Context: an optimization exercise on an open-source flow, tuned for small area. The choices shown serve that exercise and are no tape-out recipe.
Where RTL was checked, it was by simulation tests only, not by an equivalence proof against the original.
Some runs may be left out. An edit can pass the tests and still lose a function that they never use.
The RTL of run 2 was laid out without a check of its function.

--- flow/design.v: outline only ---
// module downsampler: 37 lines
// module hb1_stage: 470 lines
// module hb2_stage: 507 lines
// module srrc_stage: 2436 lines
// module RF_Channel_RX: 17 lines
// module rx_chain: 25 lines
module rx_chain(
    input wire clk, reset,
    input wire signed [17:0] sig_in,  
    input wire [3:0] delay_chain1, delay_chain2, delay_chain3,
    output wire signed [17:0] decision_variable,  
    output wire signed [17:0] test_point3a, test_point3b
);
  // ...
==> flow/run.sh <==
#!/bin/bash
# synth_recipe.tcl (not shown) runs the flow's synth.tcl, then flattens the netlist and writes it again
# the make line also repeats each setting of config.mk as NAME=value (left out here)
make -C /OpenROAD-flow-scripts/flow DESIGN_CONFIG=/design/flow/config.mk WORK_HOME=/design/flow/orfs CLKGATE_MAP_FILE= SYNTH_SCRIPT=/design/flow/synth_recipe.tcl finish
==> flow/config.mk <==
export PLATFORM = sky130hd
export DESIGN_NAME = rx_chain
export DESIGN_NICKNAME = rx_chain
export VERILOG_FILES = /design/flow/design.v
export SDC_FILE = /design/flow/constraint.sdc
export NUM_CORES = 4
export LEC_CHECK = 0
export CAP_MARGIN = 20
export CORE_MARGIN = 2
export CORE_UTILIZATION = 45
export SLEW_MARGIN = 20
==> flow/constraint.sdc <==
create_clock -name core_clock -period 17.0 [get_ports {clk}]
set_input_delay 3.4000 -clock core_clock [delete_from_list [all_inputs] [get_ports {clk}]]
set_output_delay 3.4000 -clock core_clock [all_outputs]
set_load 0.01 [all_outputs]
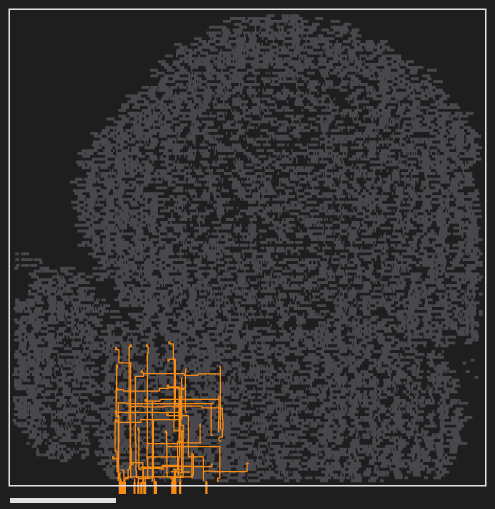
**Above:** run 1 (port wiring).
The bar under the picture is 100 um long.
| colour | port | direction | edge | end cells | wire |
|---|---|---|---|---|---|
| orange | `test_point3a` | output | south | 18 | 3030 um |
IO buf count: 84
num ports: 86

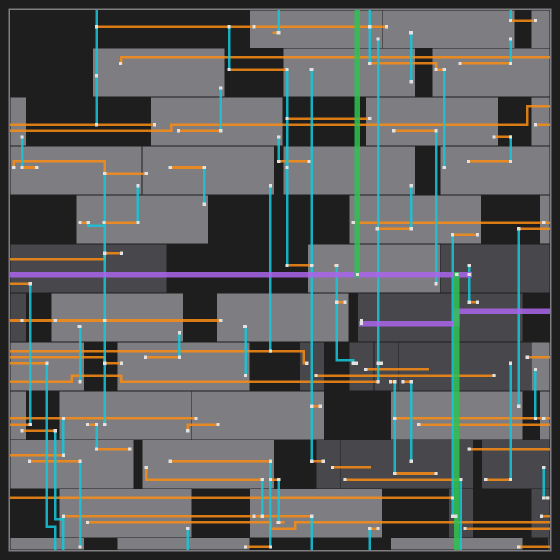
**Above:** run 1 (a small window of the routed layout).
Region (98, 323) to (128, 353) um. Cells in grey, sequential cells in the stronger grey; small squares are vias.
| colour | layer |
|---|---|
| cyan | met2 |
| purple | met3 |
| orange | met1 |
| green | met4 |
cells with their middle in the window: 38
sequential cells in the window: 25
most frequent: dfxtp_1 (25), inv_1 (6), fa_1 (3)

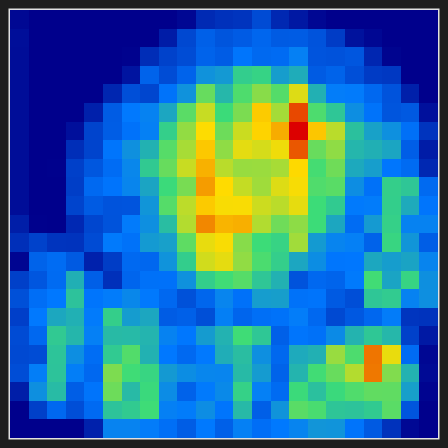
**Above:** run 1 (wire density map).
23 x 23 tiles, from dark blue (low) to red (high), scaled to the fullest tile. Values are wire area over tile area, all layers added.
mean over tiles: 0.17
nearly empty tiles: 14%
densest ninth of the die: centre
tiles over half the peak: 19%
fullest tile: 0.58
Vias: 45900
Tot GR Track Use: 21.6%
WL/cell: 21.9 um
Routed WL: 214 mm

==> impl_metrics.tcl, run 1 <==
set metrics [dict create \
    multi_input_area_um2 36100 \
    place_congestion 0.999 \
    rr_worst_depth 30 \
    rsz0062_at_grt "false" \
    yosys_warnings 11 \
    cp_max_fo 30 \
    postCtsHoldBufs 0 \
    clkLatencyLatePin_ns 0.88 \
    synth_most_common_cell "dfxtp_1" \
    die_h_um 450 \
    hold_class "register to register" \
    min_period_over_period_pct 69.8 \
    critical_path_class "input pin to output port" \
    cts_max_level 4 \
    dpl.hpwl_mm 169 \
    cts_root_buffer "clkbuf_16" \
    synth_top_area_cell "dfxtp_1" \
    synthCells 6692 \
    met2WireLength_mm 95.7 \
    synth-edff-count 52 \
    top_usage_layer "met2" \
    path_clk_slew_ns 0.06 \
    ys_ff_latch 2294 \
    wl_met3_mm 13.2 \
    routed.top_layer "met5" \
    fillers 16900 \
    synth_top_flop_cell "dfxtp_1" \
    via_per_inst 4.71 \
    synth_top_area_share_pct 50.0 \
    r2r_slack_ns 6.40 \
    cts_sinks 2294 \
    yosys.cell_types.count 74 \
    final_common_cell "dfxtp_1" \
    synthAdderAreaFrac_pct 32.3 \
    status "timing/DRC/antenna clean" \
    arrival_ns 8.46 \
    final_layout_size_suffix_gt1_share_pct 6.98 \
    dr.pass1.iters 8 \
    largest_reg_flops 1076 \
]
## run 1: stage by stage
stage	utilization (%)	cell area, um^2	setup slack, ns	instances
finish	51.1	101000	5.14	9746
global route	51.1	101000	5.06	9745
CTS	51.1	101000	5.17	9744
detailed placement	47.4	93700	5.19	9351
global placement	47.4	93700	5.23	9351
floorplan	-	89500	7.29	6692
## run 1: worst max-delay path: cells and delay by family
family | cells | cell delay [ns]
buf+inv | 2 | 1.71
simple gates | 6 | 2.91
compound gates | 1 | 0.41
## run 1: cell type report
type                       count  area share [%]
sequential                  2294            46.0
multi-input combinational   2511            35.7
timing repair buffer         123            1.12
clock buffer                 290            5.88
inverter                    1783            6.62
tap                         2640            3.27
clock inverter               103            1.42
antenna                        2         0.00495
--- run 2 (changed files replaced; the others as in run 1) ---
==> flow/design.v <==
module filter_delay#(
	parameter DELAY = 20
)(
    input wire sys_clk, sam_clk_en, reset,
    input wire signed [17:0] sig_in,
    input wire [3:0] delay_change,
    output reg signed [17:0] sig_out
);
reg signed [17:0] delay[DELAY:0];
integer i;
always @ (posedge sys_clk)
	if(sam_clk_en)
		delay[0] <= sig_in;
	else
		delay[0] <= delay[0];
always @ (posedge sys_clk)
	if(sam_clk_en)
		for (i = 1; i <= DELAY; i = i+1)
			delay[i] <= delay[i-1];
	else
		for(i = 1; i <= DELAY; i = i+1)
			delay[i] <= delay[i];
always @ *
    case(delay_change)
    4'd0: sig_out = delay[DELAY-10];
    4'd1: sig_out = delay[DELAY-9];
    4'd2: sig_out = delay[DELAY-8];
    4'd3: sig_out = delay[DELAY-7];
	 4'd4: sig_out = delay[DELAY-6];
	 4'd5: sig_out = delay[DELAY-5];
	 4'd6: sig_out = delay[DELAY-4];
	 4'd7: sig_out = delay[DELAY-3];
	 4'd8: sig_out = delay[DELAY-2];
	 4'd9: sig_out = delay[DELAY-1];
	 4'd10: sig_out = delay[DELAY];
    default: sig_out = delay[DELAY-10];
    endcase
endmodule
module downsampler(
    input sym_clk_en, sam_clk_en, sys_clk, reset,
    input wire signed [17:0] sig_in,
    output reg signed [17:0] sym_out
);
always @ (posedge sys_clk or posedge reset)
    if(reset)
        sym_out <= 18'sd0;
    else if(sym_clk_en)
        sym_out <= sig_in;
    else
        sym_out <= sym_out;
endmodule
module halfband_filter_decim_poly(
    input clk, reset, sym_clk_en, sam_clk_en, bit_rate_en,
							input [1:0] sw,
                    input signed [17:0] x_in,  
                    output reg signed [17:0] y,  
						  output reg signed [35:0] y2
);
reg signed [17:0] y1, y2_acc_delay, y2_acc_delay2;
reg signed [35:0]  y2_acc; 
reg counter, counter_lpf;
reg signed [17:0] x1[2:0];  
reg signed [17:0] x2[3:0];  
reg signed [17:0] x1_delay, x2_delay, x1_delay2, x2_delay2;
integer i;
reg signed [17:0] h_mult, x_mult;  
wire signed [17:0] h3, h1;  
reg signed [17:0] h3_in, h1_in;  
reg signed [35:0] h3_out, h1_out;  
assign h3 = 18'sd 74920;  
assign h1 = -18'sd 9220;  
always @ (posedge clk)
    if(counter == 1'b0)
        x1_delay <= x_in;
    else 
        x1_delay <= x1_delay;
always @ (posedge clk)
	x1_delay2 <= x1_delay;
always @ (posedge clk)
    if(counter == 1'b1)
        x2_delay <= x_in;
    else 
        x2_delay <= x2_delay;
always @ (posedge clk)
	x2_delay2 <= x2_delay;
always @ (posedge clk)
    if(bit_rate_en)
        x1[0] <= x1_delay2;
    else 
        x1[0] <= x1[0];
always @ (posedge clk)
    if(bit_rate_en)
        x2[0] <= x2_delay2;
    else 
        x2[0] <= x2[0];
always @ (posedge clk or posedge reset)
    if(reset)
        for(i=1; i < 3; i = i+1)
            x1[i] <= 18'sd0;
    else if (bit_rate_en)
        for(i=1; i < 3; i = i+1)
            x1[i] <= x1[i-1];
    else
        for(i = 1; i < 3; i = i+1)
            x1[i] <= x1[i];   
always @ (posedge clk or posedge reset)
    if(reset)
        for(i=1; i < 4; i = i+1)
            x2[i] <= 18'sd0;
    else if (bit_rate_en)
        for(i=1; i < 4; i = i+1)
            x2[i] <= x2[i-1];
    else
        for(i = 1; i < 4; i = i+1)
            x2[i] <= x2[i];   
always @ (posedge clk)
    y1 <= x1[2] >>> 1;
always @ *
    h3_in = {x2[1][17], x2[1][17:1]} + {x2[2][17], x2[2][17:1]};  
always @ *
    h1_in = {x2[0][17], x2[0][17:1]} + {x2[3][17], x2[3][17:1]};  
always @ *
    h3_out = h3 * h3_in;  
always @ *
    h1_out = h1 * h1_in;  
always @ *
    y2 = h1_out + h3_out;  
always @ (posedge clk or posedge reset)
    if (reset)
        y <= 18'sd0;
    else if (bit_rate_en)
        y <= y2[34:17] + y1;
    else
        y <= y;
always @ (posedge clk or posedge reset)
    if(reset)
        counter <= 1'b1;
	else if (bit_rate_en)
		counter <= 1'b1;
    else  
        counter <= counter + 1'b1;
endmodule
module halfband_filter_decim(
    input clk, reset, sym_clk_en, sam_clk_en, bit_rate_en,
							input [1:0] sw,
                    input signed [17:0] x_in,  
						  output reg signed [35:0] y2,
                    output reg signed [17:0] y  
);
reg signed [17:0] y1, y1_delay, y2_acc_delay, y2_acc_delay2;
(* noprune *) reg signed [35:0]  y2_acc; 
reg counter, counter_lpf;
reg signed [17:0] x1[2:0];  
reg signed [17:0] x2[3:0];  
reg signed [17:0] x1_delay, x2_delay;
integer i;
reg signed [17:0] h_mult, x_mult;  
wire signed [17:0] h3, h1;  
reg signed [17:0] h3_in, h1_in;  
reg signed [35:0] h3_out, h1_out;  
assign h3 = 18'sd 74920;  
assign h1 = -18'sd 9220;  
always @ (posedge clk)
    if(counter == 1'b0 && bit_rate_en)
        x1_delay <= x_in;
    else 
        x1_delay <= x1_delay;
always @ (posedge clk)
    if(counter == 1'b1 && bit_rate_en)
        x2_delay <= x_in;
    else 
        x2_delay <= x2_delay;
always @ (posedge clk)
    if(sam_clk_en)
        x1[0] <= x1_delay;
    else 
        x1[0] <= x1[0];
always @ (posedge clk)
    if(sam_clk_en)
        x2[0] <= x2_delay;
    else 
        x2[0] <= x2[0];
always @ (posedge clk or posedge reset)
    if(reset)
        for(i=1; i < 3; i = i+1)
            x1[i] <= 18'sd0;
    else if (sam_clk_en)
        for(i=1; i < 3; i = i+1)
            x1[i] <= x1[i-1];
    else
        for(i = 1; i < 3; i = i+1)
            x1[i] <= x1[i];   
always @ (posedge clk or posedge reset)
    if(reset)
        for(i=1; i < 4; i = i+1)
            x2[i] <= 18'sd0;
    else if (sam_clk_en)
        for(i=1; i < 4; i = i+1)
            x2[i] <= x2[i-1];
    else
        for(i = 1; i < 4; i = i+1)
            x2[i] <= x2[i];   
always @ (posedge clk)
    if( sam_clk_en)
        y1 <= x1[2] >>> 1;
    else
        y1 <= y1;
always @ *
    h3_in = {x2[1][17], x2[1][17:1]} + {x2[2][17], x2[2][17:1]};  
always @ *
    h1_in = {x2[0][17], x2[0][17:1]} + {x2[3][17], x2[3][17:1]};  
always @ * 
    y2 <= h_mult*x_mult;
always @ (posedge clk or posedge reset)
    if (reset)
        y <= 18'sd0;
    else if (sam_clk_en)
        y <= y2_acc_delay + y1;
    else
        y <= y;
always @ (posedge clk)
    if(reset)
        y2_acc <= y2;
    else if (counter == 1'b0 && bit_rate_en)  
        y2_acc <= y2;
    else if (bit_rate_en)
        y2_acc <= y2_acc + y2;
    else
        y2_acc <= y2_acc;
always @ (posedge clk)
    if(bit_rate_en)
        y2_acc_delay <= y2_acc[34:17];
always @ (posedge clk or posedge reset)
    if(reset)
        counter <= 1'b0;
    else if (sam_clk_en)
        counter <= 1'b0;
    else if(bit_rate_en)
        counter <= counter + 1'b1;
    else
        counter <= counter;
always @ *
    begin
        case(counter)
        1'b0: h_mult = h1;
        1'b1: h_mult = h3;
        default: h_mult = h1;
    endcase
    end
always @ *
    begin
        case(counter)
        1'b0: x_mult = h1_in;
        1'b1: x_mult = h3_in;
        default: x_mult = h1_in;
    endcase
    end
endmodule
module rx_gs_filter #(
    parameter COEFF_LEN = 65,
    parameter HALF_COEFF_LEN = (COEFF_LEN-1)/2
)
( input clk, reset, sym_clk_en, sam_clk_en,
							input [1:0] sw,
                    input signed [17:0] x_in,  
                    output reg signed [17:0] y,  
					output reg [1:0] counter);
integer  i;
reg signed [17:0] xd[COEFF_LEN-1:0];  
reg signed [17:0] x[HALF_COEFF_LEN:0];  
reg signed [17:0] xm[7:0];  
reg signed [17:0] h[7:0];  
reg signed [35:0] m[7:0];  
reg signed [35:0] m_acc[7:0];  
reg signed [35:0] m_acc_reg[7:0];  
reg signed [35:0] sum_level_1[3:0];  
reg signed [35:0] sum_level_2[1:0];  
reg signed [35:0] sum_level_3;  
reg signed [35:0] y_temp;  
reg signed [35:0] mout9, mout9_reg, mout9_reg2;
always @ (posedge clk or posedge reset)
	if (reset)
		counter <= 2'd0;
	else if (sam_clk_en)
		counter <= 2'd0;
	else
		counter <= counter + 2'd1;
always @ (posedge clk or posedge reset)
    if(reset)
        xd[0] <= 18'sd0;
    else if (sam_clk_en)
        xd[0] <= x_in;
	else
		xd[0] <= xd[0];
always @ (posedge clk or posedge reset)
    if(reset) 
    begin
        for(i=1; i<COEFF_LEN; i=i+1)
            xd[i] <= 18'sd0;
    end
    else if (sam_clk_en)
    begin
        for(i=1; i<COEFF_LEN; i=i+1)
            xd[i] <= xd[i-1];
    end
	else
    begin
        for(i=1; i<COEFF_LEN; i=i+1)
            xd[i] <= xd[i];
    end
always @ *
begin
    for(i=0; i<=HALF_COEFF_LEN-1; i= i+1)
    x[i] <= {xd[i][17], xd[i][17:1]} + {xd[COEFF_LEN-1-i][17], xd[COEFF_LEN-1-i][17:1]};  
end
always @ *
	x[HALF_COEFF_LEN] = {xd[HALF_COEFF_LEN][17], xd[HALF_COEFF_LEN][17:1]};
always @ * 
	if(reset)
		for(i=0; i<4; i = i+1)
			sum_level_1[i] = 36'sd0;
	else
		for(i=0; i<4; i = i+1)
			sum_level_1[i] = m_acc_reg[2*i] + m_acc_reg[2*i+1];
always @ * 
	if(reset)
		for(i=0; i<2; i = i + 1)
			sum_level_2[i] = 36'sd0;
	else
		for(i=0; i<2; i = i+1)
			sum_level_2[i] = sum_level_1[2*i] + sum_level_1[2*i+1];
always @ * 
	if(reset)
			sum_level_3 = 36'sd0;
	else
		sum_level_3 = sum_level_2[0] + sum_level_2[1];
always @ *
	if(reset)
		y_temp = 36'sd0;
	else
		y_temp = sum_level_3 + mout9_reg2;
always @ (posedge clk or posedge reset)
	if(reset)
		y <= 18'sd0;
	else if (sam_clk_en)
		y <= y_temp[34:17];
	else
		y <= y;
wire signed [17:0] h32;
assign h32 = 18'sd 36468;
always @ *
	mout9 = x[32] * h32;
always @ (posedge clk or posedge reset)
	if (reset)
		mout9_reg <= 18'sd0;
	else if (sam_clk_en)
		mout9_reg <= mout9;
	else
		mout9_reg <= mout9_reg;
always @ (posedge clk or posedge reset)
	if (reset)
		mout9_reg2 <= 18'sd0;
	else if (sam_clk_en)
		mout9_reg2 <= mout9_reg;
	else
		mout9_reg2 <= mout9_reg2;
always @ *
	if(reset)
		m[0] = 36'sd0;
	else
		m[0] = xm[0] * h[0];
always @ (posedge clk or posedge reset)
	if(reset)
		m_acc[0] <= 36'sd0;
	else if (counter == 2'd0)
		m_acc[0] <= m[0];
	else
		m_acc[0] <= m_acc[0] + m[0];
reg signed [35:0] m0_acc_delay[2:0];
always @ (posedge clk)
		begin
		m0_acc_delay[0] <= m_acc[0];
		m0_acc_delay[1] <= m0_acc_delay[0];
		m0_acc_delay[2] <= m0_acc_delay[1];
		end
always @ (posedge clk or posedge reset)
	if(reset)
		m_acc_reg[0] <= 36'sd0;
	else if (sam_clk_en)
		m_acc_reg[0] <= m0_acc_delay[2];
	else
		m_acc_reg[0] <= m_acc_reg[0];
always @ *
	if(reset)
		m[1] = 36'sd0;
	else
		m[1] = xm[1] * h[1];
always @ (posedge clk or posedge reset)
	if(reset)
		m_acc[1] <= 36'sd0;
	else if (counter == 2'd0)
		m_acc[1] <= m[1];
	else
		m_acc[1] <= m_acc[1] + m[1];
reg signed [35:0] m1_acc_delay[2:0];
always @ (posedge clk)
		begin
		m1_acc_delay[0] <= m_acc[1];
		m1_acc_delay[1] <= m1_acc_delay[0];
		m1_acc_delay[2] <= m1_acc_delay[1];
		end
always @ (posedge clk or posedge reset)
	if(reset)
		m_acc_reg[1] <= 36'sd0;
	else if (sam_clk_en)
		m_acc_reg[1] <= m1_acc_delay[2];
	else
		m_acc_reg[1] <= m_acc_reg[1];
always @ *
	if(reset)
		m[2] = 36'sd0;
	else
		m[2] = xm[2] * h[2];
always @ (posedge clk or posedge reset)
	if(reset)
		m_acc[2] <= 36'sd0;
	else if (counter == 2'd0)
		m_acc[2] <= m[2];
	else
		m_acc[2] <= m_acc[2] + m[2];
reg signed [35:0] m2_acc_delay[2:0];
always @ (posedge clk)
		begin
		m2_acc_delay[0] <= m_acc[2];
		m2_acc_delay[1] <= m2_acc_delay[0];
		m2_acc_delay[2] <= m2_acc_delay[1];
		end
always @ (posedge clk or posedge reset)
	if(reset)
		m_acc_reg[2] <= 36'sd0;
	else if (sam_clk_en)
		m_acc_reg[2] <= m2_acc_delay[2];
	else
		m_acc_reg[2] <= m_acc_reg[2];
always @ *
	if(reset)
		m[3] = 36'sd0;
	else
		m[3] = xm[3] * h[3];
always @ (posedge clk or posedge reset)
	if(reset)
		m_acc[3] <= 36'sd0;
	else if (counter == 2'd0)
		m_acc[3] <= m[3];
	else
		m_acc[3] <= m_acc[3] + m[3];
reg signed [35:0] m3_acc_delay[2:0];
always @ (posedge clk)
		begin
		m3_acc_delay[0] <= m_acc[3];
		m3_acc_delay[1] <= m3_acc_delay[0];
		m3_acc_delay[2] <= m3_acc_delay[1];
		end
always @ (posedge clk or posedge reset)
	if(reset)
		m_acc_reg[3] <= 36'sd0;
	else if (sam_clk_en)
		m_acc_reg[3] <= m3_acc_delay[2];
	else
		m_acc_reg[3] <= m_acc_reg[3];
always @ *
	if(reset)
		m[4] = 36'sd0;
	else
		m[4] = xm[4] * h[4];
always @ (posedge clk or posedge reset)
	if(reset)
		m_acc[4] <= 36'sd0;
	else if (counter == 2'd0)
		m_acc[4] <= m[4];
	else
		m_acc[4] <= m_acc[4] + m[4];
reg signed [35:0] m4_acc_delay[2:0];
always @ (posedge clk)
		begin
		m4_acc_delay[0] <= m_acc[4];
		m4_acc_delay[1] <= m4_acc_delay[0];
		m4_acc_delay[2] <= m4_acc_delay[1];
		end
always @ (posedge clk or posedge reset)
	if(reset)
		m_acc_reg[4] <= 36'sd0;
	else if (sam_clk_en)
		m_acc_reg[4] <= m4_acc_delay[2];
	else
		m_acc_reg[4] <= m_acc_reg[4];
always @ *
	if(reset)
		m[5] = 36'sd0;
	else
		m[5] = xm[5] * h[5];
always @ (posedge clk or posedge reset)
	if(reset)
		m_acc[5] <= 36'sd0;
	else if (counter == 2'd0)
		m_acc[5] <= m[5];
	else
		m_acc[5] <= m_acc[5] + m[5];
reg signed [35:0] m5_acc_delay[2:0];
always @ (posedge clk)
		begin
		m5_acc_delay[0] <= m_acc[5];
		m5_acc_delay[1] <= m5_acc_delay[0];
		m5_acc_delay[2] <= m5_acc_delay[1];
		end
always @ (posedge clk or posedge reset)
	if(reset)
		m_acc_reg[5] <= 36'sd0;
	else if (sam_clk_en)
		m_acc_reg[5] <= m5_acc_delay[2];
	else
		m_acc_reg[5] <= m_acc_reg[5];
always @ *
	if(reset)
		m[6] = 36'sd0;
	else
		m[6] = xm[6] * h[6];
always @ (posedge clk or posedge reset)
	if(reset)
		m_acc[6] <= 36'sd0;
	else if (counter == 2'd0)
		m_acc[6] <= m[6];
	else
		m_acc[6] <= m_acc[6] + m[6];
reg signed [35:0] m6_acc_delay[2:0];
always @ (posedge clk)
		begin
		m6_acc_delay[0] <= m_acc[6];
		m6_acc_delay[1] <= m6_acc_delay[0];
		m6_acc_delay[2] <= m6_acc_delay[1];
		end
always @ (posedge clk or posedge reset)
	if(reset)
		m_acc_reg[6] <= 36'sd0;
	else if (sam_clk_en)
		m_acc_reg[6] <= m6_acc_delay[2];
	else
		m_acc_reg[6] <= m_acc_reg[6];
always @ *
	if(reset)
		m[7] = 36'sd0;
	else
		m[7] = xm[7] * h[7];
always @ (posedge clk or posedge reset)
	if(reset)
		m_acc[7] <= 36'sd0;
	else if (counter == 2'd0)
		m_acc[7] <= m[7];
	else
		m_acc[7] <= m_acc[7] + m[7];
reg signed [35:0] m7_acc_delay[2:0];
always @ (posedge clk)
		begin
		m7_acc_delay[0] <= m_acc[7];
		m7_acc_delay[1] <= m7_acc_delay[0];
		m7_acc_delay[2] <= m7_acc_delay[1];
		end
always @ (posedge clk or posedge reset)
	if(reset)
		m_acc_reg[7] <= 36'sd0;
	else if (sam_clk_en)
		m_acc_reg[7] <= m7_acc_delay[2];
	else
		m_acc_reg[7] <= m_acc_reg[7];
always @ *
begin
	case(counter)
		2'd0 : h[0] = 18'sd 402;
		2'd1 : h[0] = 18'sd 165;
		2'd2 : h[0] = -18'sd 259;
		2'd3 : h[0] = -18'sd 581;
		default: h[0] = 18'sd 402;
	endcase
end
always @ *
begin
	case(counter)
		2'd0 : h[1] = -18'sd 535;
		2'd1 : h[1] = -18'sd 74;
		2'd2 : h[1] = 18'sd 546;
		2'd3 : h[1] = 18'sd 899;
		default: h[1] = -18'sd 535;
	endcase
end
always @ *
begin
	case(counter)
		2'd0 : h[2] = 18'sd 669;
		2'd1 : h[2] = -18'sd 97;
		2'd2 : h[2] = -18'sd 957;
		2'd3 : h[2] = -18'sd 1310;
		default: h[2] = 18'sd 669;
	endcase
end
always @ *
begin
	case(counter)
		2'd0 : h[3] = -18'sd 799;
		2'd1 : h[3] = 18'sd 387;
		2'd2 : h[3] = 18'sd 1546;
		2'd3 : h[3] = 18'sd 1854;
		default: h[3] = -18'sd 799;
	endcase
end
always @ *
begin
	case(counter)
		2'd0 : h[4] = 18'sd 918;
		2'd1 : h[4] = -18'sd 866;
		2'd2 : h[4] = -18'sd 2429;
		2'd3 : h[4] = -18'sd 2629;
		default: h[4] = 18'sd 918;
	endcase
end
always @ *
begin
	case(counter)
		2'd0 : h[5] = -18'sd 1018;
		2'd1 : h[5] = 18'sd 1706;
		2'd2 : h[5] = 18'sd 3914;
		2'd3 : h[5] = 18'sd 3921;
		default: h[5] = -18'sd 1018;
	endcase
end
always @ *
begin
	case(counter)
		2'd0 : h[6] = 18'sd 1094;
		2'd1 : h[6] = -18'sd 3463;
		2'd2 : h[6] = -18'sd 7134;
		2'd3 : h[6] = -18'sd 6946;
		default: h[6] = 18'sd 1094;
	endcase
end
always @ *
begin
	case(counter)
		2'd0 : h[7] = -18'sd 1142;
		2'd1 : h[7] = 18'sd 9656;
		2'd2 : h[7] = 18'sd 22358;
		2'd3 : h[7] = 18'sd 32565;
		default: h[7] = -18'sd 1142;
	endcase
end
always @ *
begin
	case(counter)
		2'd0 : xm[0] = x[0];
		2'd1 : xm[0] = x[1];
		2'd2 : xm[0] = x[2];
		2'd3 : xm[0] = x[3];
		default: xm[0] = x[0];
	endcase
end
always @ *
begin
	case(counter)
		2'd0 : xm[1] = x[4];
		2'd1 : xm[1] = x[5];
		2'd2 : xm[1] = x[6];
		2'd3 : xm[1] = x[7];
		default: xm[1] = x[4];
	endcase
end
always @ *
begin
	case(counter)
		2'd0 : xm[2] = x[8];
		2'd1 : xm[2] = x[9];
		2'd2 : xm[2] = x[10];
		2'd3 : xm[2] = x[11];
		default: xm[2] = x[8];
	endcase
end
always @ *
begin
	case(counter)
		2'd0 : xm[3] = x[12];
		2'd1 : xm[3] = x[13];
		2'd2 : xm[3] = x[14];
		2'd3 : xm[3] = x[15];
		default: xm[3] = x[12];
	endcase
end
always @ *
begin
	case(counter)
		2'd0 : xm[4] = x[16];
		2'd1 : xm[4] = x[17];
		2'd2 : xm[4] = x[18];
		2'd3 : xm[4] = x[19];
		default: xm[4] = x[16];
	endcase
end
always @ *
begin
	case(counter)
		2'd0 : xm[5] = x[20];
		2'd1 : xm[5] = x[21];
		2'd2 : xm[5] = x[22];
		2'd3 : xm[5] = x[23];
		default: xm[5] = x[20];
	endcase
end
always @ *
begin
	case(counter)
		2'd0 : xm[6] = x[24];
		2'd1 : xm[6] = x[25];
		2'd2 : xm[6] = x[26];
		2'd3 : xm[6] = x[27];
		default: xm[6] = x[24];
	endcase
end
always @ *
begin
	case(counter)
		2'd0 : xm[7] = x[28];
		2'd1 : xm[7] = x[29];
		2'd2 : xm[7] = x[30];
		2'd3 : xm[7] = x[31];
		default: xm[7] = x[28];
	endcase
end
endmodule
module RF_Channel_RX(
    input wire sys_clk, sam_clk_ena, sym_clk_ena, clock_12_5_ena, reset,
    input wire [3:0] delay_chain1, delay_chain2, delay_chain3,
    input wire signed [17:0] sig_in,  
    output wire signed [17:0] decision_variable,   
	 output reg signed [17:0] test_point3a, test_point3b
);
wire signed [17:0] hb_decim1_out,hb_decim1_down, hb_decim2_out, hb_decim2_down, y_into_delay, y_into_down_sam;
halfband_filter_decim_poly decim1(
	.clk(sys_clk),
	.reset(reset),
	.sym_clk_en(sym_clk_ena),
	.sam_clk_en(sam_clk_ena),
	.bit_rate_en(clock_12_5_ena),
	.x_in(sig_in),
	.y(hb_decim1_out)
);
filter_delay #(.DELAY(10)) hb1_decim_delay(
	.sys_clk(sys_clk),
	.reset(reset),
	.sam_clk_en(clock_12_5_ena),
	.sig_in(hb_decim1_out),
	.sig_out(hb_decim1_down),
	.delay_change(delay_chain1)
);
always @ *
	test_point3a = hb_decim1_down;
halfband_filter_decim decim2(
	.clk(sys_clk),
	.reset(reset),
	.sym_clk_en(sym_clk_ena),
	.sam_clk_en(sam_clk_ena),
	.bit_rate_en(clock_12_5_ena),
	.x_in(hb_decim1_down),
	.y(hb_decim2_out)
);
filter_delay #(.DELAY(10)) hb2_decim_delay(
	.sys_clk(sys_clk),
	.reset(reset),
	.sam_clk_en(sam_clk_ena),
	.sig_in(hb_decim2_out),
	.sig_out(hb_decim2_down),
	.delay_change(delay_chain2)
);
always @ *
	test_point3b = hb_decim2_down;
rx_gs_filter filt2(
	.clk(sys_clk),
	.reset(reset),
	.sym_clk_en(sym_clk_ena),
	.sam_clk_en(sam_clk_ena),
	.x_in(hb_decim2_down),
	.y(y_into_delay)
);
filter_delay #(.DELAY(10)) filt_delay(
	.sys_clk(sys_clk),
	.reset(reset),
	.sam_clk_en(sam_clk_ena),
	.sig_in(y_into_delay),
	.sig_out(y_into_down_sam),
	.delay_change(delay_chain3)
);
downsampler downsam(
	.sys_clk(sys_clk),
	.sym_clk_en(sym_clk_ena),
	.sam_clk_en(sam_clk_ena),
	.reset(reset),
	.sig_in(y_into_down_sam),
	.sym_out(decision_variable)
);
endmodule
module rx_chain(
    input wire clk, reset,
    input wire signed [17:0] sig_in,  
    input wire [3:0] delay_chain1, delay_chain2, delay_chain3,
    output wire signed [17:0] decision_variable,  
    output wire signed [17:0] test_point3a, test_point3b
);
reg [3:0] clk_phase;
reg clock_12_5_ena, sam_clk_ena, sym_clk_ena;
always @ (posedge clk or posedge reset)
    if(reset)
        clk_phase <= 4'd0;
    else if(clk_phase == 4'd15)
        clk_phase <= 4'd0;
    else
        clk_phase <= clk_phase + 4'd1;
always @ *
    clock_12_5_ena = (clk_phase[0] == 1'b1);
always @ *
    sam_clk_ena = (clk_phase[1:0] == 2'b11);
always @ *
    sym_clk_ena = (clk_phase == 4'hf);
RF_Channel_RX rx(
    .sys_clk(clk),
    .sam_clk_ena(sam_clk_ena),
    .sym_clk_ena(sym_clk_ena),
    .clock_12_5_ena(clock_12_5_ena),
    .reset(reset),
    .sig_in(sig_in),
    .delay_chain1(delay_chain1),
    .delay_chain2(delay_chain2),
    .delay_chain3(delay_chain3),
    .decision_variable(decision_variable),
    .test_point3a(test_point3a),
    .test_point3b(test_point3b)
);
endmodule
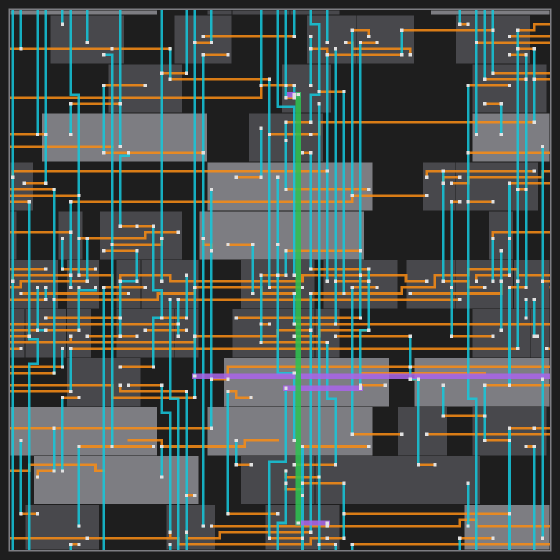
**Above:** run 2 (a small window of the routed layout).
Region (185, 585) to (215, 615) um. Cells in grey, sequential cells in the stronger grey; small squares are vias.
| colour | layer |
|---|---|
| cyan | met2 |
| orange | met1 |
| green | met4 |
| purple | met3 |
cells with their middle in the window: 48
sequential cells in the window: 9
most frequent: mux2_2 (11), dfrtp_1 (9)

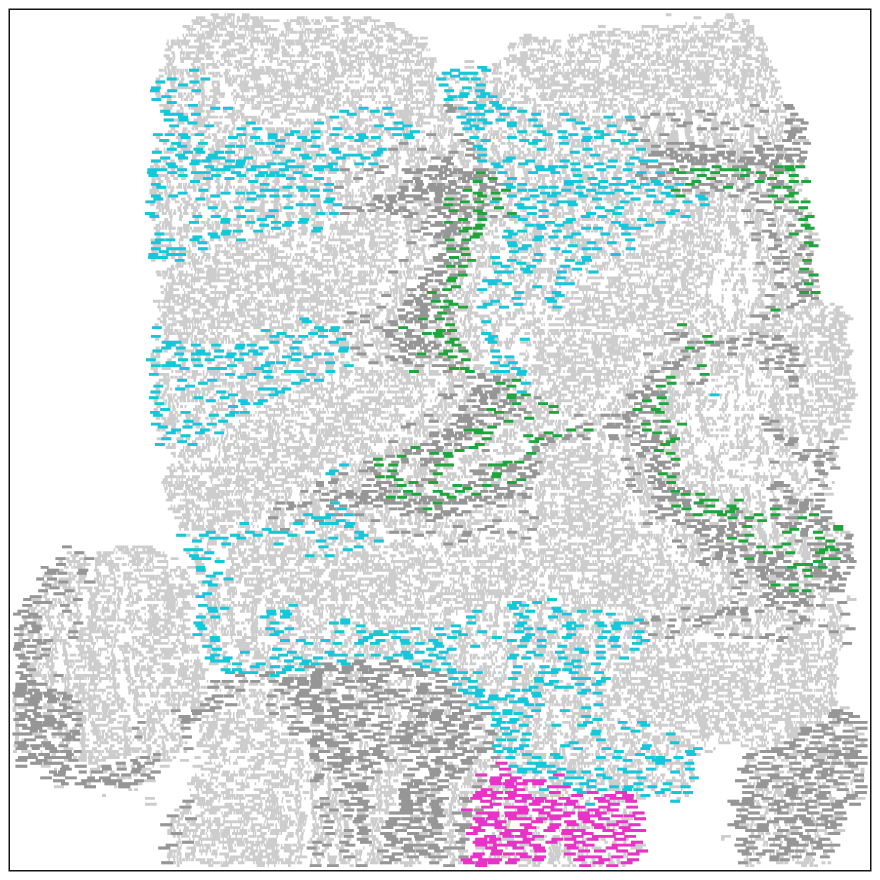
**Above:** run 2 (sequential cells grouped by signal name).
Other sequential cells in the stronger grey, the rest of the logic in the fainter grey.
| colour | name in the netlist | sequential cells |
|---|---|---|
| green | `rx.filt2.m_acc_reg` | 280 |
| cyan | `rx.filt2.xd` | 1105 |
| magenta | `rx.hb2_decim_delay.delay` | 198 |
not coloured: 2081
final core utilization: 49.2%
sequential cell area share: 29.4%

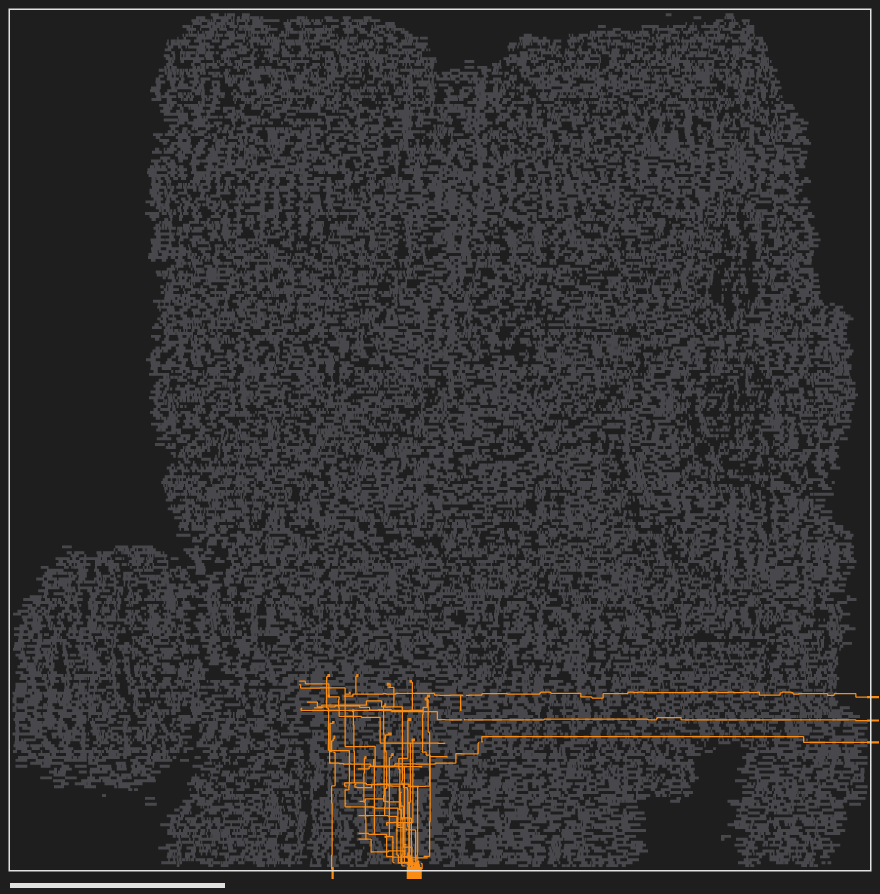
**Above:** run 2 (port wiring).
The bar under the picture is 200 um long.
| colour | port | direction | edge | end cells | wire |
|---|---|---|---|---|---|
| orange | `test_point3a` | output | 15 south, 3 east | 18 | 4990 um |

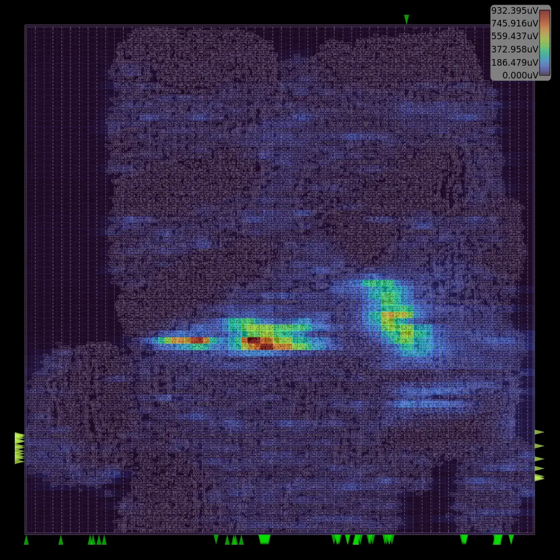
**Above:** run 2 (static IR drop).

==> run 2 against run 1 <==
Still clean on timing, DRC and antenna. Non-clock buffer count is 194 higher. Cell area rose to 3.1 times the previous value. First-iteration DRC count grew to 3.8 times the previous value. Setup slack lost 1.4 ns. Final cell count increased to 3.7 times the previous value. Core utilization is 2.0 points lower. Clock skew grew 0.015 ns. Critical path type is now register to register. Critical endpoint is now rx.filt2.m_acc[5][34]$_DFF_PP0_. Highest routed layer unchanged.
==> impl_metrics.tcl, run 2 <==
set metrics [dict create \
    dp_cells 34900 \
    largest_reg_flops 1105 \
    cp.depth 47 \
    crit_buf_inv 4 \
    yosys.cell_types.count 99 \
    via_per_inst 5.32 \
    ios 86 \
    avgRoutedWirePerCell_um 20.6 \
    arrival_ns 14.12 \
    synthAdderAreaFrac_pct 32.2 \
    final_common_cell "inv_1" \
    final_layout_size_suffix_gt1_share_pct 10.2 \
    fin_area_um2 311000 \
    status "timing/DRC/antenna clean" \
    ys_ff_latch 3664 \
    place_congestion 0.906 \
    stdcell_count 35700 \
    synth-edff-count 798 \
    place_area_um2 296000 \
    postCtsHoldBufs 0 \
    cp_max_fo 5 \
    min_period_over_period_pct 77.9 \
    fillers 57200 \
    cts_sinks 3664 \
    cts_root_buffer "clkbuf_16" \
    cts_max_level 5 \
    synthCells 26900 \
    num_vias 190000 \
    path_clk_slew_ns 0.07 \
    clkLatencyLatePin_ns 1.05 \
    hold_class "register to register" \
    rr_worst_depth 47 \
    grt_use_total_pct 23.0 \
    multi_input_area_um2 174000 \
    synth_top_area_share_pct 21.3 \
    dpl.hpwl_mm 583 \
    yosys_warnings 29 \
    synth_top_flop_cell "dfrtp_1" \
]
==> run 2: stage by stage <==
step                      setup slack (ns)  TNS [ns]
after detailed placement              3.98         0
after global placement                4.08         0
final                                 3.76         0
after global routing                  2.97         0
after CTS                             3.93         0
after floorplan                     -0.575   -853.64
==> run 2: area by class of cell <==
type	instances	area share, %
well taps	8379	3.37
diodes	10	0.00805
repair buffers	317	0.920
clock buffers	527	3.62
flip-flops and latches	3664	29.4
multi-input cells	17900	56.0
inverters	4733	5.73
clock inverters	225	0.966
==> run 2: per-layer routing <==
metal  GRT usage (%)  vias up  wire (um)
met5               0        -         26
met4            5.53        4      19300
met3            3.83      830      46200
met2            36.3     4499     332000
met1            33.0    95700     338000
li1                -    89100          -
--- run 3: outline of the changes from run 2 ---
flow/design.v: 843 -> 3513 lines; modules unchanged: 0
  csa_fa: new, 4 lines
  downsampler: edited, 13 -> 37 lines
  hb1_stage: new, 465 lines
  hb2_stage: new, 502 lines
  srrc_stage: new, 2463 lines
  RF_Channel_RX: edited, 71 -> 17 lines
  rx_chain: edited, 37 -> 25 lines
  removed: filter_delay, halfband_filter_decim_poly, halfband_filter_decim, rx_gs_filter
==> module rx_chain as of run 3 <==
module rx_chain(
    input wire clk, reset,
    input wire signed [17:0] sig_in,  
    input wire [3:0] delay_chain1, delay_chain2, delay_chain3,
    output wire signed [17:0] decision_variable,  
    output wire signed [17:0] test_point3a, test_point3b
);
reg [3:0] clk_phase;
always @ (posedge clk or posedge reset)
    if(reset)
        clk_phase <= 4'd0;
    else
        clk_phase <= clk_phase + 4'd1;
RF_Channel_RX rx(
    .sys_clk(clk),
    .clk_phase(clk_phase),
    .sig_in(sig_in),
    .delay_chain1(delay_chain1),
    .delay_chain2(delay_chain2),
    .delay_chain3(delay_chain3),
    .decision_variable(decision_variable),
    .test_point3a(test_point3a),
    .test_point3b(test_point3b)
);
endmodule
==> module csa_fa as of run 3 <==
module csa_fa(input wire a, b, c, output wire s, co);
assign s = a ^ b ^ c;
assign co = (a & b) | (a & c) | (b & c);
endmodule
==> module downsampler as of run 3 <==
module downsampler(
    input wire sys_clk,
    input wire [3:0] clk_phase,
    input wire [17:0] sig_in,
    input wire [3:0] delay_change,
    output reg [17:0] sym_out
);
reg [17:0] r [0:10];
reg [17:0] pick;
integer i;
always @(posedge sys_clk) begin
    r[0] <= (clk_phase[1:0] == 2'd0) ? sig_in : r[10];
    for (i = 1; i < 11; i = i + 1) r[i] <= r[i-1];
    if (clk_phase == 4'd15) sym_out <= pick;
end
always @* begin
    case (delay_change)
    4'd0: pick = r[2];
    4'd1: pick = r[6];
    4'd2: pick = r[10];
    4'd3: pick = r[3];
    4'd4: pick = r[7];
    4'd5: pick = r[0];
    4'd6: pick = r[4];
    4'd7: pick = r[8];
    4'd8: pick = r[1];
    4'd9: pick = r[5];
    4'd10: pick = r[9];
    4'd11: pick = r[2];
    4'd12: pick = r[2];
    4'd13: pick = r[2];
    4'd14: pick = r[2];
    4'd15: pick = r[2];
    default: pick = 18'd0;
    endcase
end
endmodule
==> module RF_Channel_RX as of run 3 <==
module RF_Channel_RX(
    input wire sys_clk,
    input wire [3:0] clk_phase,
    input wire [3:0] delay_chain1, delay_chain2, delay_chain3,
    input wire signed [17:0] sig_in,
    output wire signed [17:0] decision_variable,
    output wire signed [17:0] test_point3a, test_point3b
);
wire [17:0] srrc_y;
hb1_stage decim1(.clk(sys_clk), .odd(clk_phase[0]), .ph0b(clk_phase[0]),
    .w_in(sig_in[17:1]), .sel(delay_chain1), .tp(test_point3a));
hb2_stage decim2(.clk(sys_clk), .ph(clk_phase[1:0]), .x_in(test_point3a),
    .sel(delay_chain2), .tp(test_point3b));
srrc_stage filt2(.clk(sys_clk), .ph(clk_phase[1:0]), .x_in(test_point3b), .y(srrc_y));
downsampler downsam(.sys_clk(sys_clk), .clk_phase(clk_phase), .sig_in(srrc_y),
    .delay_change(delay_chain3), .sym_out(decision_variable));
endmodule
--- a/flow/config.mk
+++ b/flow/config.mk
@@ -6,6 +6,11 @@
 export NUM_CORES = 4
 export LEC_CHECK = 0
+export ABC_AREA = 1
 export CAP_MARGIN = 20
 export CORE_MARGIN = 2
 export CORE_UTILIZATION = 45
+export CTS_BUF_LIST = sky130_fd_sc_hd__clkbuf_4
+export CTS_CLUSTER_SIZE = 30
 export SLEW_MARGIN = 20
+export SYNTH_HIERARCHICAL = 1
+export SYNTH_MINIMUM_KEEP_SIZE = 0
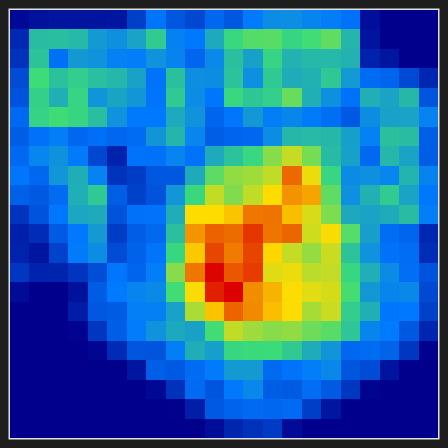
**Above:** run 3 (wire density map).
22 x 22 tiles, from dark blue (low) to red (high), scaled to the fullest tile. Values are wire area over tile area, all layers added.
tiles over half the peak: 17%
emptiest ninth of the die: south-west
fullest tile: 0.60
densest ninth of the die: centre
nearly empty tiles: 16%
WL/cell: 22.2 um
Vias: 45500
Routed WL: 213 mm

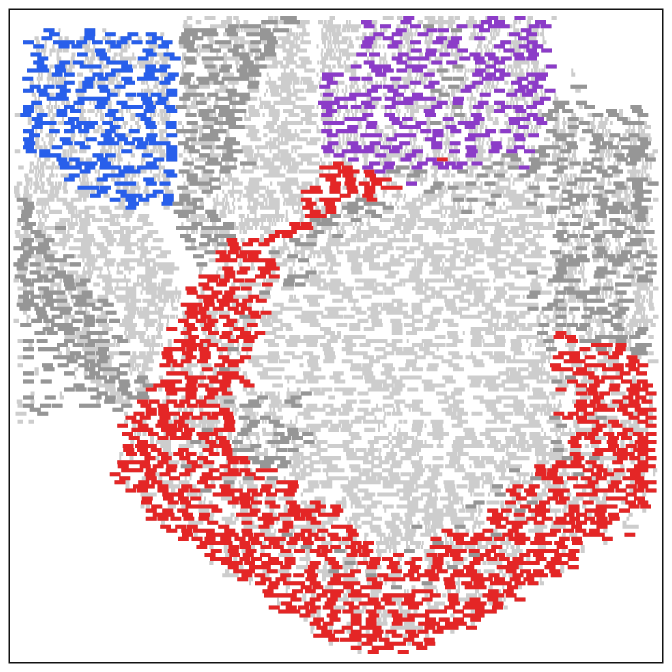
**Above:** run 3 (sequential cells grouped by signal name).
Other sequential cells in the stronger grey, the rest of the logic in the fainter grey.
| colour | name in the netlist | sequential cells |
|---|---|---|
| red | `rx.filt2.ln` | 1076 |
| purple | `rx.decim2.r` | 270 |
| blue | `rx.decim1.r` | 234 |
Reg area: 46400 um^2
final core utilization: 51.2%
sequential cell area share: 48.2%

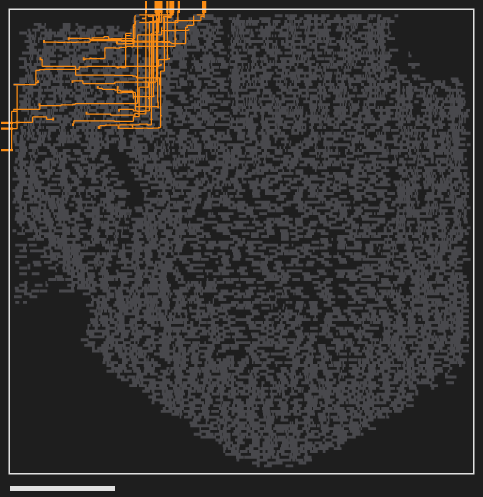
**Above:** run 3 (port wiring).
The bar under the picture is 100 um long.
| colour | port | direction | edge | end cells | wire |
|---|---|---|---|---|---|
| orange | `test_point3a` | output | 15 north, 3 west | 18 | 2830 um |

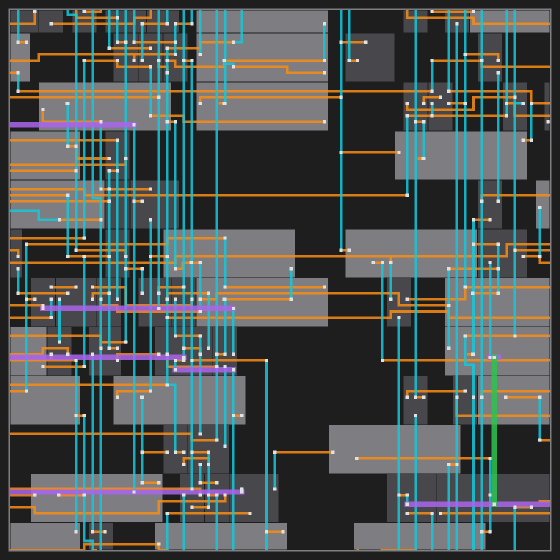
**Above:** run 3 (a small window of the routed layout).
Region (95, 314) to (125, 344) um. Cells in grey, sequential cells in the stronger grey; small squares are vias.
| colour | layer |
|---|---|
| cyan | met2 |
| purple | met3 |
| orange | met1 |
| green | met4 |
cells with their middle in the window: 53
most frequent: nand2_1 (20), dfxtp_1 (19), clkbuf_4 (5)
sequential cells in the window: 19

==> run 3 against run 2 <==
Global-route usage fell by 0.069 points. First-iteration DRC count fell by 78%. Core utilization rose by 2.0 points. Worst hold slack got worse by 0.028 ns. Via count fell by 76%. Critical path type is now input pin to output port.
==> impl_metrics.tcl, run 3 <==
set metrics [dict create \
    status "timing/DRC/antenna clean" \
    postCtsHoldBufs 0 \
    dr.pass1.iters 5 \
    setup_slack_ns 6.34 \
    path_clk_slew_ns 0.06 \
    r2r_slack_ns 6.53 \
    grt-ovfl-total 0 \
    top_usage_layer "met2" \
    synth_top_area_share_pct 52.4 \
    io_buffer_count 84 \
    synth_top_flop_cell "dfxtp_1" \
    yosys_warnings 17 \
    largest_reg_flops 1076 \
    cts_root_buffer "clkbuf_4" \
    final_layout_size_suffix_gt1_share_pct 14.5 \
    ios 86 \
    cp.depth 10 \
    hold_class "register to register" \
    critical_path_class "input pin to output port" \
    synthCells 6093 \
    clkLatencyLatePin_ns 1.41 \
    rr_worst_depth 30 \
    met1_length_mm 91.2 \
    yosys.cell_types.count 45 \
    met2WireLength_mm 96.0 \
    place_congestion 1.01 \
    met1_usage_pct 30.3 \
    ys_ff_latch 2289 \
    cp_top_family "simple AND/OR/NAND/NOR gates" \
    cts_max_level 6 \
    via_per_inst 4.74 \
    rsz0062_at_grt "false" \
    max-slew-margin-rel_pct 17.4 \
    synth-edff-count 52 \
    crit_buf_inv 3 \
    routed.top_layer "met5" \
    arrival_ns 7.26 \
    grt_util_met3_pct 7.06 \
    synth_most_common_cell "dfxtp_1" \
    min_period_over_period_pct 62.7 \
    numCtsBuffers 572 \
    pre_cts_ws_ns 6.37 \
    dpl.hpwl_mm 159 \
    wl_met3_mm 17.4 \
    grt_use_total_pct 22.9 \
    die_h_um 439 \
]
run 3: cell types whose count changed after synthesis, moves of 530 or more:
cell	delta
fa_1	-1655
edfxtp_1	-746
nor2_1	-1273
dfxtp_1	+1342
inv_1	-4159
nand2_1	-530
xnor2_1	-873
mux2_2	-1626
clkbuf_1	-537
dfrtp_1	-1970
a21oi_1	-1270
ha_1	-2396
o21ai_0	-768
run 3: stage by stage:
step | hold slack [ns] | instances | cell area, um^2
2_1_floorplan | 0.310 | 6093 | 85300
3_3_place_gp | 0.310 | 8649 | 89300
3_5_place_dp | 0.312 | 8650 | 89300
4_1_cts | 0.209 | 9590 | 96200
5_1_grt | 0.209 | 9599 | 96200
6_report | 0.226 | 9600 | 96200
run 3: layout make-up:
type	count	area [um^2]
flip-flops and latches	2289	46400
well taps	2495	3120
inverters	583	2190
clock buffers	793	5950
fillers	16200	91700
multi-input cells	3125	36200
diodes	10	25.0
repair buffers	158	1400
clock inverters	147	995
==> run 3 -> run 4 <==
--- a/flow/config.mk
+++ b/flow/config.mk
@@ -11,4 +11,2 @@
 export CORE_UTILIZATION = 45
-export CTS_BUF_LIST = sky130_fd_sc_hd__clkbuf_4
-export CTS_CLUSTER_SIZE = 30
 export SLEW_MARGIN = 20
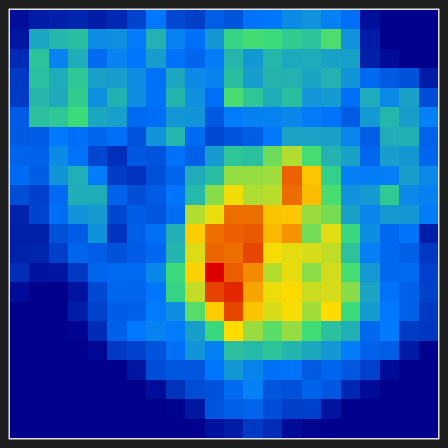
**Above:** run 4 (wire density map).
22 x 22 tiles, from dark blue (low) to red (high), scaled to the fullest tile. Values are wire area over tile area, all layers added.
densest ninth of the die: centre
tiles over half the peak: 15%
nearly empty tiles: 15%
emptiest ninth of the die: south-west
fullest tile: 0.63
Routed WL: 210 mm
WL/cell: 23.2 um

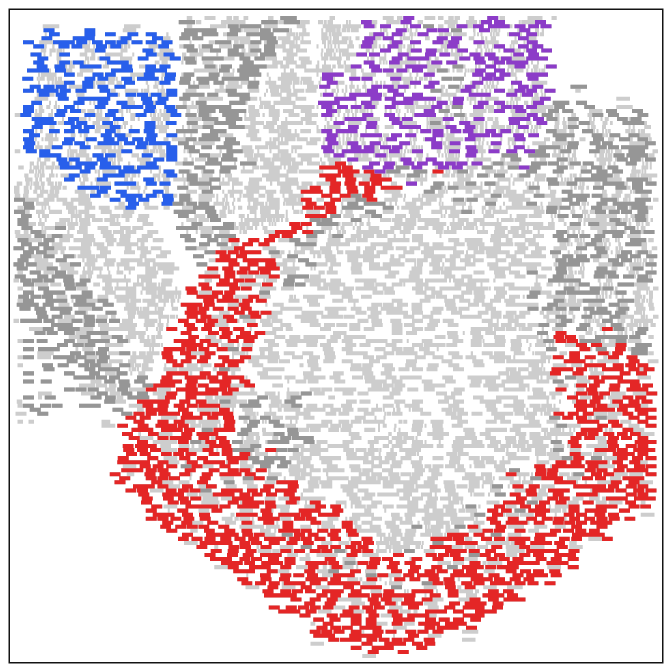
**Above:** run 4 (sequential cells grouped by signal name).
Other sequential cells in the stronger grey, the rest of the logic in the fainter grey.
| colour | name in the netlist | sequential cells |
|---|---|---|
| red | `rx.filt2.ln` | 1076 |
| blue | `rx.decim1.r` | 234 |
| purple | `rx.decim2.r` | 270 |
not coloured: 709
sequential cell area share: 47.9%
final core utilization: 51.4%

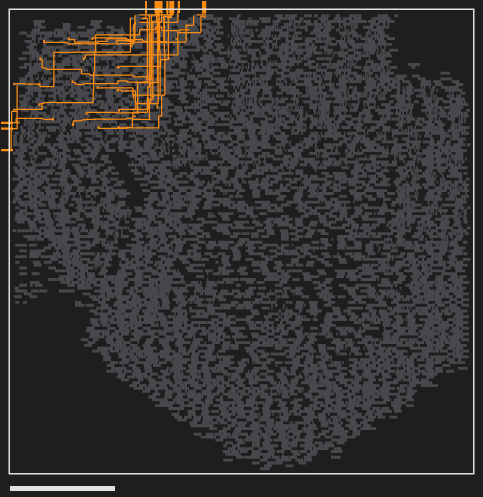
**Above:** run 4 (port wiring).
The bar under the picture is 100 um long.
| colour | port | direction | edge | end cells | wire |
|---|---|---|---|---|---|
| orange | `test_point3a` | output | 15 north, 3 west | 18 | 2820 um |

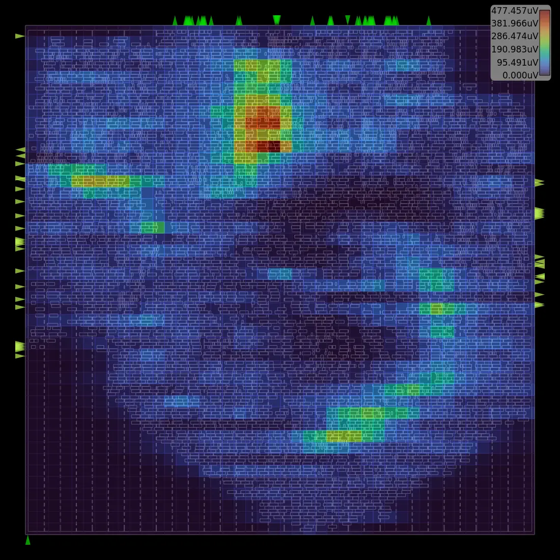
**Above:** run 4 (static IR drop).

==> run 4 against run 3 <==
Cell area up 0.49%. Synthesized cell count stayed put. Flip-flop and latch count did not move. Setup slack better by 0.027 ns. Sequential share of layout area decreased by 0.24 points. Global-route usage shrank 0.35 points. Maximum frequency is 0.25% higher. Critical endpoint unchanged. Highest routed layer unchanged.
==> impl_metrics.tcl, run 4 <==
set metrics [dict create \
    arrival_ns 7.23 \
    routed.top_layer "met5" \
    status "timing/DRC/antenna clean" \
    critical_path_class "input pin to output port" \
    synthCells 6093 \
    hold_class "register to register" \
    r2r_slack_ns 6.53 \
    clkCellAreaFrac_pct 7.69 \
    pre_cts_ws_ns 6.37 \
    grt-ovfl-total 0 \
    yosys_warnings 17 \
    postCtsHoldBufs 0 \
    diodes 2 \
    wl_met3_mm 16.8 \
    setup_slack_ns 6.37 \
    register_area_um2 46400 \
    fin_setup_tns_ns 0 \
    buffers 158 \
    fin_area_um2 96700 \
    nClkBuffers 303 \
    cts_max_level 4 \
    grt_use_total_pct 22.5 \
    hold_ws_ns 0.301 \
    multi_input_area_share_pct 37.4 \
    dr.pass1.iters 6 \
    buffer_area_share_pct 1.45 \
    dp_cells 8650 \
    synth_top_flop_cell "dfxtp_1" \
    dpl.hpwl_mm 159 \
    dominant_cells "flip-flops and latches" \
    yosys.cell_types.count 45 \
    stdcell_count 9043 \
    cts_sinks 2289 \
    design.seq.count 2289 \
    synth_top_area_cell "dfxtp_1" \
    synth_most_common_cell "dfxtp_1" \
    synth_top_area_share_pct 52.4 \
]
-- run 4: cell count changes in the layout (fill, tap and decap cells not counted), moves of 16 or more --
| cell | before | now |
|---|---|---|
| clkbuf_4 | 793 | 0 |
| clkbuf_16 | 0 | 214 |
| clkinv_1 | 94 | 2 |
| clkbuf_8 | 0 | 51 |
| clkbuf_1 | 0 | 38 |
| clkinv_2 | 17 | 33 |
-- run 4: cells by family (layout without fill, tap and decap cells) --
| kind of cell | Yosys count | count (layout) | synth area share [%] |
|---|---|---|---|
| simple gates | 1510 | 1510 | 7.25 |
| mux | 36 | 36 | 0.475 |
| other cells | 0 | 2 | 0 |
| fa+ha+maj | 1474 | 1474 | 33.8 |
| xor+xnor | 10 | 10 | 0.103 |
| buf+inv | 679 | 1132 | 3.20 |
| flops | 2289 | 2289 | 54.4 |
| compound gates | 95 | 95 | 0.832 |
==> run 4 -> run 5 <==
--- a/flow/config.mk
+++ b/flow/config.mk
@@ -11,2 +11,5 @@
 export CORE_UTILIZATION = 45
+export CTS_BUF_LIST = sky130_fd_sc_hd__clkbuf_16
+export CTS_CLUSTER_DIAMETER = 80
+export CTS_CLUSTER_SIZE = 28
 export SLEW_MARGIN = 20
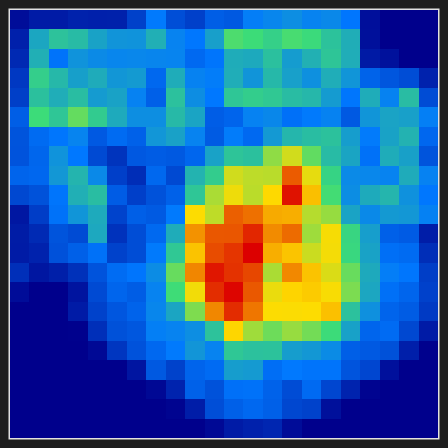
**Above:** run 5 (wire density map).
22 x 22 tiles, from dark blue (low) to red (high), scaled to the fullest tile. Values are wire area over tile area, all layers added.
mean over tiles: 0.17
nearly empty tiles: 16%
fullest tile: 0.59
tiles over half the peak: 16%
Vias: 42500
Routed WL: 206 mm

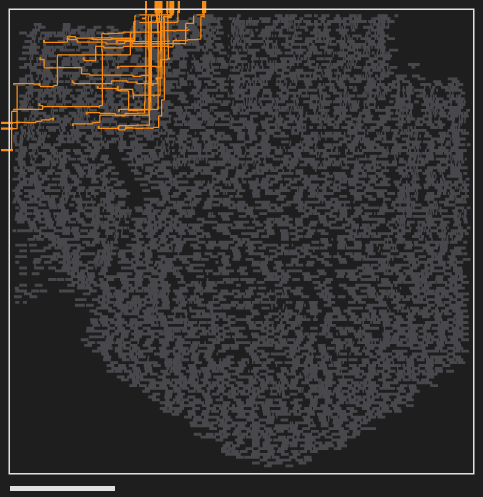
**Above:** run 5 (port wiring).
The bar under the picture is 100 um long.
| colour | port | direction | edge | end cells | wire |
|---|---|---|---|---|---|
| orange | `test_point3a` | output | 15 north, 3 west | 18 | 2850 um |

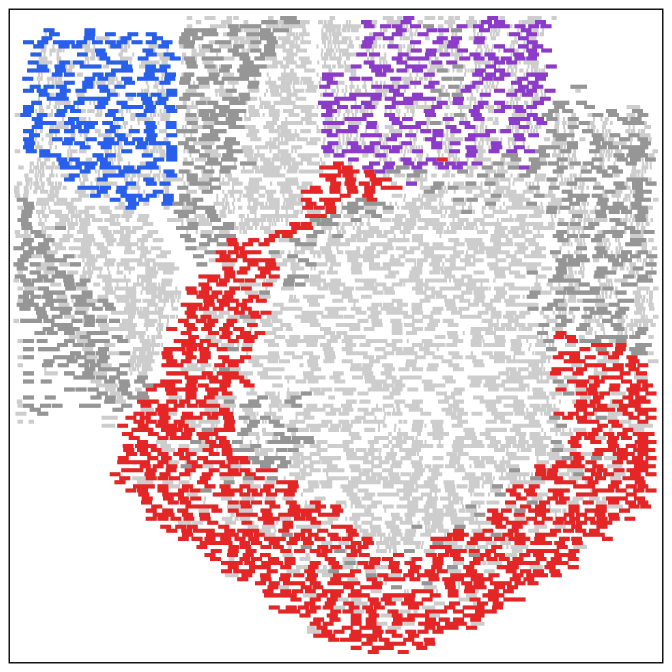
**Above:** run 5 (sequential cells grouped by signal name).
Other sequential cells in the stronger grey, the rest of the logic in the fainter grey.
| colour | name in the netlist | sequential cells |
|---|---|---|
| red | `rx.filt2.ln` | 1076 |
| blue | `rx.decim1.r` | 234 |
| purple | `rx.decim2.r` | 270 |
not coloured: 709
final core utilization: 49.3%
sequential cell area share: 50.1%

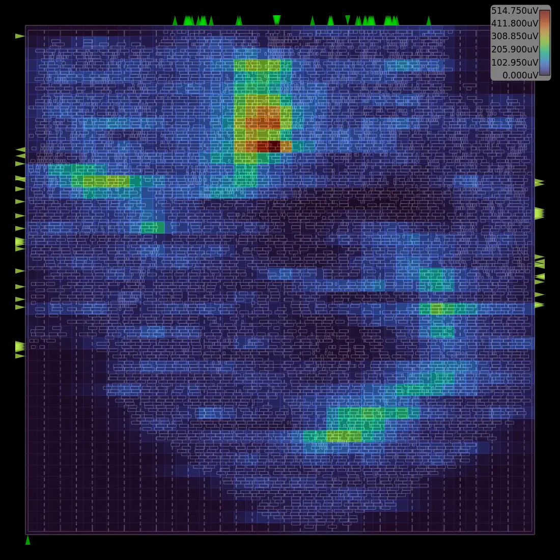
**Above:** run 5 (static IR drop).

==> run 5 against run 4 <==
Still clean. First-iteration DRC count grew 2.2%. Clock skew grew 0.0045 ns. Flip-flop and latch count is the same. Area after synthesis is the same. Synthesized cell count is the same. Die area is the same. Cell area shrank 4.3%. Maximum frequency grew 0.25%. Clock-buffer cell count shrank 198. Critical path depth is the same. Critical path type unchanged. Critical endpoint unchanged. Highest routed layer is now met4.
==> impl_metrics.tcl, run 5 <==
set metrics [dict create \
    status "timing/DRC/antenna clean" \
    max-slew-margin-rel_pct 20.3 \
    synth_most_common_cell "dfxtp_1" \
    postCtsHoldBufs 0 \
    cp_max_fo 18 \
    stdcell_count 8807 \
    grt_use_total_pct 22.0 \
    dp_cells 8650 \
    yosys.cell_types.count 45 \
    setup_slack_ns 6.40 \
    final_common_cell "dfxtp_1" \
    ios 86 \
    fin_area_um2 92600 \
    synth_top_area_cell "dfxtp_1" \
    largest_reg_flops 1076 \
    synth_top_area_share_pct 52.4 \
    path_clk_slew_ns 0.10 \
    ys_ff_latch 2289 \
    synth_top_flop_cell "dfxtp_1" \
    via_per_inst 4.82 \
    met2WireLength_mm 92.3 \
    synthCells 6093 \
    final_layout_size_suffix_gt1_share_pct 5.09 \
    synth-edff-count 52 \
    io_buffer_count 84 \
    hold_class "register to register" \
    wl_met3_mm 15.1 \
    fin_setup_tns_ns 0 \
    diodes 0 \
]
## run 5: cell counts after synthesis
Identical to the previous run, type by type.
## run 5: cell families after synthesis
| logic type | after synthesis | share of synthesized area (%) |
|---|---|---|
| AOI/OAI and AO/OA | 95 | 0.832 |
| xor gates and xnor gates | 10 | 0.103 |
| adders and majority gates | 1474 | 33.8 |
| buffers and inverters | 679 | 3.20 |
| DFF | 2289 | 54.4 |
| muxes | 36 | 0.475 |
| and+or+nand+nor | 1510 | 7.25 |
## run 5: layout make-up
type                    count  area, um^2
multi-input cells        3125       36200
inverters                 583        2190
fillers                 16200       95400
clock buffers             105        2630
well taps                2495        3120
repair buffers            158        1400
clock inverters            52         684
flip-flops and latches   2289       46400
## run 5: worst max-delay path, stage by stage
cell	delay [ns]
clkdlybuf4s50_1	0.53
nor2_1	0.09
inv_2	0.06
nor3_1	0.05
o21ai_2	0.69
nand4_1	0.28
nor3_4	0.91
nand2_1	0.10
nand3_1	0.41
clkdlybuf4s50_1	0.66
==> run 5 -> run 6 <==
--- a/flow/config.mk
+++ b/flow/config.mk
@@ -11,5 +11,5 @@
 export CORE_UTILIZATION = 45
-export CTS_BUF_LIST = sky130_fd_sc_hd__clkbuf_16
-export CTS_CLUSTER_DIAMETER = 80
-export CTS_CLUSTER_SIZE = 28
+export CTS_BUF_LIST = sky130_fd_sc_hd__clkbuf_8
+export CTS_CLUSTER_DIAMETER = 60
+export CTS_CLUSTER_SIZE = 20
 export SLEW_MARGIN = 20
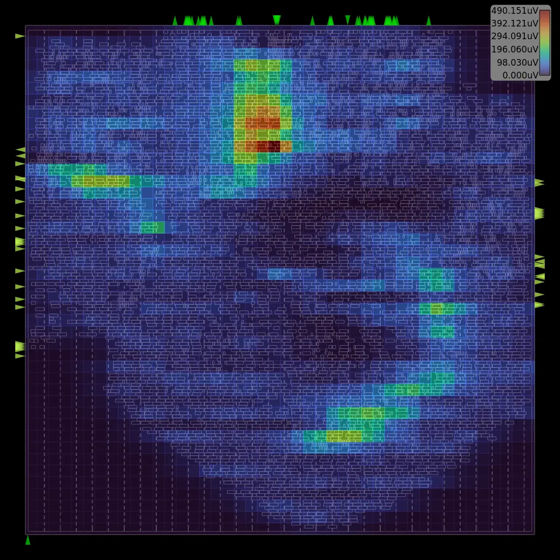
**Above:** run 6 (static IR drop).

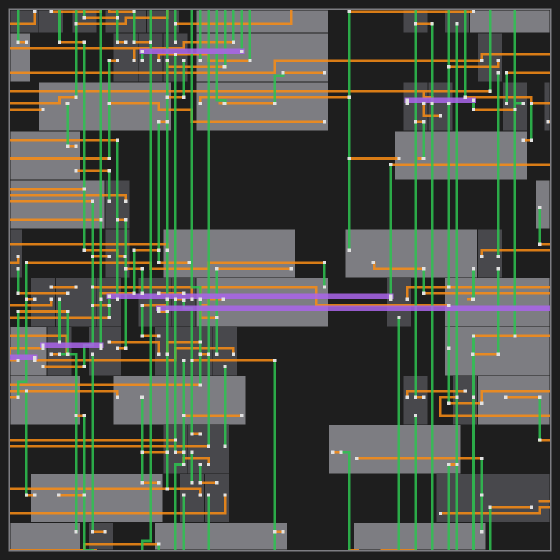
**Above:** run 6 (a small window of the routed layout).
Region (95, 314) to (125, 344) um. Cells in grey, sequential cells in the stronger grey; small squares are vias.
| colour | layer |
|---|---|
| purple | met3 |
| orange | met1 |
| green | met2 |
most frequent: nand2_1 (20), dfxtp_1 (19), nand4_1 (2)
cells with their middle in the window: 47
sequential cells in the window: 19

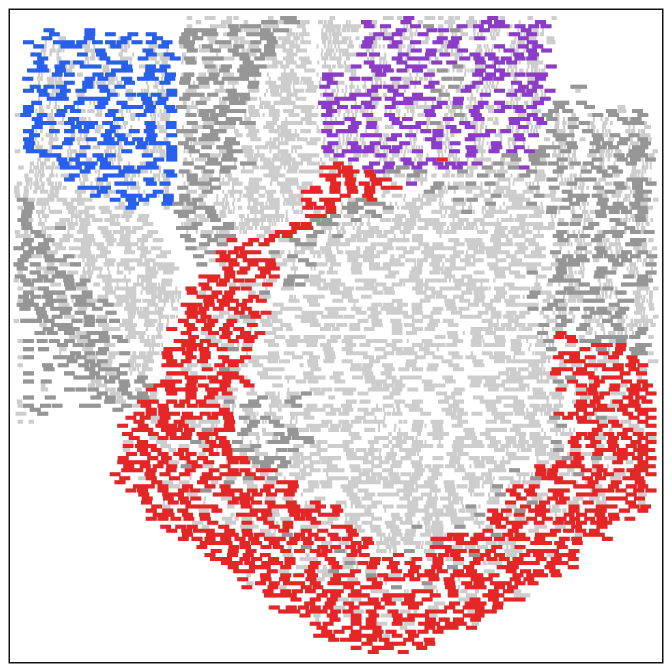
**Above:** run 6 (sequential cells grouped by signal name).
Other sequential cells in the stronger grey, the rest of the logic in the fainter grey.
| colour | name in the netlist | sequential cells |
|---|---|---|
| red | `rx.filt2.ln` | 1076 |
| purple | `rx.decim2.r` | 270 |
| blue | `rx.decim1.r` | 234 |
final core utilization: 49.0%

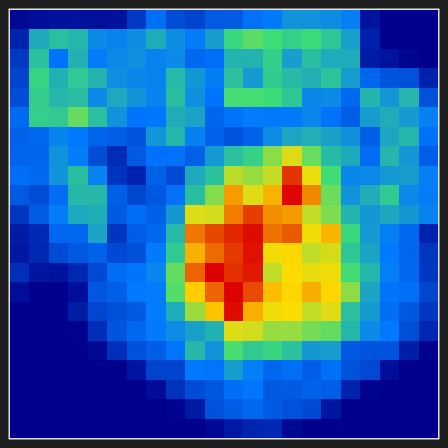
**Above:** run 6 (wire density map).
22 x 22 tiles, from dark blue (low) to red (high), scaled to the fullest tile. Values are wire area over tile area, all layers added.
nearly empty tiles: 16%
densest ninth of the die: centre
mean over tiles: 0.18
emptiest ninth of the die: south-west
Tot GR Track Use: 22.2%
Vias: 42900
WL/cell: 23.3 um
Routed WL: 207 mm

==> run 6 against run 5 <==
Still clean. Sequential share of layout area up 0.25 points. Cell area down 0.49%. Wire length up 0.26%. Flip-flop and latch count unchanged. First-iteration DRC count down 4.0%. Clock-buffer cell count up 51.
==> impl_metrics.tcl, run 6 <==
set metrics [dict create \
    fillers 16300 \
    dpl.hpwl_mm 159 \
    routed.top_layer "met4" \
    io_buffer_count 84 \
    critical_path_class "input pin to output port" \
    synthAdderAreaFrac_pct 33.8 \
    numCtsBuffers 149 \
    cts_max_level 4 \
    rr_worst_depth 29 \
    die_h_um 439 \
    synth_top_area_share_pct 52.4 \
    yosys.area_share.simple_pct 7.25 \
    cp_slowest_cell "nor3_4" \
    row_count 159 \
    cpMostUsedCell "clkdlybuf4s50_1" \
    rsz0062_at_grt "false" \
    grt_util_met3_pct 5.56 \
    largest_reg_flops 1076 \
    postCtsHoldBufs 0 \
    clkLatencyLatePin_ns 0.99 \
    max-slew-margin-rel_pct 21.4 \
    place_congestion 1.01 \
    synth_top_flop_cell "dfxtp_1" \
    met1_length_mm 90.0 \
    synth_xor_area_share_pct 0.103 \
    r2r_slack_ns 6.52 \
    ios 86 \
    arrival_ns 7.24 \
    top_usage_layer "met2" \
    coreArea_um2 188000 \
    cts_root_buffer "clkbuf_8" \
    crit_chain "clkdlybuf4s50_1 -> nor2_1 -> inv_2 -> nor3_1 -> o21ai_2 -> nand4_1 -> nor3_4 -> nand2_1 -> nand3_1 -> clkdlybuf4s50_1" \
    grt-ovfl-total 0 \
    yosys_warnings 17 \
    final_layout_size_suffix_gt1_share_pct 6.04 \
    hold_class "register to register" \
    max_stage_delay_ns 0.93 \
    grt_use_met2_pct 34.2 \
    crit_buf_inv 3 \
    cp.depth 10 \
    avgSynthCellArea_um2 14.0 \
    dp_cells 8650 \
    synth_most_common_cell "dfxtp_1" \
    min_period_over_period_pct 62.6 \
    dr.pass1.iters 5 \
    synth_top_area_cell "dfxtp_1" \
    final_common_cell "dfxtp_1" \
    cp_max_fo 18 \
    wl_met3_mm 16.3 \
    status "timing/DRC/antenna clean" \
    synthCells 6093 \
    via_per_inst 4.83 \
    synth_top_family_by_area "adder cells" \
    path_clk_slew_ns 0.11 \
    ys_ff_latch 2289 \
    cp_top_family "simple AND/OR/NAND/NOR gates" \
    met1_usage_pct 30.4 \
]
[run 6: layout make-up]
| type | count | area, um^2 | share of cell area, % |
|---|---|---|---|
| flip-flops and latches | 2289 | 46400 | 50.3 |
| well taps | 2495 | 3120 | 3.39 |
| multi-input cells | 3125 | 36200 | 39.3 |
| diodes | 5 | 12.5 | 0.0136 |
| clock inverters | 65 | 697 | 0.756 |
| clock buffers | 156 | 2150 | 2.33 |
| inverters | 583 | 2190 | 2.38 |
| repair buffers | 158 | 1400 | 1.52 |
[run 6: stage by stage]
step / cell area, um^2 / hold WS (ns) / util [%] / setup WS, ns
after global routing: 92100 / 0.301 / 49.0 / 6.02
after detailed placement: 89300 / 0.312 / 47.5 / 6.37
after global placement: 89300 / 0.310 / 47.5 / 6.38
final: 92100 / 0.301 / 49.0 / 6.36
after CTS: 92100 / 0.299 / 49.0 / 6.37
after floorplan: 85300 / 0.310 / - / 6.98
## Run 7: large edit since run 6, in outline
flow/design.v: 3513 -> 3645 lines; modules unchanged: 2
  mx_aoi3: new, 3 lines
  mx_aoi2: new, 3 lines
  mx_nand2: new, 3 lines
  mx_nand3: new, 3 lines
  mx_nand4: new, 3 lines
  mx_and4: new, 3 lines
  downsampler: edited, 37 -> 202 lines
  hb_stages: new, 1037 lines
  srrc_stage: edited, 2463 -> 2344 lines
  RF_Channel_RX: edited, 17 -> 15 lines
  removed: hb1_stage, hb2_stage
==> module RF_Channel_RX as of run 7 <==
module RF_Channel_RX(
    input wire sys_clk,
    input wire [3:0] clk_phase,
    input wire [3:0] delay_chain1, delay_chain2, delay_chain3,
    input wire signed [17:0] sig_in,
    output wire signed [17:0] decision_variable,
    output wire signed [17:0] test_point3a, test_point3b
);
wire [17:0] srrc_y;
hb_stages decim(.clk(sys_clk), .ph(clk_phase[1:0]), .w_in(sig_in[17:1]),
    .sel1(delay_chain1), .sel2(delay_chain2), .tp1(test_point3a), .tp2(test_point3b));
srrc_stage filt2(.clk(sys_clk), .ph(clk_phase[1:0]), .x_in(test_point3b), .y(srrc_y));
downsampler downsam(.sys_clk(sys_clk), .clk_phase(clk_phase), .sig_in(srrc_y),
    .delay_change(delay_chain3), .sym_out(decision_variable));
endmodule
==> module mx_aoi2 as of run 7 <==
module mx_aoi2(input wire a0, s0, a1, s1, output wire y);
assign y = ~((a0 & s0) | (a1 & s1));
endmodule
==> module mx_nand3 as of run 7 <==
module mx_nand3(input wire a, b, c, output wire y);
assign y = ~(a & b & c);
endmodule
==> module mx_and4 as of run 7 <==
module mx_and4(input wire a, b, c, d, output wire y);
assign y = a & b & c & d;
endmodule
==> module mx_nand2 as of run 7 <==
module mx_nand2(input wire a, b, output wire y);
assign y = ~(a & b);
endmodule
==> module mx_aoi3 as of run 7 <==
module mx_aoi3(input wire a0, s0, a1, s1, a2, s2, output wire y);
assign y = ~((a0 & s0) | (a1 & s1) | (a2 & s2));
endmodule
==> module mx_nand4 as of run 7 <==
module mx_nand4(input wire a, b, c, d, output wire y);
assign y = ~(a & b & c & d);
endmodule
--- a/flow/config.mk
+++ b/flow/config.mk
@@ -6,5 +6,4 @@
 export NUM_CORES = 4
 export LEC_CHECK = 0
-export ABC_AREA = 1
 export CAP_MARGIN = 20
 export CORE_MARGIN = 2
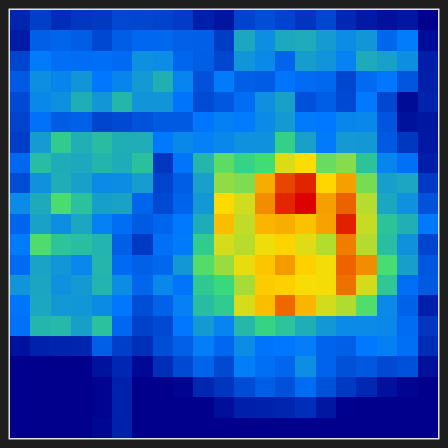
**Above:** run 7 (wire density map).
21 x 21 tiles, from dark blue (low) to red (high), scaled to the fullest tile. Values are wire area over tile area, all layers added.
fullest tile: 0.63
mean over tiles: 0.18
emptiest ninth of the die: south-west
nearly empty tiles: 11%
tiles over half the peak: 14%
Routed WL: 192 mm
Vias: 36300
WL/cell: 27.0 um
Tot GR Track Use: 22.7%

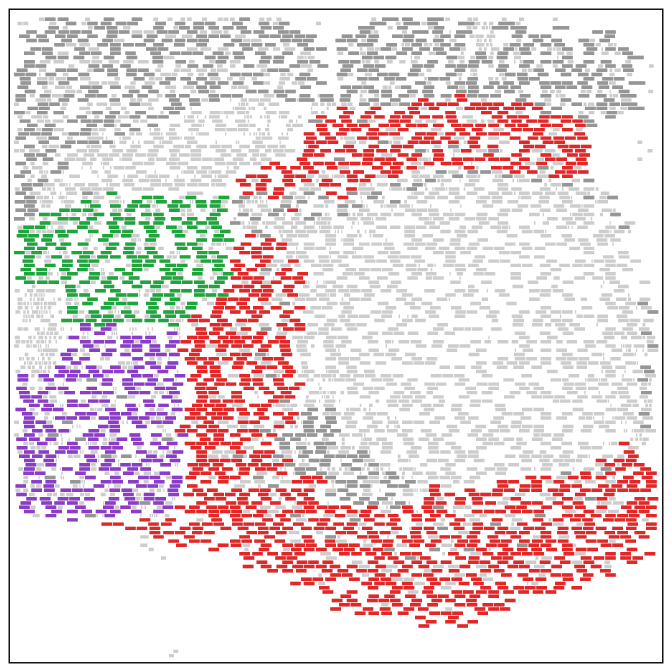
**Above:** run 7 (sequential cells grouped by signal name).
Other sequential cells in the stronger grey, the rest of the logic in the fainter grey.
| colour | name in the netlist | sequential cells |
|---|---|---|
| purple | `rx.decim.r2` | 270 |
| green | `rx.decim.r1` | 234 |
| red | `rx.filt2.ln` | 1076 |
not coloured: 673
Reg area: 45300 um^2
sequential cell area share: 54.2%
final core utilization: 49.2%

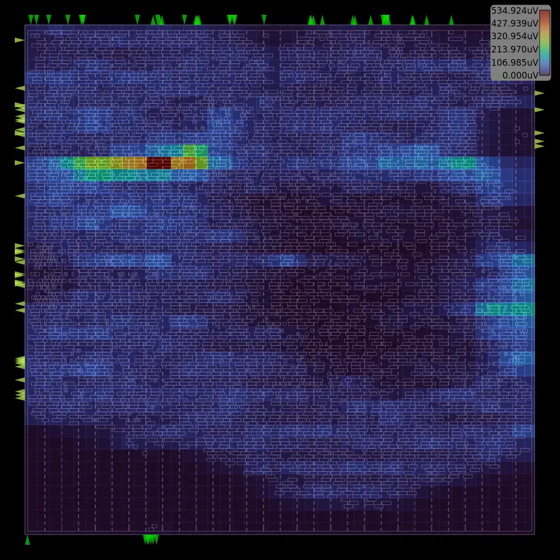
**Above:** run 7 (static IR drop).

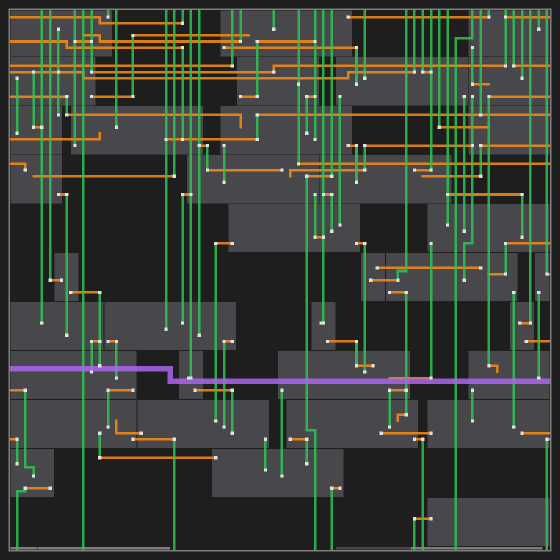
**Above:** run 7 (a small window of the routed layout).
Region (90, 299) to (120, 329) um. Cells in grey, sequential cells in the stronger grey; small squares are vias.
| colour | layer |
|---|---|
| green | met2 |
| orange | met1 |
| purple | met3 |
cells with their middle in the window: 32
sequential cells in the window: 0
most frequent: fa_1 (24), inv_1 (5), ha_1 (2)

==> run 7 against run 6 <==
Flip-flop and latch count down 36. Register-to-register slack worse by 0.77 ns. Die area fell by 9.4%. Worst hold slack improved by 0.0073 ns. Critical path type is now register to register.
==> impl_metrics.tcl, run 7 <==
set metrics [dict create \
    via_per_inst 5.10 \
    ios 86 \
    synth_top_area_cell "dfxtp_1" \
    fin_area_um2 83600 \
    setup_slack_ns 5.75 \
    inv_count 220 \
    row_count 151 \
    max_stage_delay_ns 0.67 \
    grt_use_met2_pct 35.9 \
    cts_sinks 2253 \
    arrival_ns 12.07 \
    clkCellAreaFrac_pct 3.22 \
    place_area_um2 80900 \
    fillers 14300 \
    hold_class "register to register" \
    taps 2218 \
    status "timing/DRC/antenna clean" \
    cts_max_level 4 \
    cp.depth 29 \
    pre_cts_ws_ns 5.62 \
    min_period_over_period_pct 66.2 \
    hold_ws_ns 0.308 \
    avgSynthCellArea_um2 16.7 \
    ys_ff_latch 2253 \
    grt_util_met3_pct 4.71 \
    dr.pass1.iters 10 \
    synth_top_flop_cell "dfxtp_1" \
    cpMostUsedCell "fa_1" \
    postCtsHoldBufs 0 \
    cts_root_buffer "clkbuf_8" \
    fin_setup_tns_ns 0 \
    buffers 130 \
    synthCells 4629 \
    multi_input_area_um2 30800 \
    rr_worst_depth 29 \
    multi_input_area_share_pct 36.9 \
    dominant_cells "flip-flops and latches" \
    dp_cells 6910 \
    diodes 4 \
    rsz0062_at_grt "false" \
    numCtsBuffers 143 \
    stdcell_count 7118 \
    wl_met3_mm 12.3 \
    final_common_cell "dfxtp_1" \
    met2WireLength_mm 89.3 \
    clkLatencyLatePin_ns 0.93 \
    synth_top_area_share_pct 57.9 \
    place_congestion 1.01 \
]
-- run 7: changes by cell type in the layout (fill, tap and decap cells not counted), moves of 27 or more --
cell,before,now
a222oi_1,0,217
nand2_1,955,169
edfxtp_1,52,18
nor2_1,290,45
mux2_2,36,100
and4_1,0,37
inv_1,578,233
and3_1,0,27
nand3_1,174,9
and2_1,0,78
nand4_1,56,18
fa_1,1378,1160
buf_4,73,44
-- run 7: cell families (layout without fill, tap and decap cells) --
logic type / Yosys count / count (layout) / share of synthesized area (%)
flip-flops: 2253 / 2253 / 58.7
adder cells (fa/ha/maj): 1248 / 1248 / 31.5
AND/OR/NAND/NOR: 441 / 441 / 2.97
AO/OA/AOI/OAI: 285 / 285 / 3.54
buffers and inverters: 285 / 552 / 1.58
multiplexers: 105 / 105 / 1.52
XOR/XNOR: 12 / 12 / 0.136
other: 0 / 4 / 0
==> run 8: too many edits to list; what changed since run 7 <==
flow/design.v: 3645 -> 3576 lines; modules unchanged: 10
  hb_stages: edited, 1037 -> 967 lines
  srrc_stage: edited, 2344 -> 2345 lines
--- a/flow/config.mk
+++ b/flow/config.mk
@@ -8,5 +8,5 @@
 export CAP_MARGIN = 20
 export CORE_MARGIN = 2
-export CORE_UTILIZATION = 45
+export CORE_UTILIZATION = 60
 export CTS_BUF_LIST = sky130_fd_sc_hd__clkbuf_8
 export CTS_CLUSTER_DIAMETER = 60
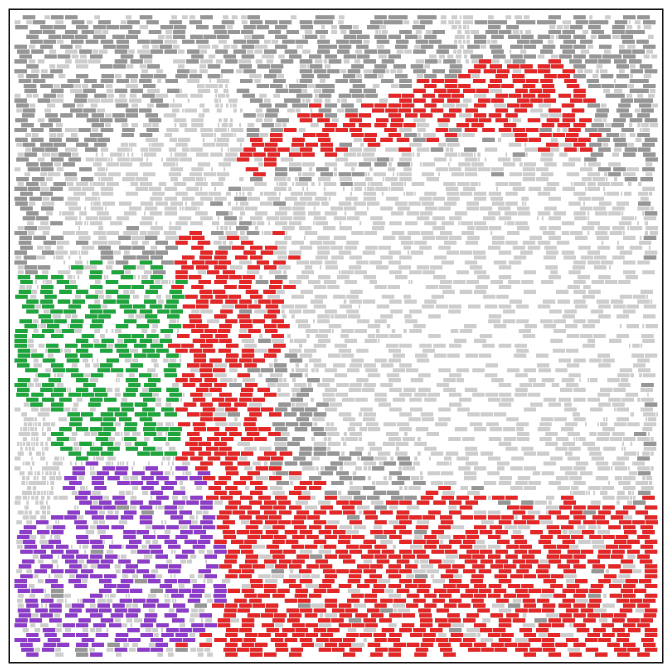
**Above:** run 8 (sequential cells grouped by signal name).
Other sequential cells in the stronger grey, the rest of the logic in the fainter grey.
| colour | name in the netlist | sequential cells |
|---|---|---|
| green | `rx.decim.r1` | 234 |
| purple | `rx.decim.r2` | 270 |
| red | `rx.filt2.ln` | 1076 |
not coloured: 673
sequential cell area share: 55.1%

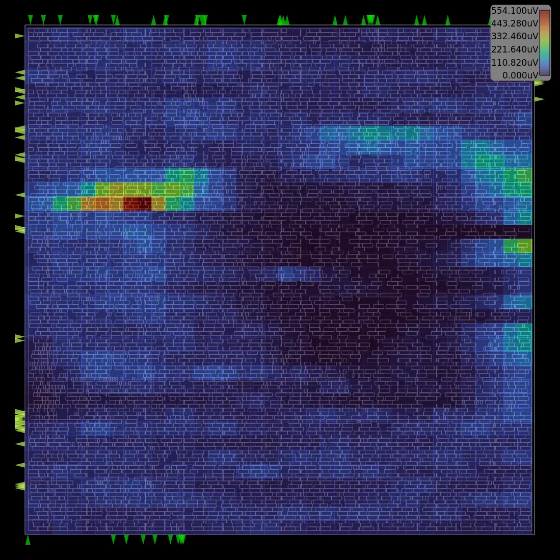
**Above:** run 8 (static IR drop).

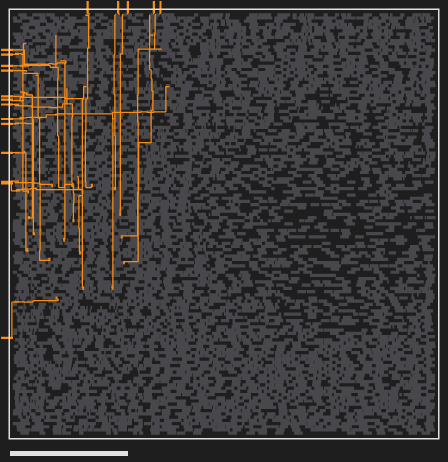
**Above:** run 8 (port wiring).
The bar under the picture is 100 um long.
| colour | port | direction | edge | end cells | wire |
|---|---|---|---|---|---|
| orange | `test_point3a` | output | 13 west, 5 north | 18 | 3080 um |

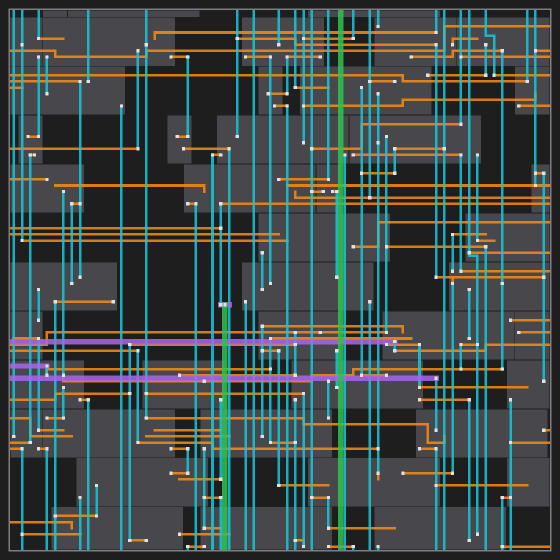
**Above:** run 8 (a small window of the routed layout).
Region (75, 256) to (105, 286) um. Cells in grey, sequential cells in the stronger grey; small squares are vias.
| colour | layer |
|---|---|
| purple | met3 |
| cyan | met2 |
| green | met4 |
| orange | met1 |
cells with their middle in the window: 32
most frequent: fa_1 (24), inv_1 (4), ha_1 (4)
sequential cells in the window: 0

==> run 8 against run 7 <==
Cell area is 1.7% lower. Critical path depth is 1 lower. Still clean on timing, DRC and antenna. Highest routed layer is now met5.
==> impl_metrics.tcl, run 8 <==
set metrics [dict create \
    avgSynthCellArea_um2 16.8 \
    synthCells 4565 \
    grt_use_total_pct 29.7 \
    grt_use_met2_pct 46.7 \
    max-slew-margin-rel_pct 20.5 \
    dpl.hpwl_mm 147 \
    status "timing/DRC/antenna clean" \
    synth-edff-count 18 \
    num_vias 36100 \
    yosys.area_share.simple_pct 2.88 \
    synth_xor_area_share_pct 0.108 \
    cp_slowest_cell "dfxtp_1" \
    fin_setup_tns_ns 0 \
    dp_cells 6270 \
    ys_ff_latch 2253 \
    yosys_warnings 18 \
    avgRoutedWirePerCell_um 29.0 \
    post-route-util_pct 64.5 \
    largest_reg_flops 1076 \
    muxShareOfSynthArea_pct 2.21 \
    critical_path_class "register to register" \
    drt_wl_total_mm 187 \
    hold_class "register to register" \
    synth_top_family_by_area "adder cells" \
    place_congestion 1.07 \
    path_clk_slew_ns 0.11 \
    met2WireLength_mm 87.2 \
]
==> run 8: cell types whose count changed after synthesis, moves of 8 or more <==
cell	previous run	this run
clkbuf_1	8	23
fa_1	1160	1128
nor2_1	54	25
buf_2	21	13
nand2_1	170	128
clkbuf_2	8	0
mux2_2	100	136
inv_1	219	188
or2_1	1	29
mux2_1	0	10
==> run 8: layout make-up <==
| class | instances | area share [%] |
|---|---|---|
| well taps | 1662 | 2.53 |
| multi-input cells | 2055 | 37.2 |
| flip-flops and latches | 2253 | 55.1 |
| clock inverters | 43 | 0.542 |
| diodes | 7 | 0.0213 |
| clock buffers | 145 | 2.43 |
| repair buffers | 113 | 1.31 |
| inverters | 189 | 0.863 |
==> run 8: per-stage QoR <==
| step | worst slack (ns) | area (um^2) |
|---|---|---|
| floorplan | 6.24 | 76800 |
| global placement | 5.69 | 79700 |
| detailed placement | 5.56 | 79700 |
| CTS | 5.51 | 82200 |
| global route | 5.26 | 82200 |
| finish | 5.59 | 82200 |
==> run 8 -> run 9 <==
--- a/flow/config.mk
+++ b/flow/config.mk
@@ -9,3 +9,3 @@
 export CORE_MARGIN = 2
-export CORE_UTILIZATION = 60
+export CORE_UTILIZATION = 70
 export CTS_BUF_LIST = sky130_fd_sc_hd__clkbuf_8
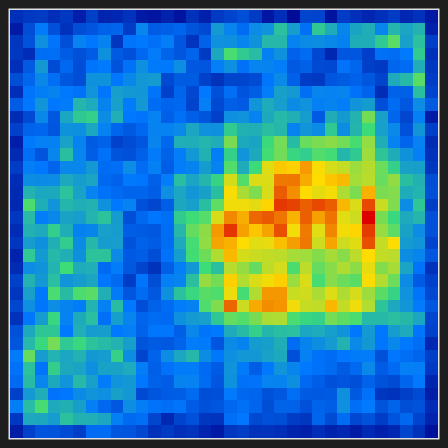
**Above:** run 9 (wire density map).
34 x 34 tiles, from dark blue (low) to red (high), scaled to the fullest tile. Values are wire area over tile area, all layers added.
fullest tile: 0.84
mean over tiles: 0.28
tiles over half the peak: 19%
emptiest ninth of the die: north-west
Tot GR Track Use: 34.6%
Vias: 36500
Routed WL: 185 mm
WL/cell: 29.9 um

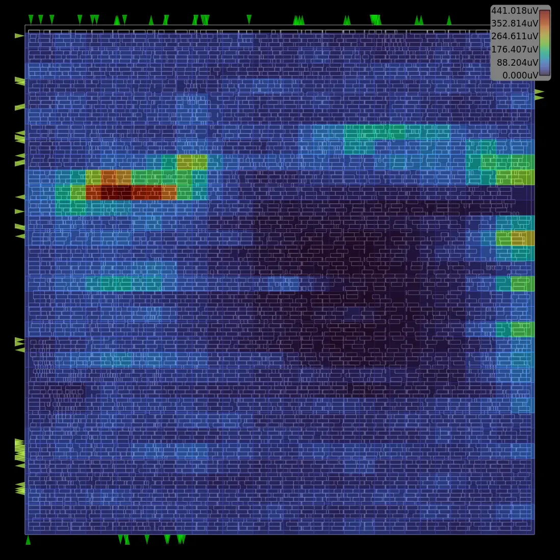
**Above:** run 9 (static IR drop).

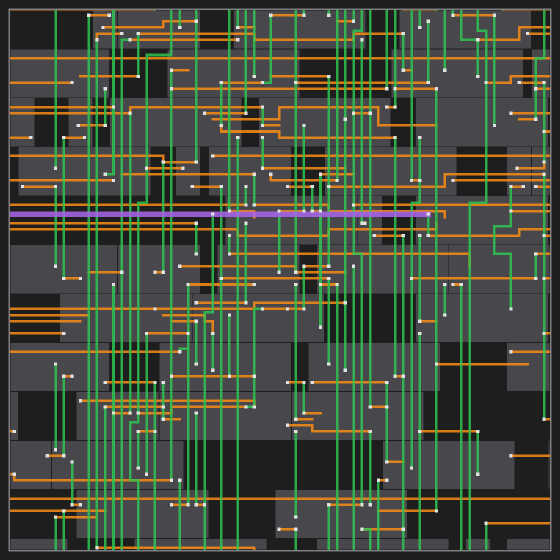
**Above:** run 9 (a small window of the routed layout).
Region (69, 236) to (99, 266) um. Cells in grey, sequential cells in the stronger grey; small squares are vias.
| colour | layer |
|---|---|
| orange | met1 |
| green | met2 |
| purple | met3 |
most frequent: fa_1 (27), inv_1 (5), ha_1 (5)
cells with their middle in the window: 37
sequential cells in the window: 0

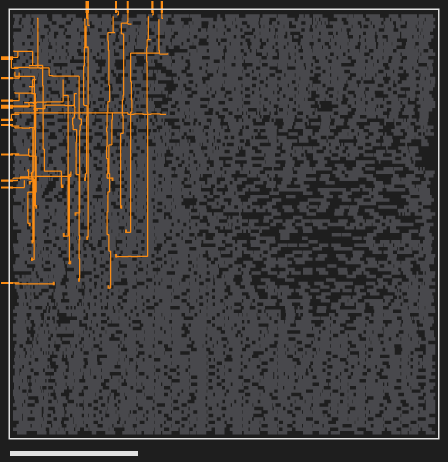
**Above:** run 9 (port wiring).
The bar under the picture is 100 um long.
| colour | port | direction | edge | end cells | wire |
|---|---|---|---|---|---|
| orange | `test_point3a` | output | 12 west, 6 north | 18 | 2880 um |

==> run 9 against run 8 <==
Synthesized cell count unchanged. Final cell count is 4.2% lower. Cell area shrank 0.60%. Clock skew grew 0.0069 ns. Die area down 14%. Critical path type unchanged.
==> impl_metrics.tcl, run 9 <==
set metrics [dict create \
    status "timing/DRC/antenna clean" \
    cp_max_fo 6 \
    synth-edff-count 18 \
    path_clk_slew_ns 0.11 \
    rsz0062_at_grt "false" \
    cp_top_family "adder cells" \
    synth_top_flop_cell "dfxtp_1" \
    yosys.cell_types.count 63 \
    critical_path_class "register to register" \
    synth_top_area_cell "dfxtp_1" \
    rr_worst_depth 28 \
    fillers 6517 \
    fin_setup_tns_ns 0 \
    register_area_um2 45300 \
    cpMostUsedCell "fa_1" \
    r2r_slack_ns 5.73 \
    cts_root_buffer "clkbuf_8" \
    top_usage_layer "met2" \
    postCtsHoldBufs 0 \
    max_stage_delay_ns 0.62 \
    place_congestion 1.11 \
    yosys_warnings 18 \
    multi_input_area_um2 30600 \
    cts_max_level 4 \
    routed.top_layer "met4" \
    dr.pass1.iters 12 \
    seq_share_pct 55.5 \
    synthCells 4565 \
    avgSynthCellArea_um2 16.8 \
    met2WireLength_mm 86.9 \
    taps 1414 \
    ys_ff_latch 2253 \
    arrival_ns 12.04 \
    max-slew-margin-rel_pct 20.5 \
    buffer_area_share_pct 1.16 \
    cts_sinks 2253 \
    coreArea_um2 109000 \
    final_layout_size_suffix_gt1_share_pct 8.09 \
    numCtsBuffers 138 \
]
-- run 9: cell counts after synthesis --
No cell type changed its count.
-- run 9: through the flow --
step	instance area (um^2)	instances	setup slack (ns)	util (%)
detailed placement	79300	6009	5.61	72.9
CTS	81700	6188	5.59	75.0
global placement	79300	6009	5.76	72.9
floorplan	76800	4565	6.24	-
global route	81700	6190	5.31	75.1
finish	81700	6194	5.73	75.1
-- run 9: logic make-up after synthesis --
kind of cell               after synthesis  share of synthesized area, %
muxes                                  151                          2.21
DFF                                   2253                          59.0
adders and majority gates             1214                          30.8
AOI/OAI and AO/OA                      284                          3.55
buffers and inverters                  257                          1.45
xor gates and xnor gates                 6                         0.108
and+or+nand+nor                        400                          2.88
-- run 9: worst reg2reg max path, delay by kind of cell (launching register included) --
family	cells	cell delay, ns
flops	1	0.62
fa+ha+maj	23	9.51
mux	1	0.31
compound gates	4	0.72
==> run 9 -> run 10 <==
--- a/flow/config.mk
+++ b/flow/config.mk
@@ -9,3 +9,3 @@
 export CORE_MARGIN = 2
-export CORE_UTILIZATION = 70
+export CORE_UTILIZATION = 45
 export CTS_BUF_LIST = sky130_fd_sc_hd__clkbuf_8
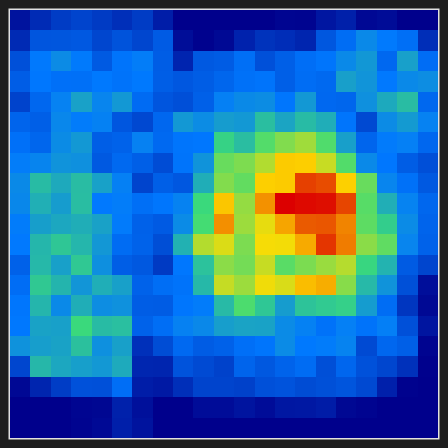
**Above:** run 10 (wire density map).
21 x 21 tiles, from dark blue (low) to red (high), scaled to the fullest tile. Values are wire area over tile area, all layers added.
emptiest ninth of the die: south-east
nearly empty tiles: 11%
mean over tiles: 0.18
tiles over half the peak: 14%
fullest tile: 0.65
Routed WL: 196 mm
WL/cell: 28.0 um

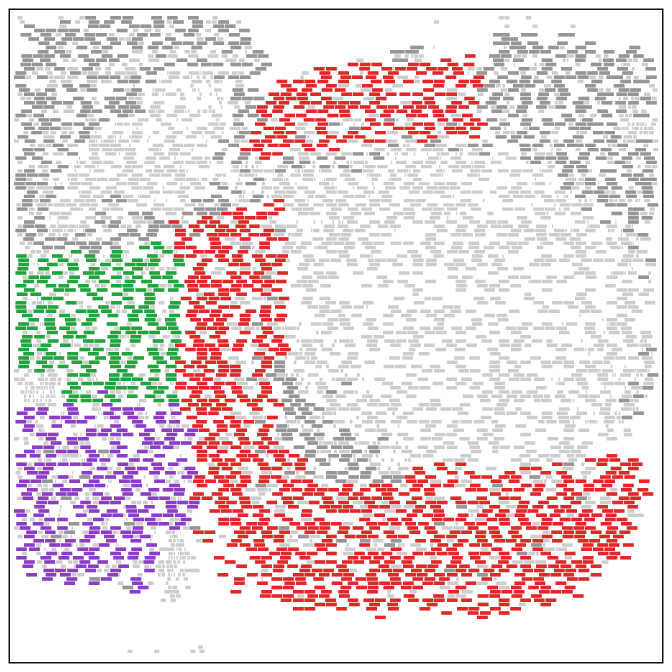
**Above:** run 10 (sequential cells grouped by signal name).
Other sequential cells in the stronger grey, the rest of the logic in the fainter grey.
| colour | name in the netlist | sequential cells |
|---|---|---|
| purple | `rx.decim.r2` | 270 |
| red | `rx.filt2.ln` | 1076 |
| green | `rx.decim.r1` | 234 |
not coloured: 673
sequential cell area share: 54.6%
final core utilization: 49.0%

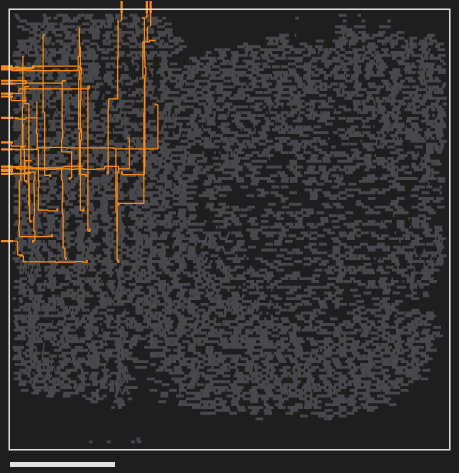
**Above:** run 10 (port wiring).
The bar under the picture is 100 um long.
| colour | port | direction | edge | end cells | wire |
|---|---|---|---|---|---|
| orange | `test_point3a` | output | 15 west, 3 north | 18 | 3170 um |

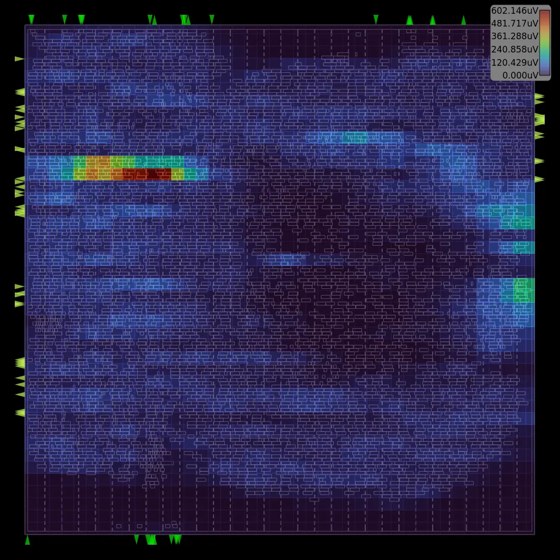
**Above:** run 10 (static IR drop).

==> run 10 against run 9 <==
Clock-buffer cell count rose by 4. Maximum frequency increased by 0.32%. Critical path depth did not move. Critical endpoint unchanged. Highest routed layer is now met5.
==> impl_metrics.tcl, run 10 <==
set metrics [dict create \
    final_common_cell "dfxtp_1" \
    coreArea_um2 169000 \
    largest_reg_flops 1076 \
    yosys.cell_types.count 63 \
    critical_path_class "register to register" \
    dpl.hpwl_mm 154 \
    max_stage_delay_ns 0.62 \
    rr_worst_depth 28 \
    status "timing/DRC/antenna clean" \
    path_clk_slew_ns 0.11 \
    pre_cts_ws_ns 5.60 \
    ios 86 \
    synthCells 4565 \
    yosys_warnings 18 \
    avgSynthCellArea_um2 16.8 \
    fin_area_um2 83000 \
    io_buffer_count 84 \
    cpMostUsedCell "fa_1" \
    synth_compound_area_share_pct 3.55 \
    die_h_um 417 \
    cap_violations 0 \
    postCtsHoldBufs 0 \
    grt_use_total_pct 23.1 \
    cp_slowest_cell "dfxtp_1" \
    min_period_over_period_pct 66.1 \
    ys_ff_latch 2253 \
    hold_class "register to register" \
    via_per_inst 5.13 \
    synth_top_area_share_pct 58.2 \
    muxShareOfSynthArea_pct 2.21 \
    crit_buf_inv 0 \
    dr.pass1.iters 9 \
    place_congestion 1.03 \
    synthAdderAreaFrac_pct 30.8 \
    cts_sinks 2253 \
    setup_slack_ns 5.76 \
    synth_most_common_cell "dfxtp_1" \
    max-slew-margin-rel_pct 22.4 \
    final_layout_size_suffix_gt1_share_pct 8.48 \
    yosys.area_share.simple_pct 2.88 \
    grt-ovfl-total 0 \
    synth_top_family_by_area "adder cells" \
    cp_top_family "adder cells" \
    arrival_ns 12.05 \
    cts_max_level 4 \
    clkLatencyLatePin_ns 0.92 \
    synth_top_area_cell "dfxtp_1" \
]
[run 10: layout make-up]
cell class	count	area [um^2]
diodes	1	2.50
clock buffers	146	2010
well taps	2218	2780
clock inverters	49	500
flip-flops and latches	2253	45300
repair buffers	109	1040
multi-input cells	2055	30600
fillers	14400	86500
inverters	189	709
[run 10: worst reg2reg max path: cells and delay by family (launching register included)]
kind | cells | cell delay [ns]
AO/OA/AOI/OAI | 4 | 0.71
adder cells (fa/ha/maj) | 23 | 9.50
flip-flops | 1 | 0.62
multiplexers | 1 | 0.31
[run 10: stage by stage]
step / cells
2_1_floorplan: 4565
5_1_grt: 7020
6_report: 7020
3_3_place_gp: 6822
3_5_place_dp: 6823
4_1_cts: 7018
[run 10: metal layers]
metal	GRT usage [%]	wire length, um	vias to the layer above
met5	0	26	-
met4	9.54	8920	4
met3	4.84	12400	320
met2	36.9	92000	1211
met1	30.8	82900	19000
li1	-	-	15400
[run 10: logic make-up after synthesis]
logic type | after synthesis
compound gates | 284
xor+xnor | 6
fa+ha+maj | 1214
buf+inv | 257
flops | 2253
mux | 151
simple gates | 400
==> run 10 -> run 11 <==
--- a/flow/config.mk
+++ b/flow/config.mk
@@ -11,4 +11,4 @@
 export CTS_BUF_LIST = sky130_fd_sc_hd__clkbuf_8
-export CTS_CLUSTER_DIAMETER = 60
-export CTS_CLUSTER_SIZE = 20
+export CTS_CLUSTER_DIAMETER = 50
+export CTS_CLUSTER_SIZE = 22
 export SLEW_MARGIN = 20
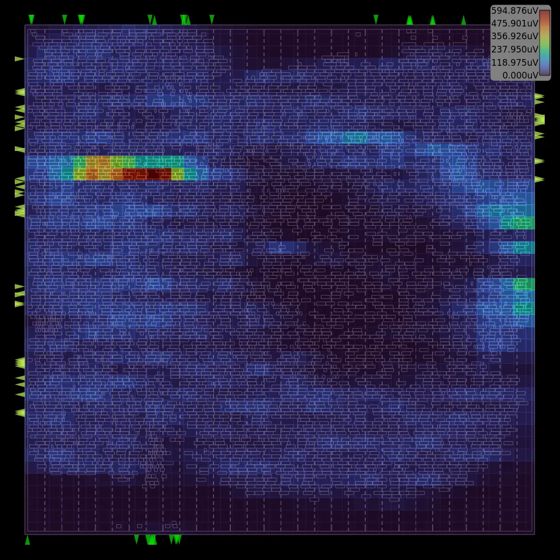
**Above:** run 11 (static IR drop).

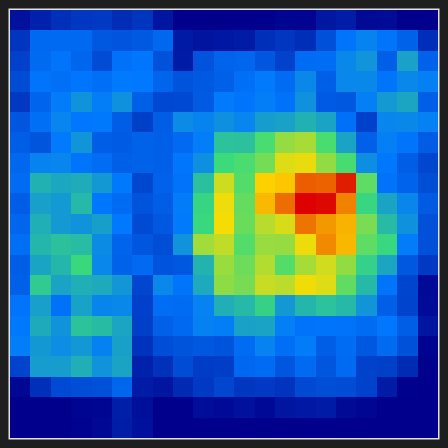
**Above:** run 11 (wire density map).
21 x 21 tiles, from dark blue (low) to red (high), scaled to the fullest tile. Values are wire area over tile area, all layers added.
nearly empty tiles: 10%
mean over tiles: 0.18
fullest tile: 0.69
emptiest ninth of the die: south-east
tiles over half the peak: 13%
Routed WL: 196 mm
WL/cell: 27.8 um

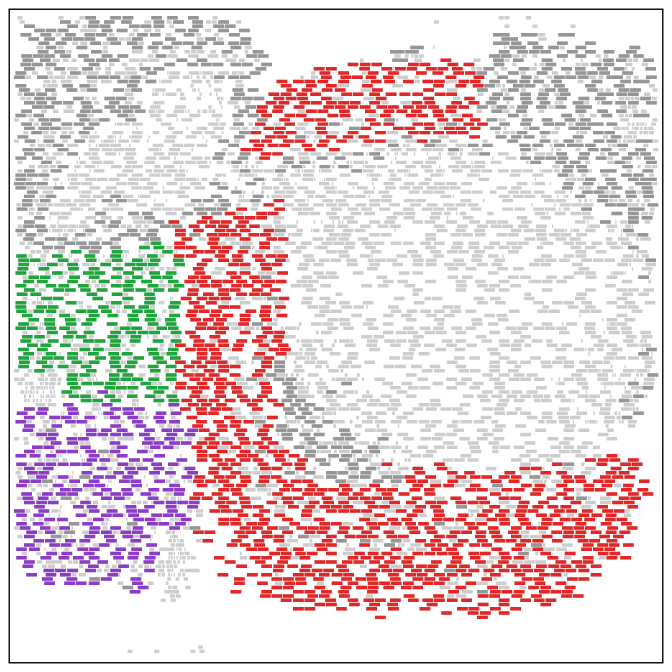
**Above:** run 11 (sequential cells grouped by signal name).
Other sequential cells in the stronger grey, the rest of the logic in the fainter grey.
| colour | name in the netlist | sequential cells |
|---|---|---|
| red | `rx.filt2.ln` | 1076 |
| purple | `rx.decim.r2` | 270 |
| green | `rx.decim.r1` | 234 |
not coloured: 673
final core utilization: 49.3%
sequential cell area share: 54.2%

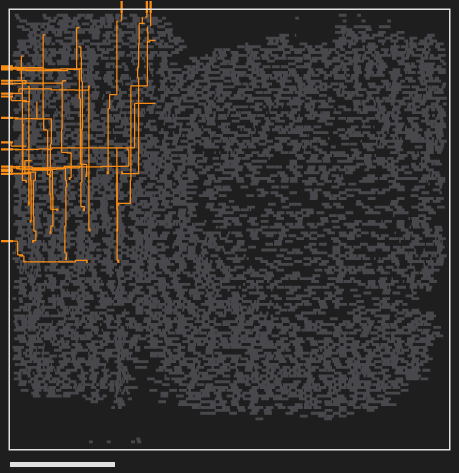
**Above:** run 11 (port wiring).
The bar under the picture is 100 um long.
| colour | port | direction | edge | end cells | wire |
|---|---|---|---|---|---|
| orange | `test_point3a` | output | 15 west, 3 north | 18 | 3120 um |

==> run 11 against run 10 <==
Area after synthesis unchanged. Final cell count increased by 0.77%. Sequential share of layout area decreased by 0.44 points. Synthesized cell count unchanged. Register-to-register slack about the same.
==> impl_metrics.tcl, run 11 <==
set metrics [dict create \
    met1_usage_pct 31.0 \
    pre_cts_ws_ns 5.60 \
    synth_top_area_cell "dfxtp_1" \
    wl_met3_mm 13.1 \
    synth-edff-count 18 \
    clkLatencyLatePin_ns 0.91 \
    top_usage_layer "met2" \
    grt_use_met2_pct 36.9 \
    synth_top_family_by_area "adder cells" \
    die_h_um 417 \
    arrival_ns 12.05 \
    yosys_warnings 18 \
    ios 86 \
    critical_path_class "register to register" \
    crit_buf_inv 0 \
    cp_max_fo 6 \
    routed.top_layer "met5" \
    status "timing/DRC/antenna clean" \
    io_buffer_count 84 \
    postCtsHoldBufs 0 \
    r2r_slack_ns 5.76 \
    synth_top_area_share_pct 58.2 \
    synthAdderAreaFrac_pct 30.8 \
    largest_reg_flops 1076 \
    synth_xor_area_share_pct 0.108 \
    via_per_inst 5.11 \
    met1_length_mm 82.5 \
    final_layout_size_suffix_gt1_share_pct 9.60 \
    coreArea_um2 169000 \
    cap_violations 0 \
    met2WireLength_mm 91.7 \
    stdcell_count 7074 \
    cp.depth 28 \
    max-slew-margin-rel_pct 23.1 \
    dr.pass1.iters 9 \
    synth_top_flop_cell "dfxtp_1" \
    grt_use_total_pct 23.2 \
    yosys.area_share.simple_pct 2.88 \
    num_vias 36100 \
    synthCells 4565 \
    cts_sinks 2253 \
    dp_cells 6823 \
    cts_root_buffer "clkbuf_8" \
    yosys.cell_types.count 63 \
    min_period_over_period_pct 66.1 \
    muxShareOfSynthArea_pct 2.21 \
]
[run 11: changes by cell type in the layout (fill, tap and decap cells not counted), moves of 4 or more]
cell / delta
inv_1: -8
inv_6: +18
clkbuf_8: +9
inv_8: +5
clkinv_2: +10
clkinv_4: +4
bufinv_16: +5
[run 11: per-stage QoR]
| stage | hold slack, ns | util (%) |
|---|---|---|
| 2_1_floorplan | 0.310 | - |
| 3_3_place_gp | 0.310 | 47.4 |
| 3_5_place_dp | 0.312 | 47.5 |
| 4_1_cts | 0.287 | 49.3 |
| 5_1_grt | 0.284 | 49.3 |
| 6_report | 0.299 | 49.3 |
[run 11: cell type report]
type / instances / area [um^2]
antenna: 4 / 10.0
clock buffer: 155 / 2130
clock inverter: 91 / 1040
fill: 14300 / 85800
inverter: 189 / 709
multi-input combinational: 2055 / 30600
sequential: 2253 / 45300
tap: 2218 / 2780
timing repair buffer: 109 / 1040
[run 11: worst reg2reg max path: cells and delay by family (launching register included)]
kind            cells  cell delay (ns)
compound gates      4             0.71
mux                 1             0.30
flops               1             0.62
fa+ha+maj          23             9.52
==> run 11 -> run 12 <==
==> flow/flow/run.sh (new file) <==
#!/bin/bash
# The standard layout (standard.sh, its synthesis unchanged) with two
# changes to how it is built: the port buffers use the smallest buffer cell, and
# the clock tree is built without dummy loads (clkbuf_16 buffers, clusters of at
# most 30 sinks within 50 um). make's output goes to standard.log; ORFS keeps
# each step's own log under orfs/logs.
set -euo pipefail
bash standard.sh finish \
  "BUFFER_PORTS_ARGS=-buffer_cell sky130_fd_sc_hd__buf_1" \
  "CTS_ARGS=-sink_clustering_enable -repair_clock_nets -dont_use_dummy_load -buf_list sky130_fd_sc_hd__clkbuf_16 -sink_clustering_size 30 -sink_clustering_max_diameter 50" \
  > standard.log 2>&1
==> flow/standard.sh (new file) <==
#!/bin/bash
# synth_recipe.tcl (not shown) runs the flow's synth.tcl, then flattens the netlist and writes it again
# the make line also repeats each setting of config.mk as NAME=value (left out here)
make -C /OpenROAD-flow-scripts/flow DESIGN_CONFIG=/design/flow/config.mk WORK_HOME=/design/flow/orfs CLKGATE_MAP_FILE= SYNTH_SCRIPT=/design/flow/synth_recipe.tcl "${@:-finish}"
--- a/flow/config.mk
+++ b/flow/config.mk
@@ -11,4 +11,4 @@
 export CTS_BUF_LIST = sky130_fd_sc_hd__clkbuf_8
-export CTS_CLUSTER_DIAMETER = 50
-export CTS_CLUSTER_SIZE = 22
+export CTS_CLUSTER_DIAMETER = 60
+export CTS_CLUSTER_SIZE = 20
 export SLEW_MARGIN = 20
removed: flow/run.sh
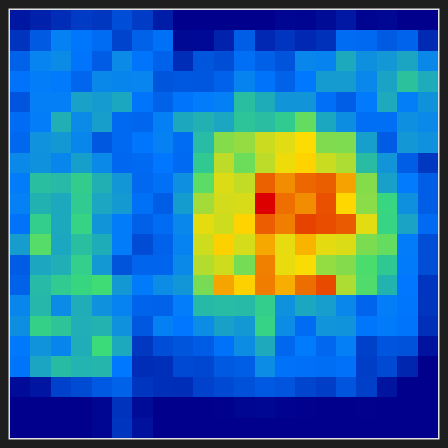
**Above:** run 12 (wire density map).
21 x 21 tiles, from dark blue (low) to red (high), scaled to the fullest tile. Values are wire area over tile area, all layers added.
mean over tiles: 0.18
tiles over half the peak: 16%
densest ninth of the die: centre
nearly empty tiles: 12%
emptiest ninth of the die: south-east
Vias: 35700
WL/cell: 28.2 um
Tot GR Track Use: 23.4%
Routed WL: 197 mm

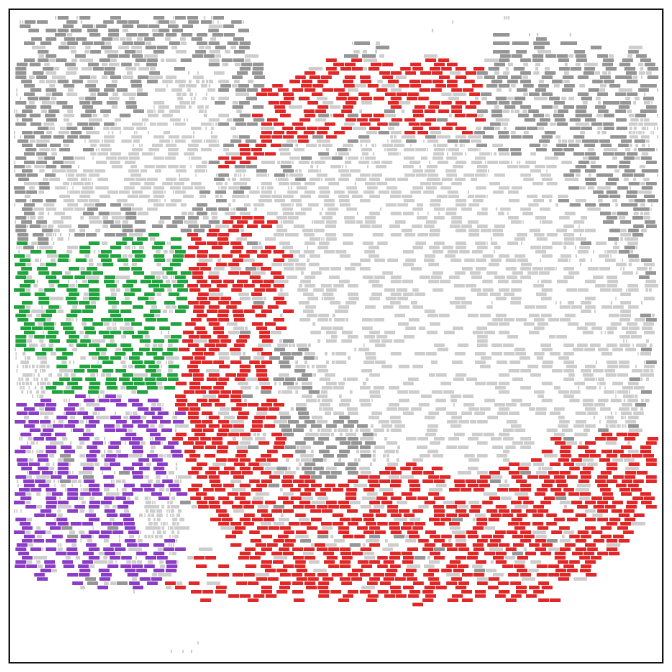
**Above:** run 12 (sequential cells grouped by signal name).
Other sequential cells in the stronger grey, the rest of the logic in the fainter grey.
| colour | name in the netlist | sequential cells |
|---|---|---|
| red | `rx.filt2.ln` | 1076 |
| green | `rx.decim.r1` | 234 |
| purple | `rx.decim.r2` | 270 |
sequential cell area share: 54.3%
final core utilization: 49.3%

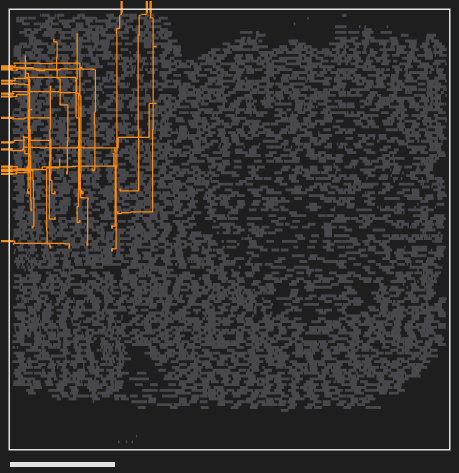
**Above:** run 12 (port wiring).
The bar under the picture is 100 um long.
| colour | port | direction | edge | end cells | wire |
|---|---|---|---|---|---|
| orange | `test_point3a` | output | 15 west, 3 north | 18 | 3080 um |

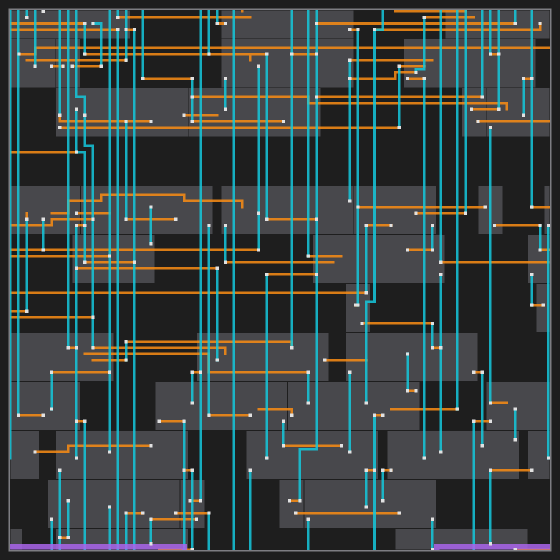
**Above:** run 12 (a small window of the routed layout).
Region (89, 298) to (119, 328) um. Cells in grey, sequential cells in the stronger grey; small squares are vias.
| colour | layer |
|---|---|
| cyan | met2 |
| purple | met3 |
| orange | met1 |
most frequent: fa_1 (22), inv_1 (7), ha_1 (2)
sequential cells in the window: 0
cells with their middle in the window: 31

==> run 12 against run 11 <==
Area after synthesis is the same. Critical endpoint unchanged. Global-route usage is 0.20 points higher. Critical path type unchanged.
==> impl_metrics.tcl, run 12 <==
set metrics [dict create \
    status "timing/DRC/antenna clean" \
    rr_worst_depth 28 \
    rsz0062_at_grt "false" \
    stdcell_count 6975 \
    largest_reg_flops 1076 \
    hold_ws_ns 0.257 \
    via_per_inst 5.11 \
    fillers 14300 \
    path_clk_slew_ns 0.09 \
    dp_cells 6833 \
    cts_sinks 2253 \
    synthAdderAreaFrac_pct 30.8 \
    final_layout_size_suffix_gt1_share_pct 7.95 \
    die_h_um 417 \
    postCtsHoldBufs 0 \
    critical_path_class "register to register" \
    io_buffer_count 84 \
    grt_use_met2_pct 37.4 \
    cp_max_fo 6 \
    met2WireLength_mm 92.0 \
    synthCells 4565 \
    clkLatencyLatePin_ns 0.82 \
    hold_class "register to register" \
    register_area_um2 45300 \
    met1_usage_pct 31.0 \
    grt-ovfl-total 0 \
    dr.pass1.iters 8 \
    place_congestion 1.03 \
    row_count 151 \
    numCtsBuffers 141 \
    pre_cts_ws_ns 5.54 \
    grt_util_met3_pct 4.63 \
    coreArea_um2 169000 \
    final_common_cell "dfxtp_1" \
    min_period_over_period_pct 66.3 \
    cts_root_buffer "clkbuf_16" \
    arrival_ns 11.94 \
    fin_setup_tns_ns 0 \
    synth_top_family_by_area "adder cells" \
    crit_buf_inv 0 \
    muxShareOfSynthArea_pct 2.21 \
    fin_area_um2 83500 \
    wl_met3_mm 11.2 \
    ios 86 \
    multi_input_area_um2 30600 \
    met1_length_mm 84.0 \
]
[run 12: changes by cell type in the layout (fill, tap and decap cells not counted), moves of 8 or more]
cell / delta
buf_1: +84
buf_4: +11
bufinv_16: -8
clkbuf_16: +141
clkbuf_8: -155
clkdlybuf4s50_1: -84
clkinv_2: -14
clkinvlp_4: -9
inv_6: -23
[run 12: kinds of logic (layout without fill, tap and decap cells)]
family / count (synthesis) / count (layout)
flops: 2253 / 2253
fa+ha+maj: 1214 / 1214
compound gates: 284 / 284
simple gates: 400 / 400
buf+inv: 257 / 448
xor+xnor: 6 / 6
other cells: 0 / 1
mux: 151 / 151
[run 12: cell type report]
type	count	area share, %
tap	2218	3.32
inverter	189	0.850
sequential	2253	54.3
clock buffer	141	4.23
antenna	1	0.00300
timing repair buffer	118	0.683
multi-input combinational	2055	36.7

==> screenshots <==
Static IR drop.
(a)
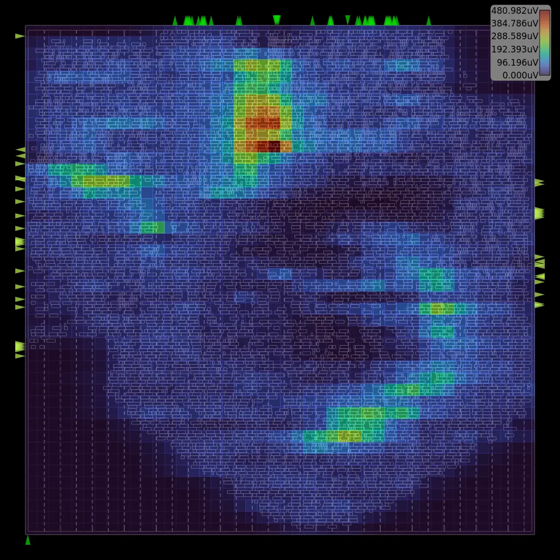
(b)
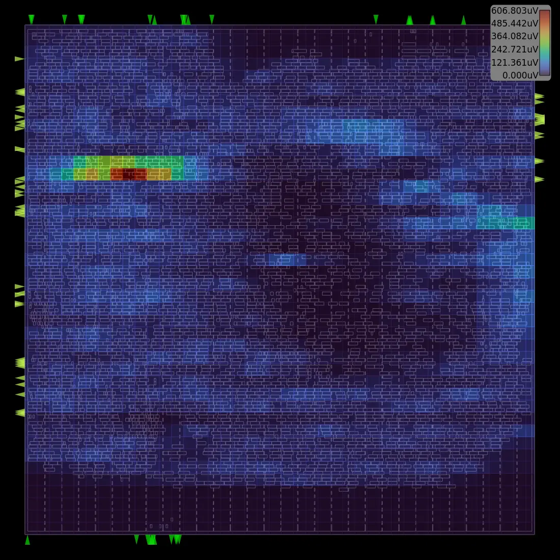
(c)
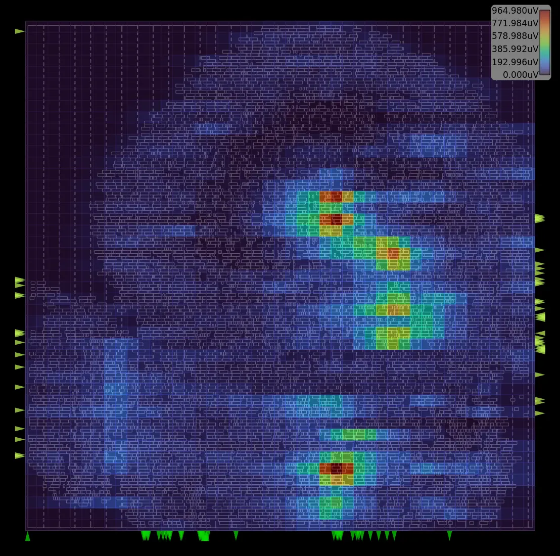
(b) is run 12.
(a) is run 3.
(c) is run 1.

## re-timing with driven ports
In the flow no input, the clock included, has a driving cell. The finished layouts below were timed again as built, in two steps. Step 1, drivers: a clkbuf_16 drives clk and a buf_2 each remaining input, both assumed. Step 2 also shifts input and output timing later by t, the mid clock arrival at the registers, as if the neighbouring blocks saw the same clock. Three values: ideal ports, drivers, drivers and shift; two values: the first two.
run	t, ns	setup slack, ns	worst register clock-pin slew, ns
run 1	0.934	5.142 / 5.058 / 5.058	0.07 / 0.07
run 2	1.122	3.755 / 3.755 / 3.755	0.07 / 0.07
run 3	1.409	6.343 / 6.261 / 6.261	0.08 / 0.08
run 4	0.937	6.370 / 6.303 / 6.303	0.07 / 0.07
run 5	0.867	6.397 / 6.317 / 6.317	0.11 / 0.11
run 6	1.050	6.363 / 6.287 / 6.287	0.12 / 0.12
run 7	0.984	5.753 / 5.753 / 5.753	0.12 / 0.12
run 8	0.938	5.589 / 5.589 / 5.589	0.12 / 0.12
run 9	0.926	5.726 / 5.726 / 5.726	0.12 / 0.12
run 10	0.969	5.762 / 5.762 / 5.762	0.12 / 0.12
run 11	0.966	5.761 / 5.761 / 5.761	0.12 / 0.12
run 12	0.830	5.726 / 5.726 / 5.726	0.11 / 0.11
After both steps setup and hold are still met in every run listed. For run 1, which loses most, drivers alone change the setup slack by -0.084 ns; drivers and shift together by -0.084 ns.
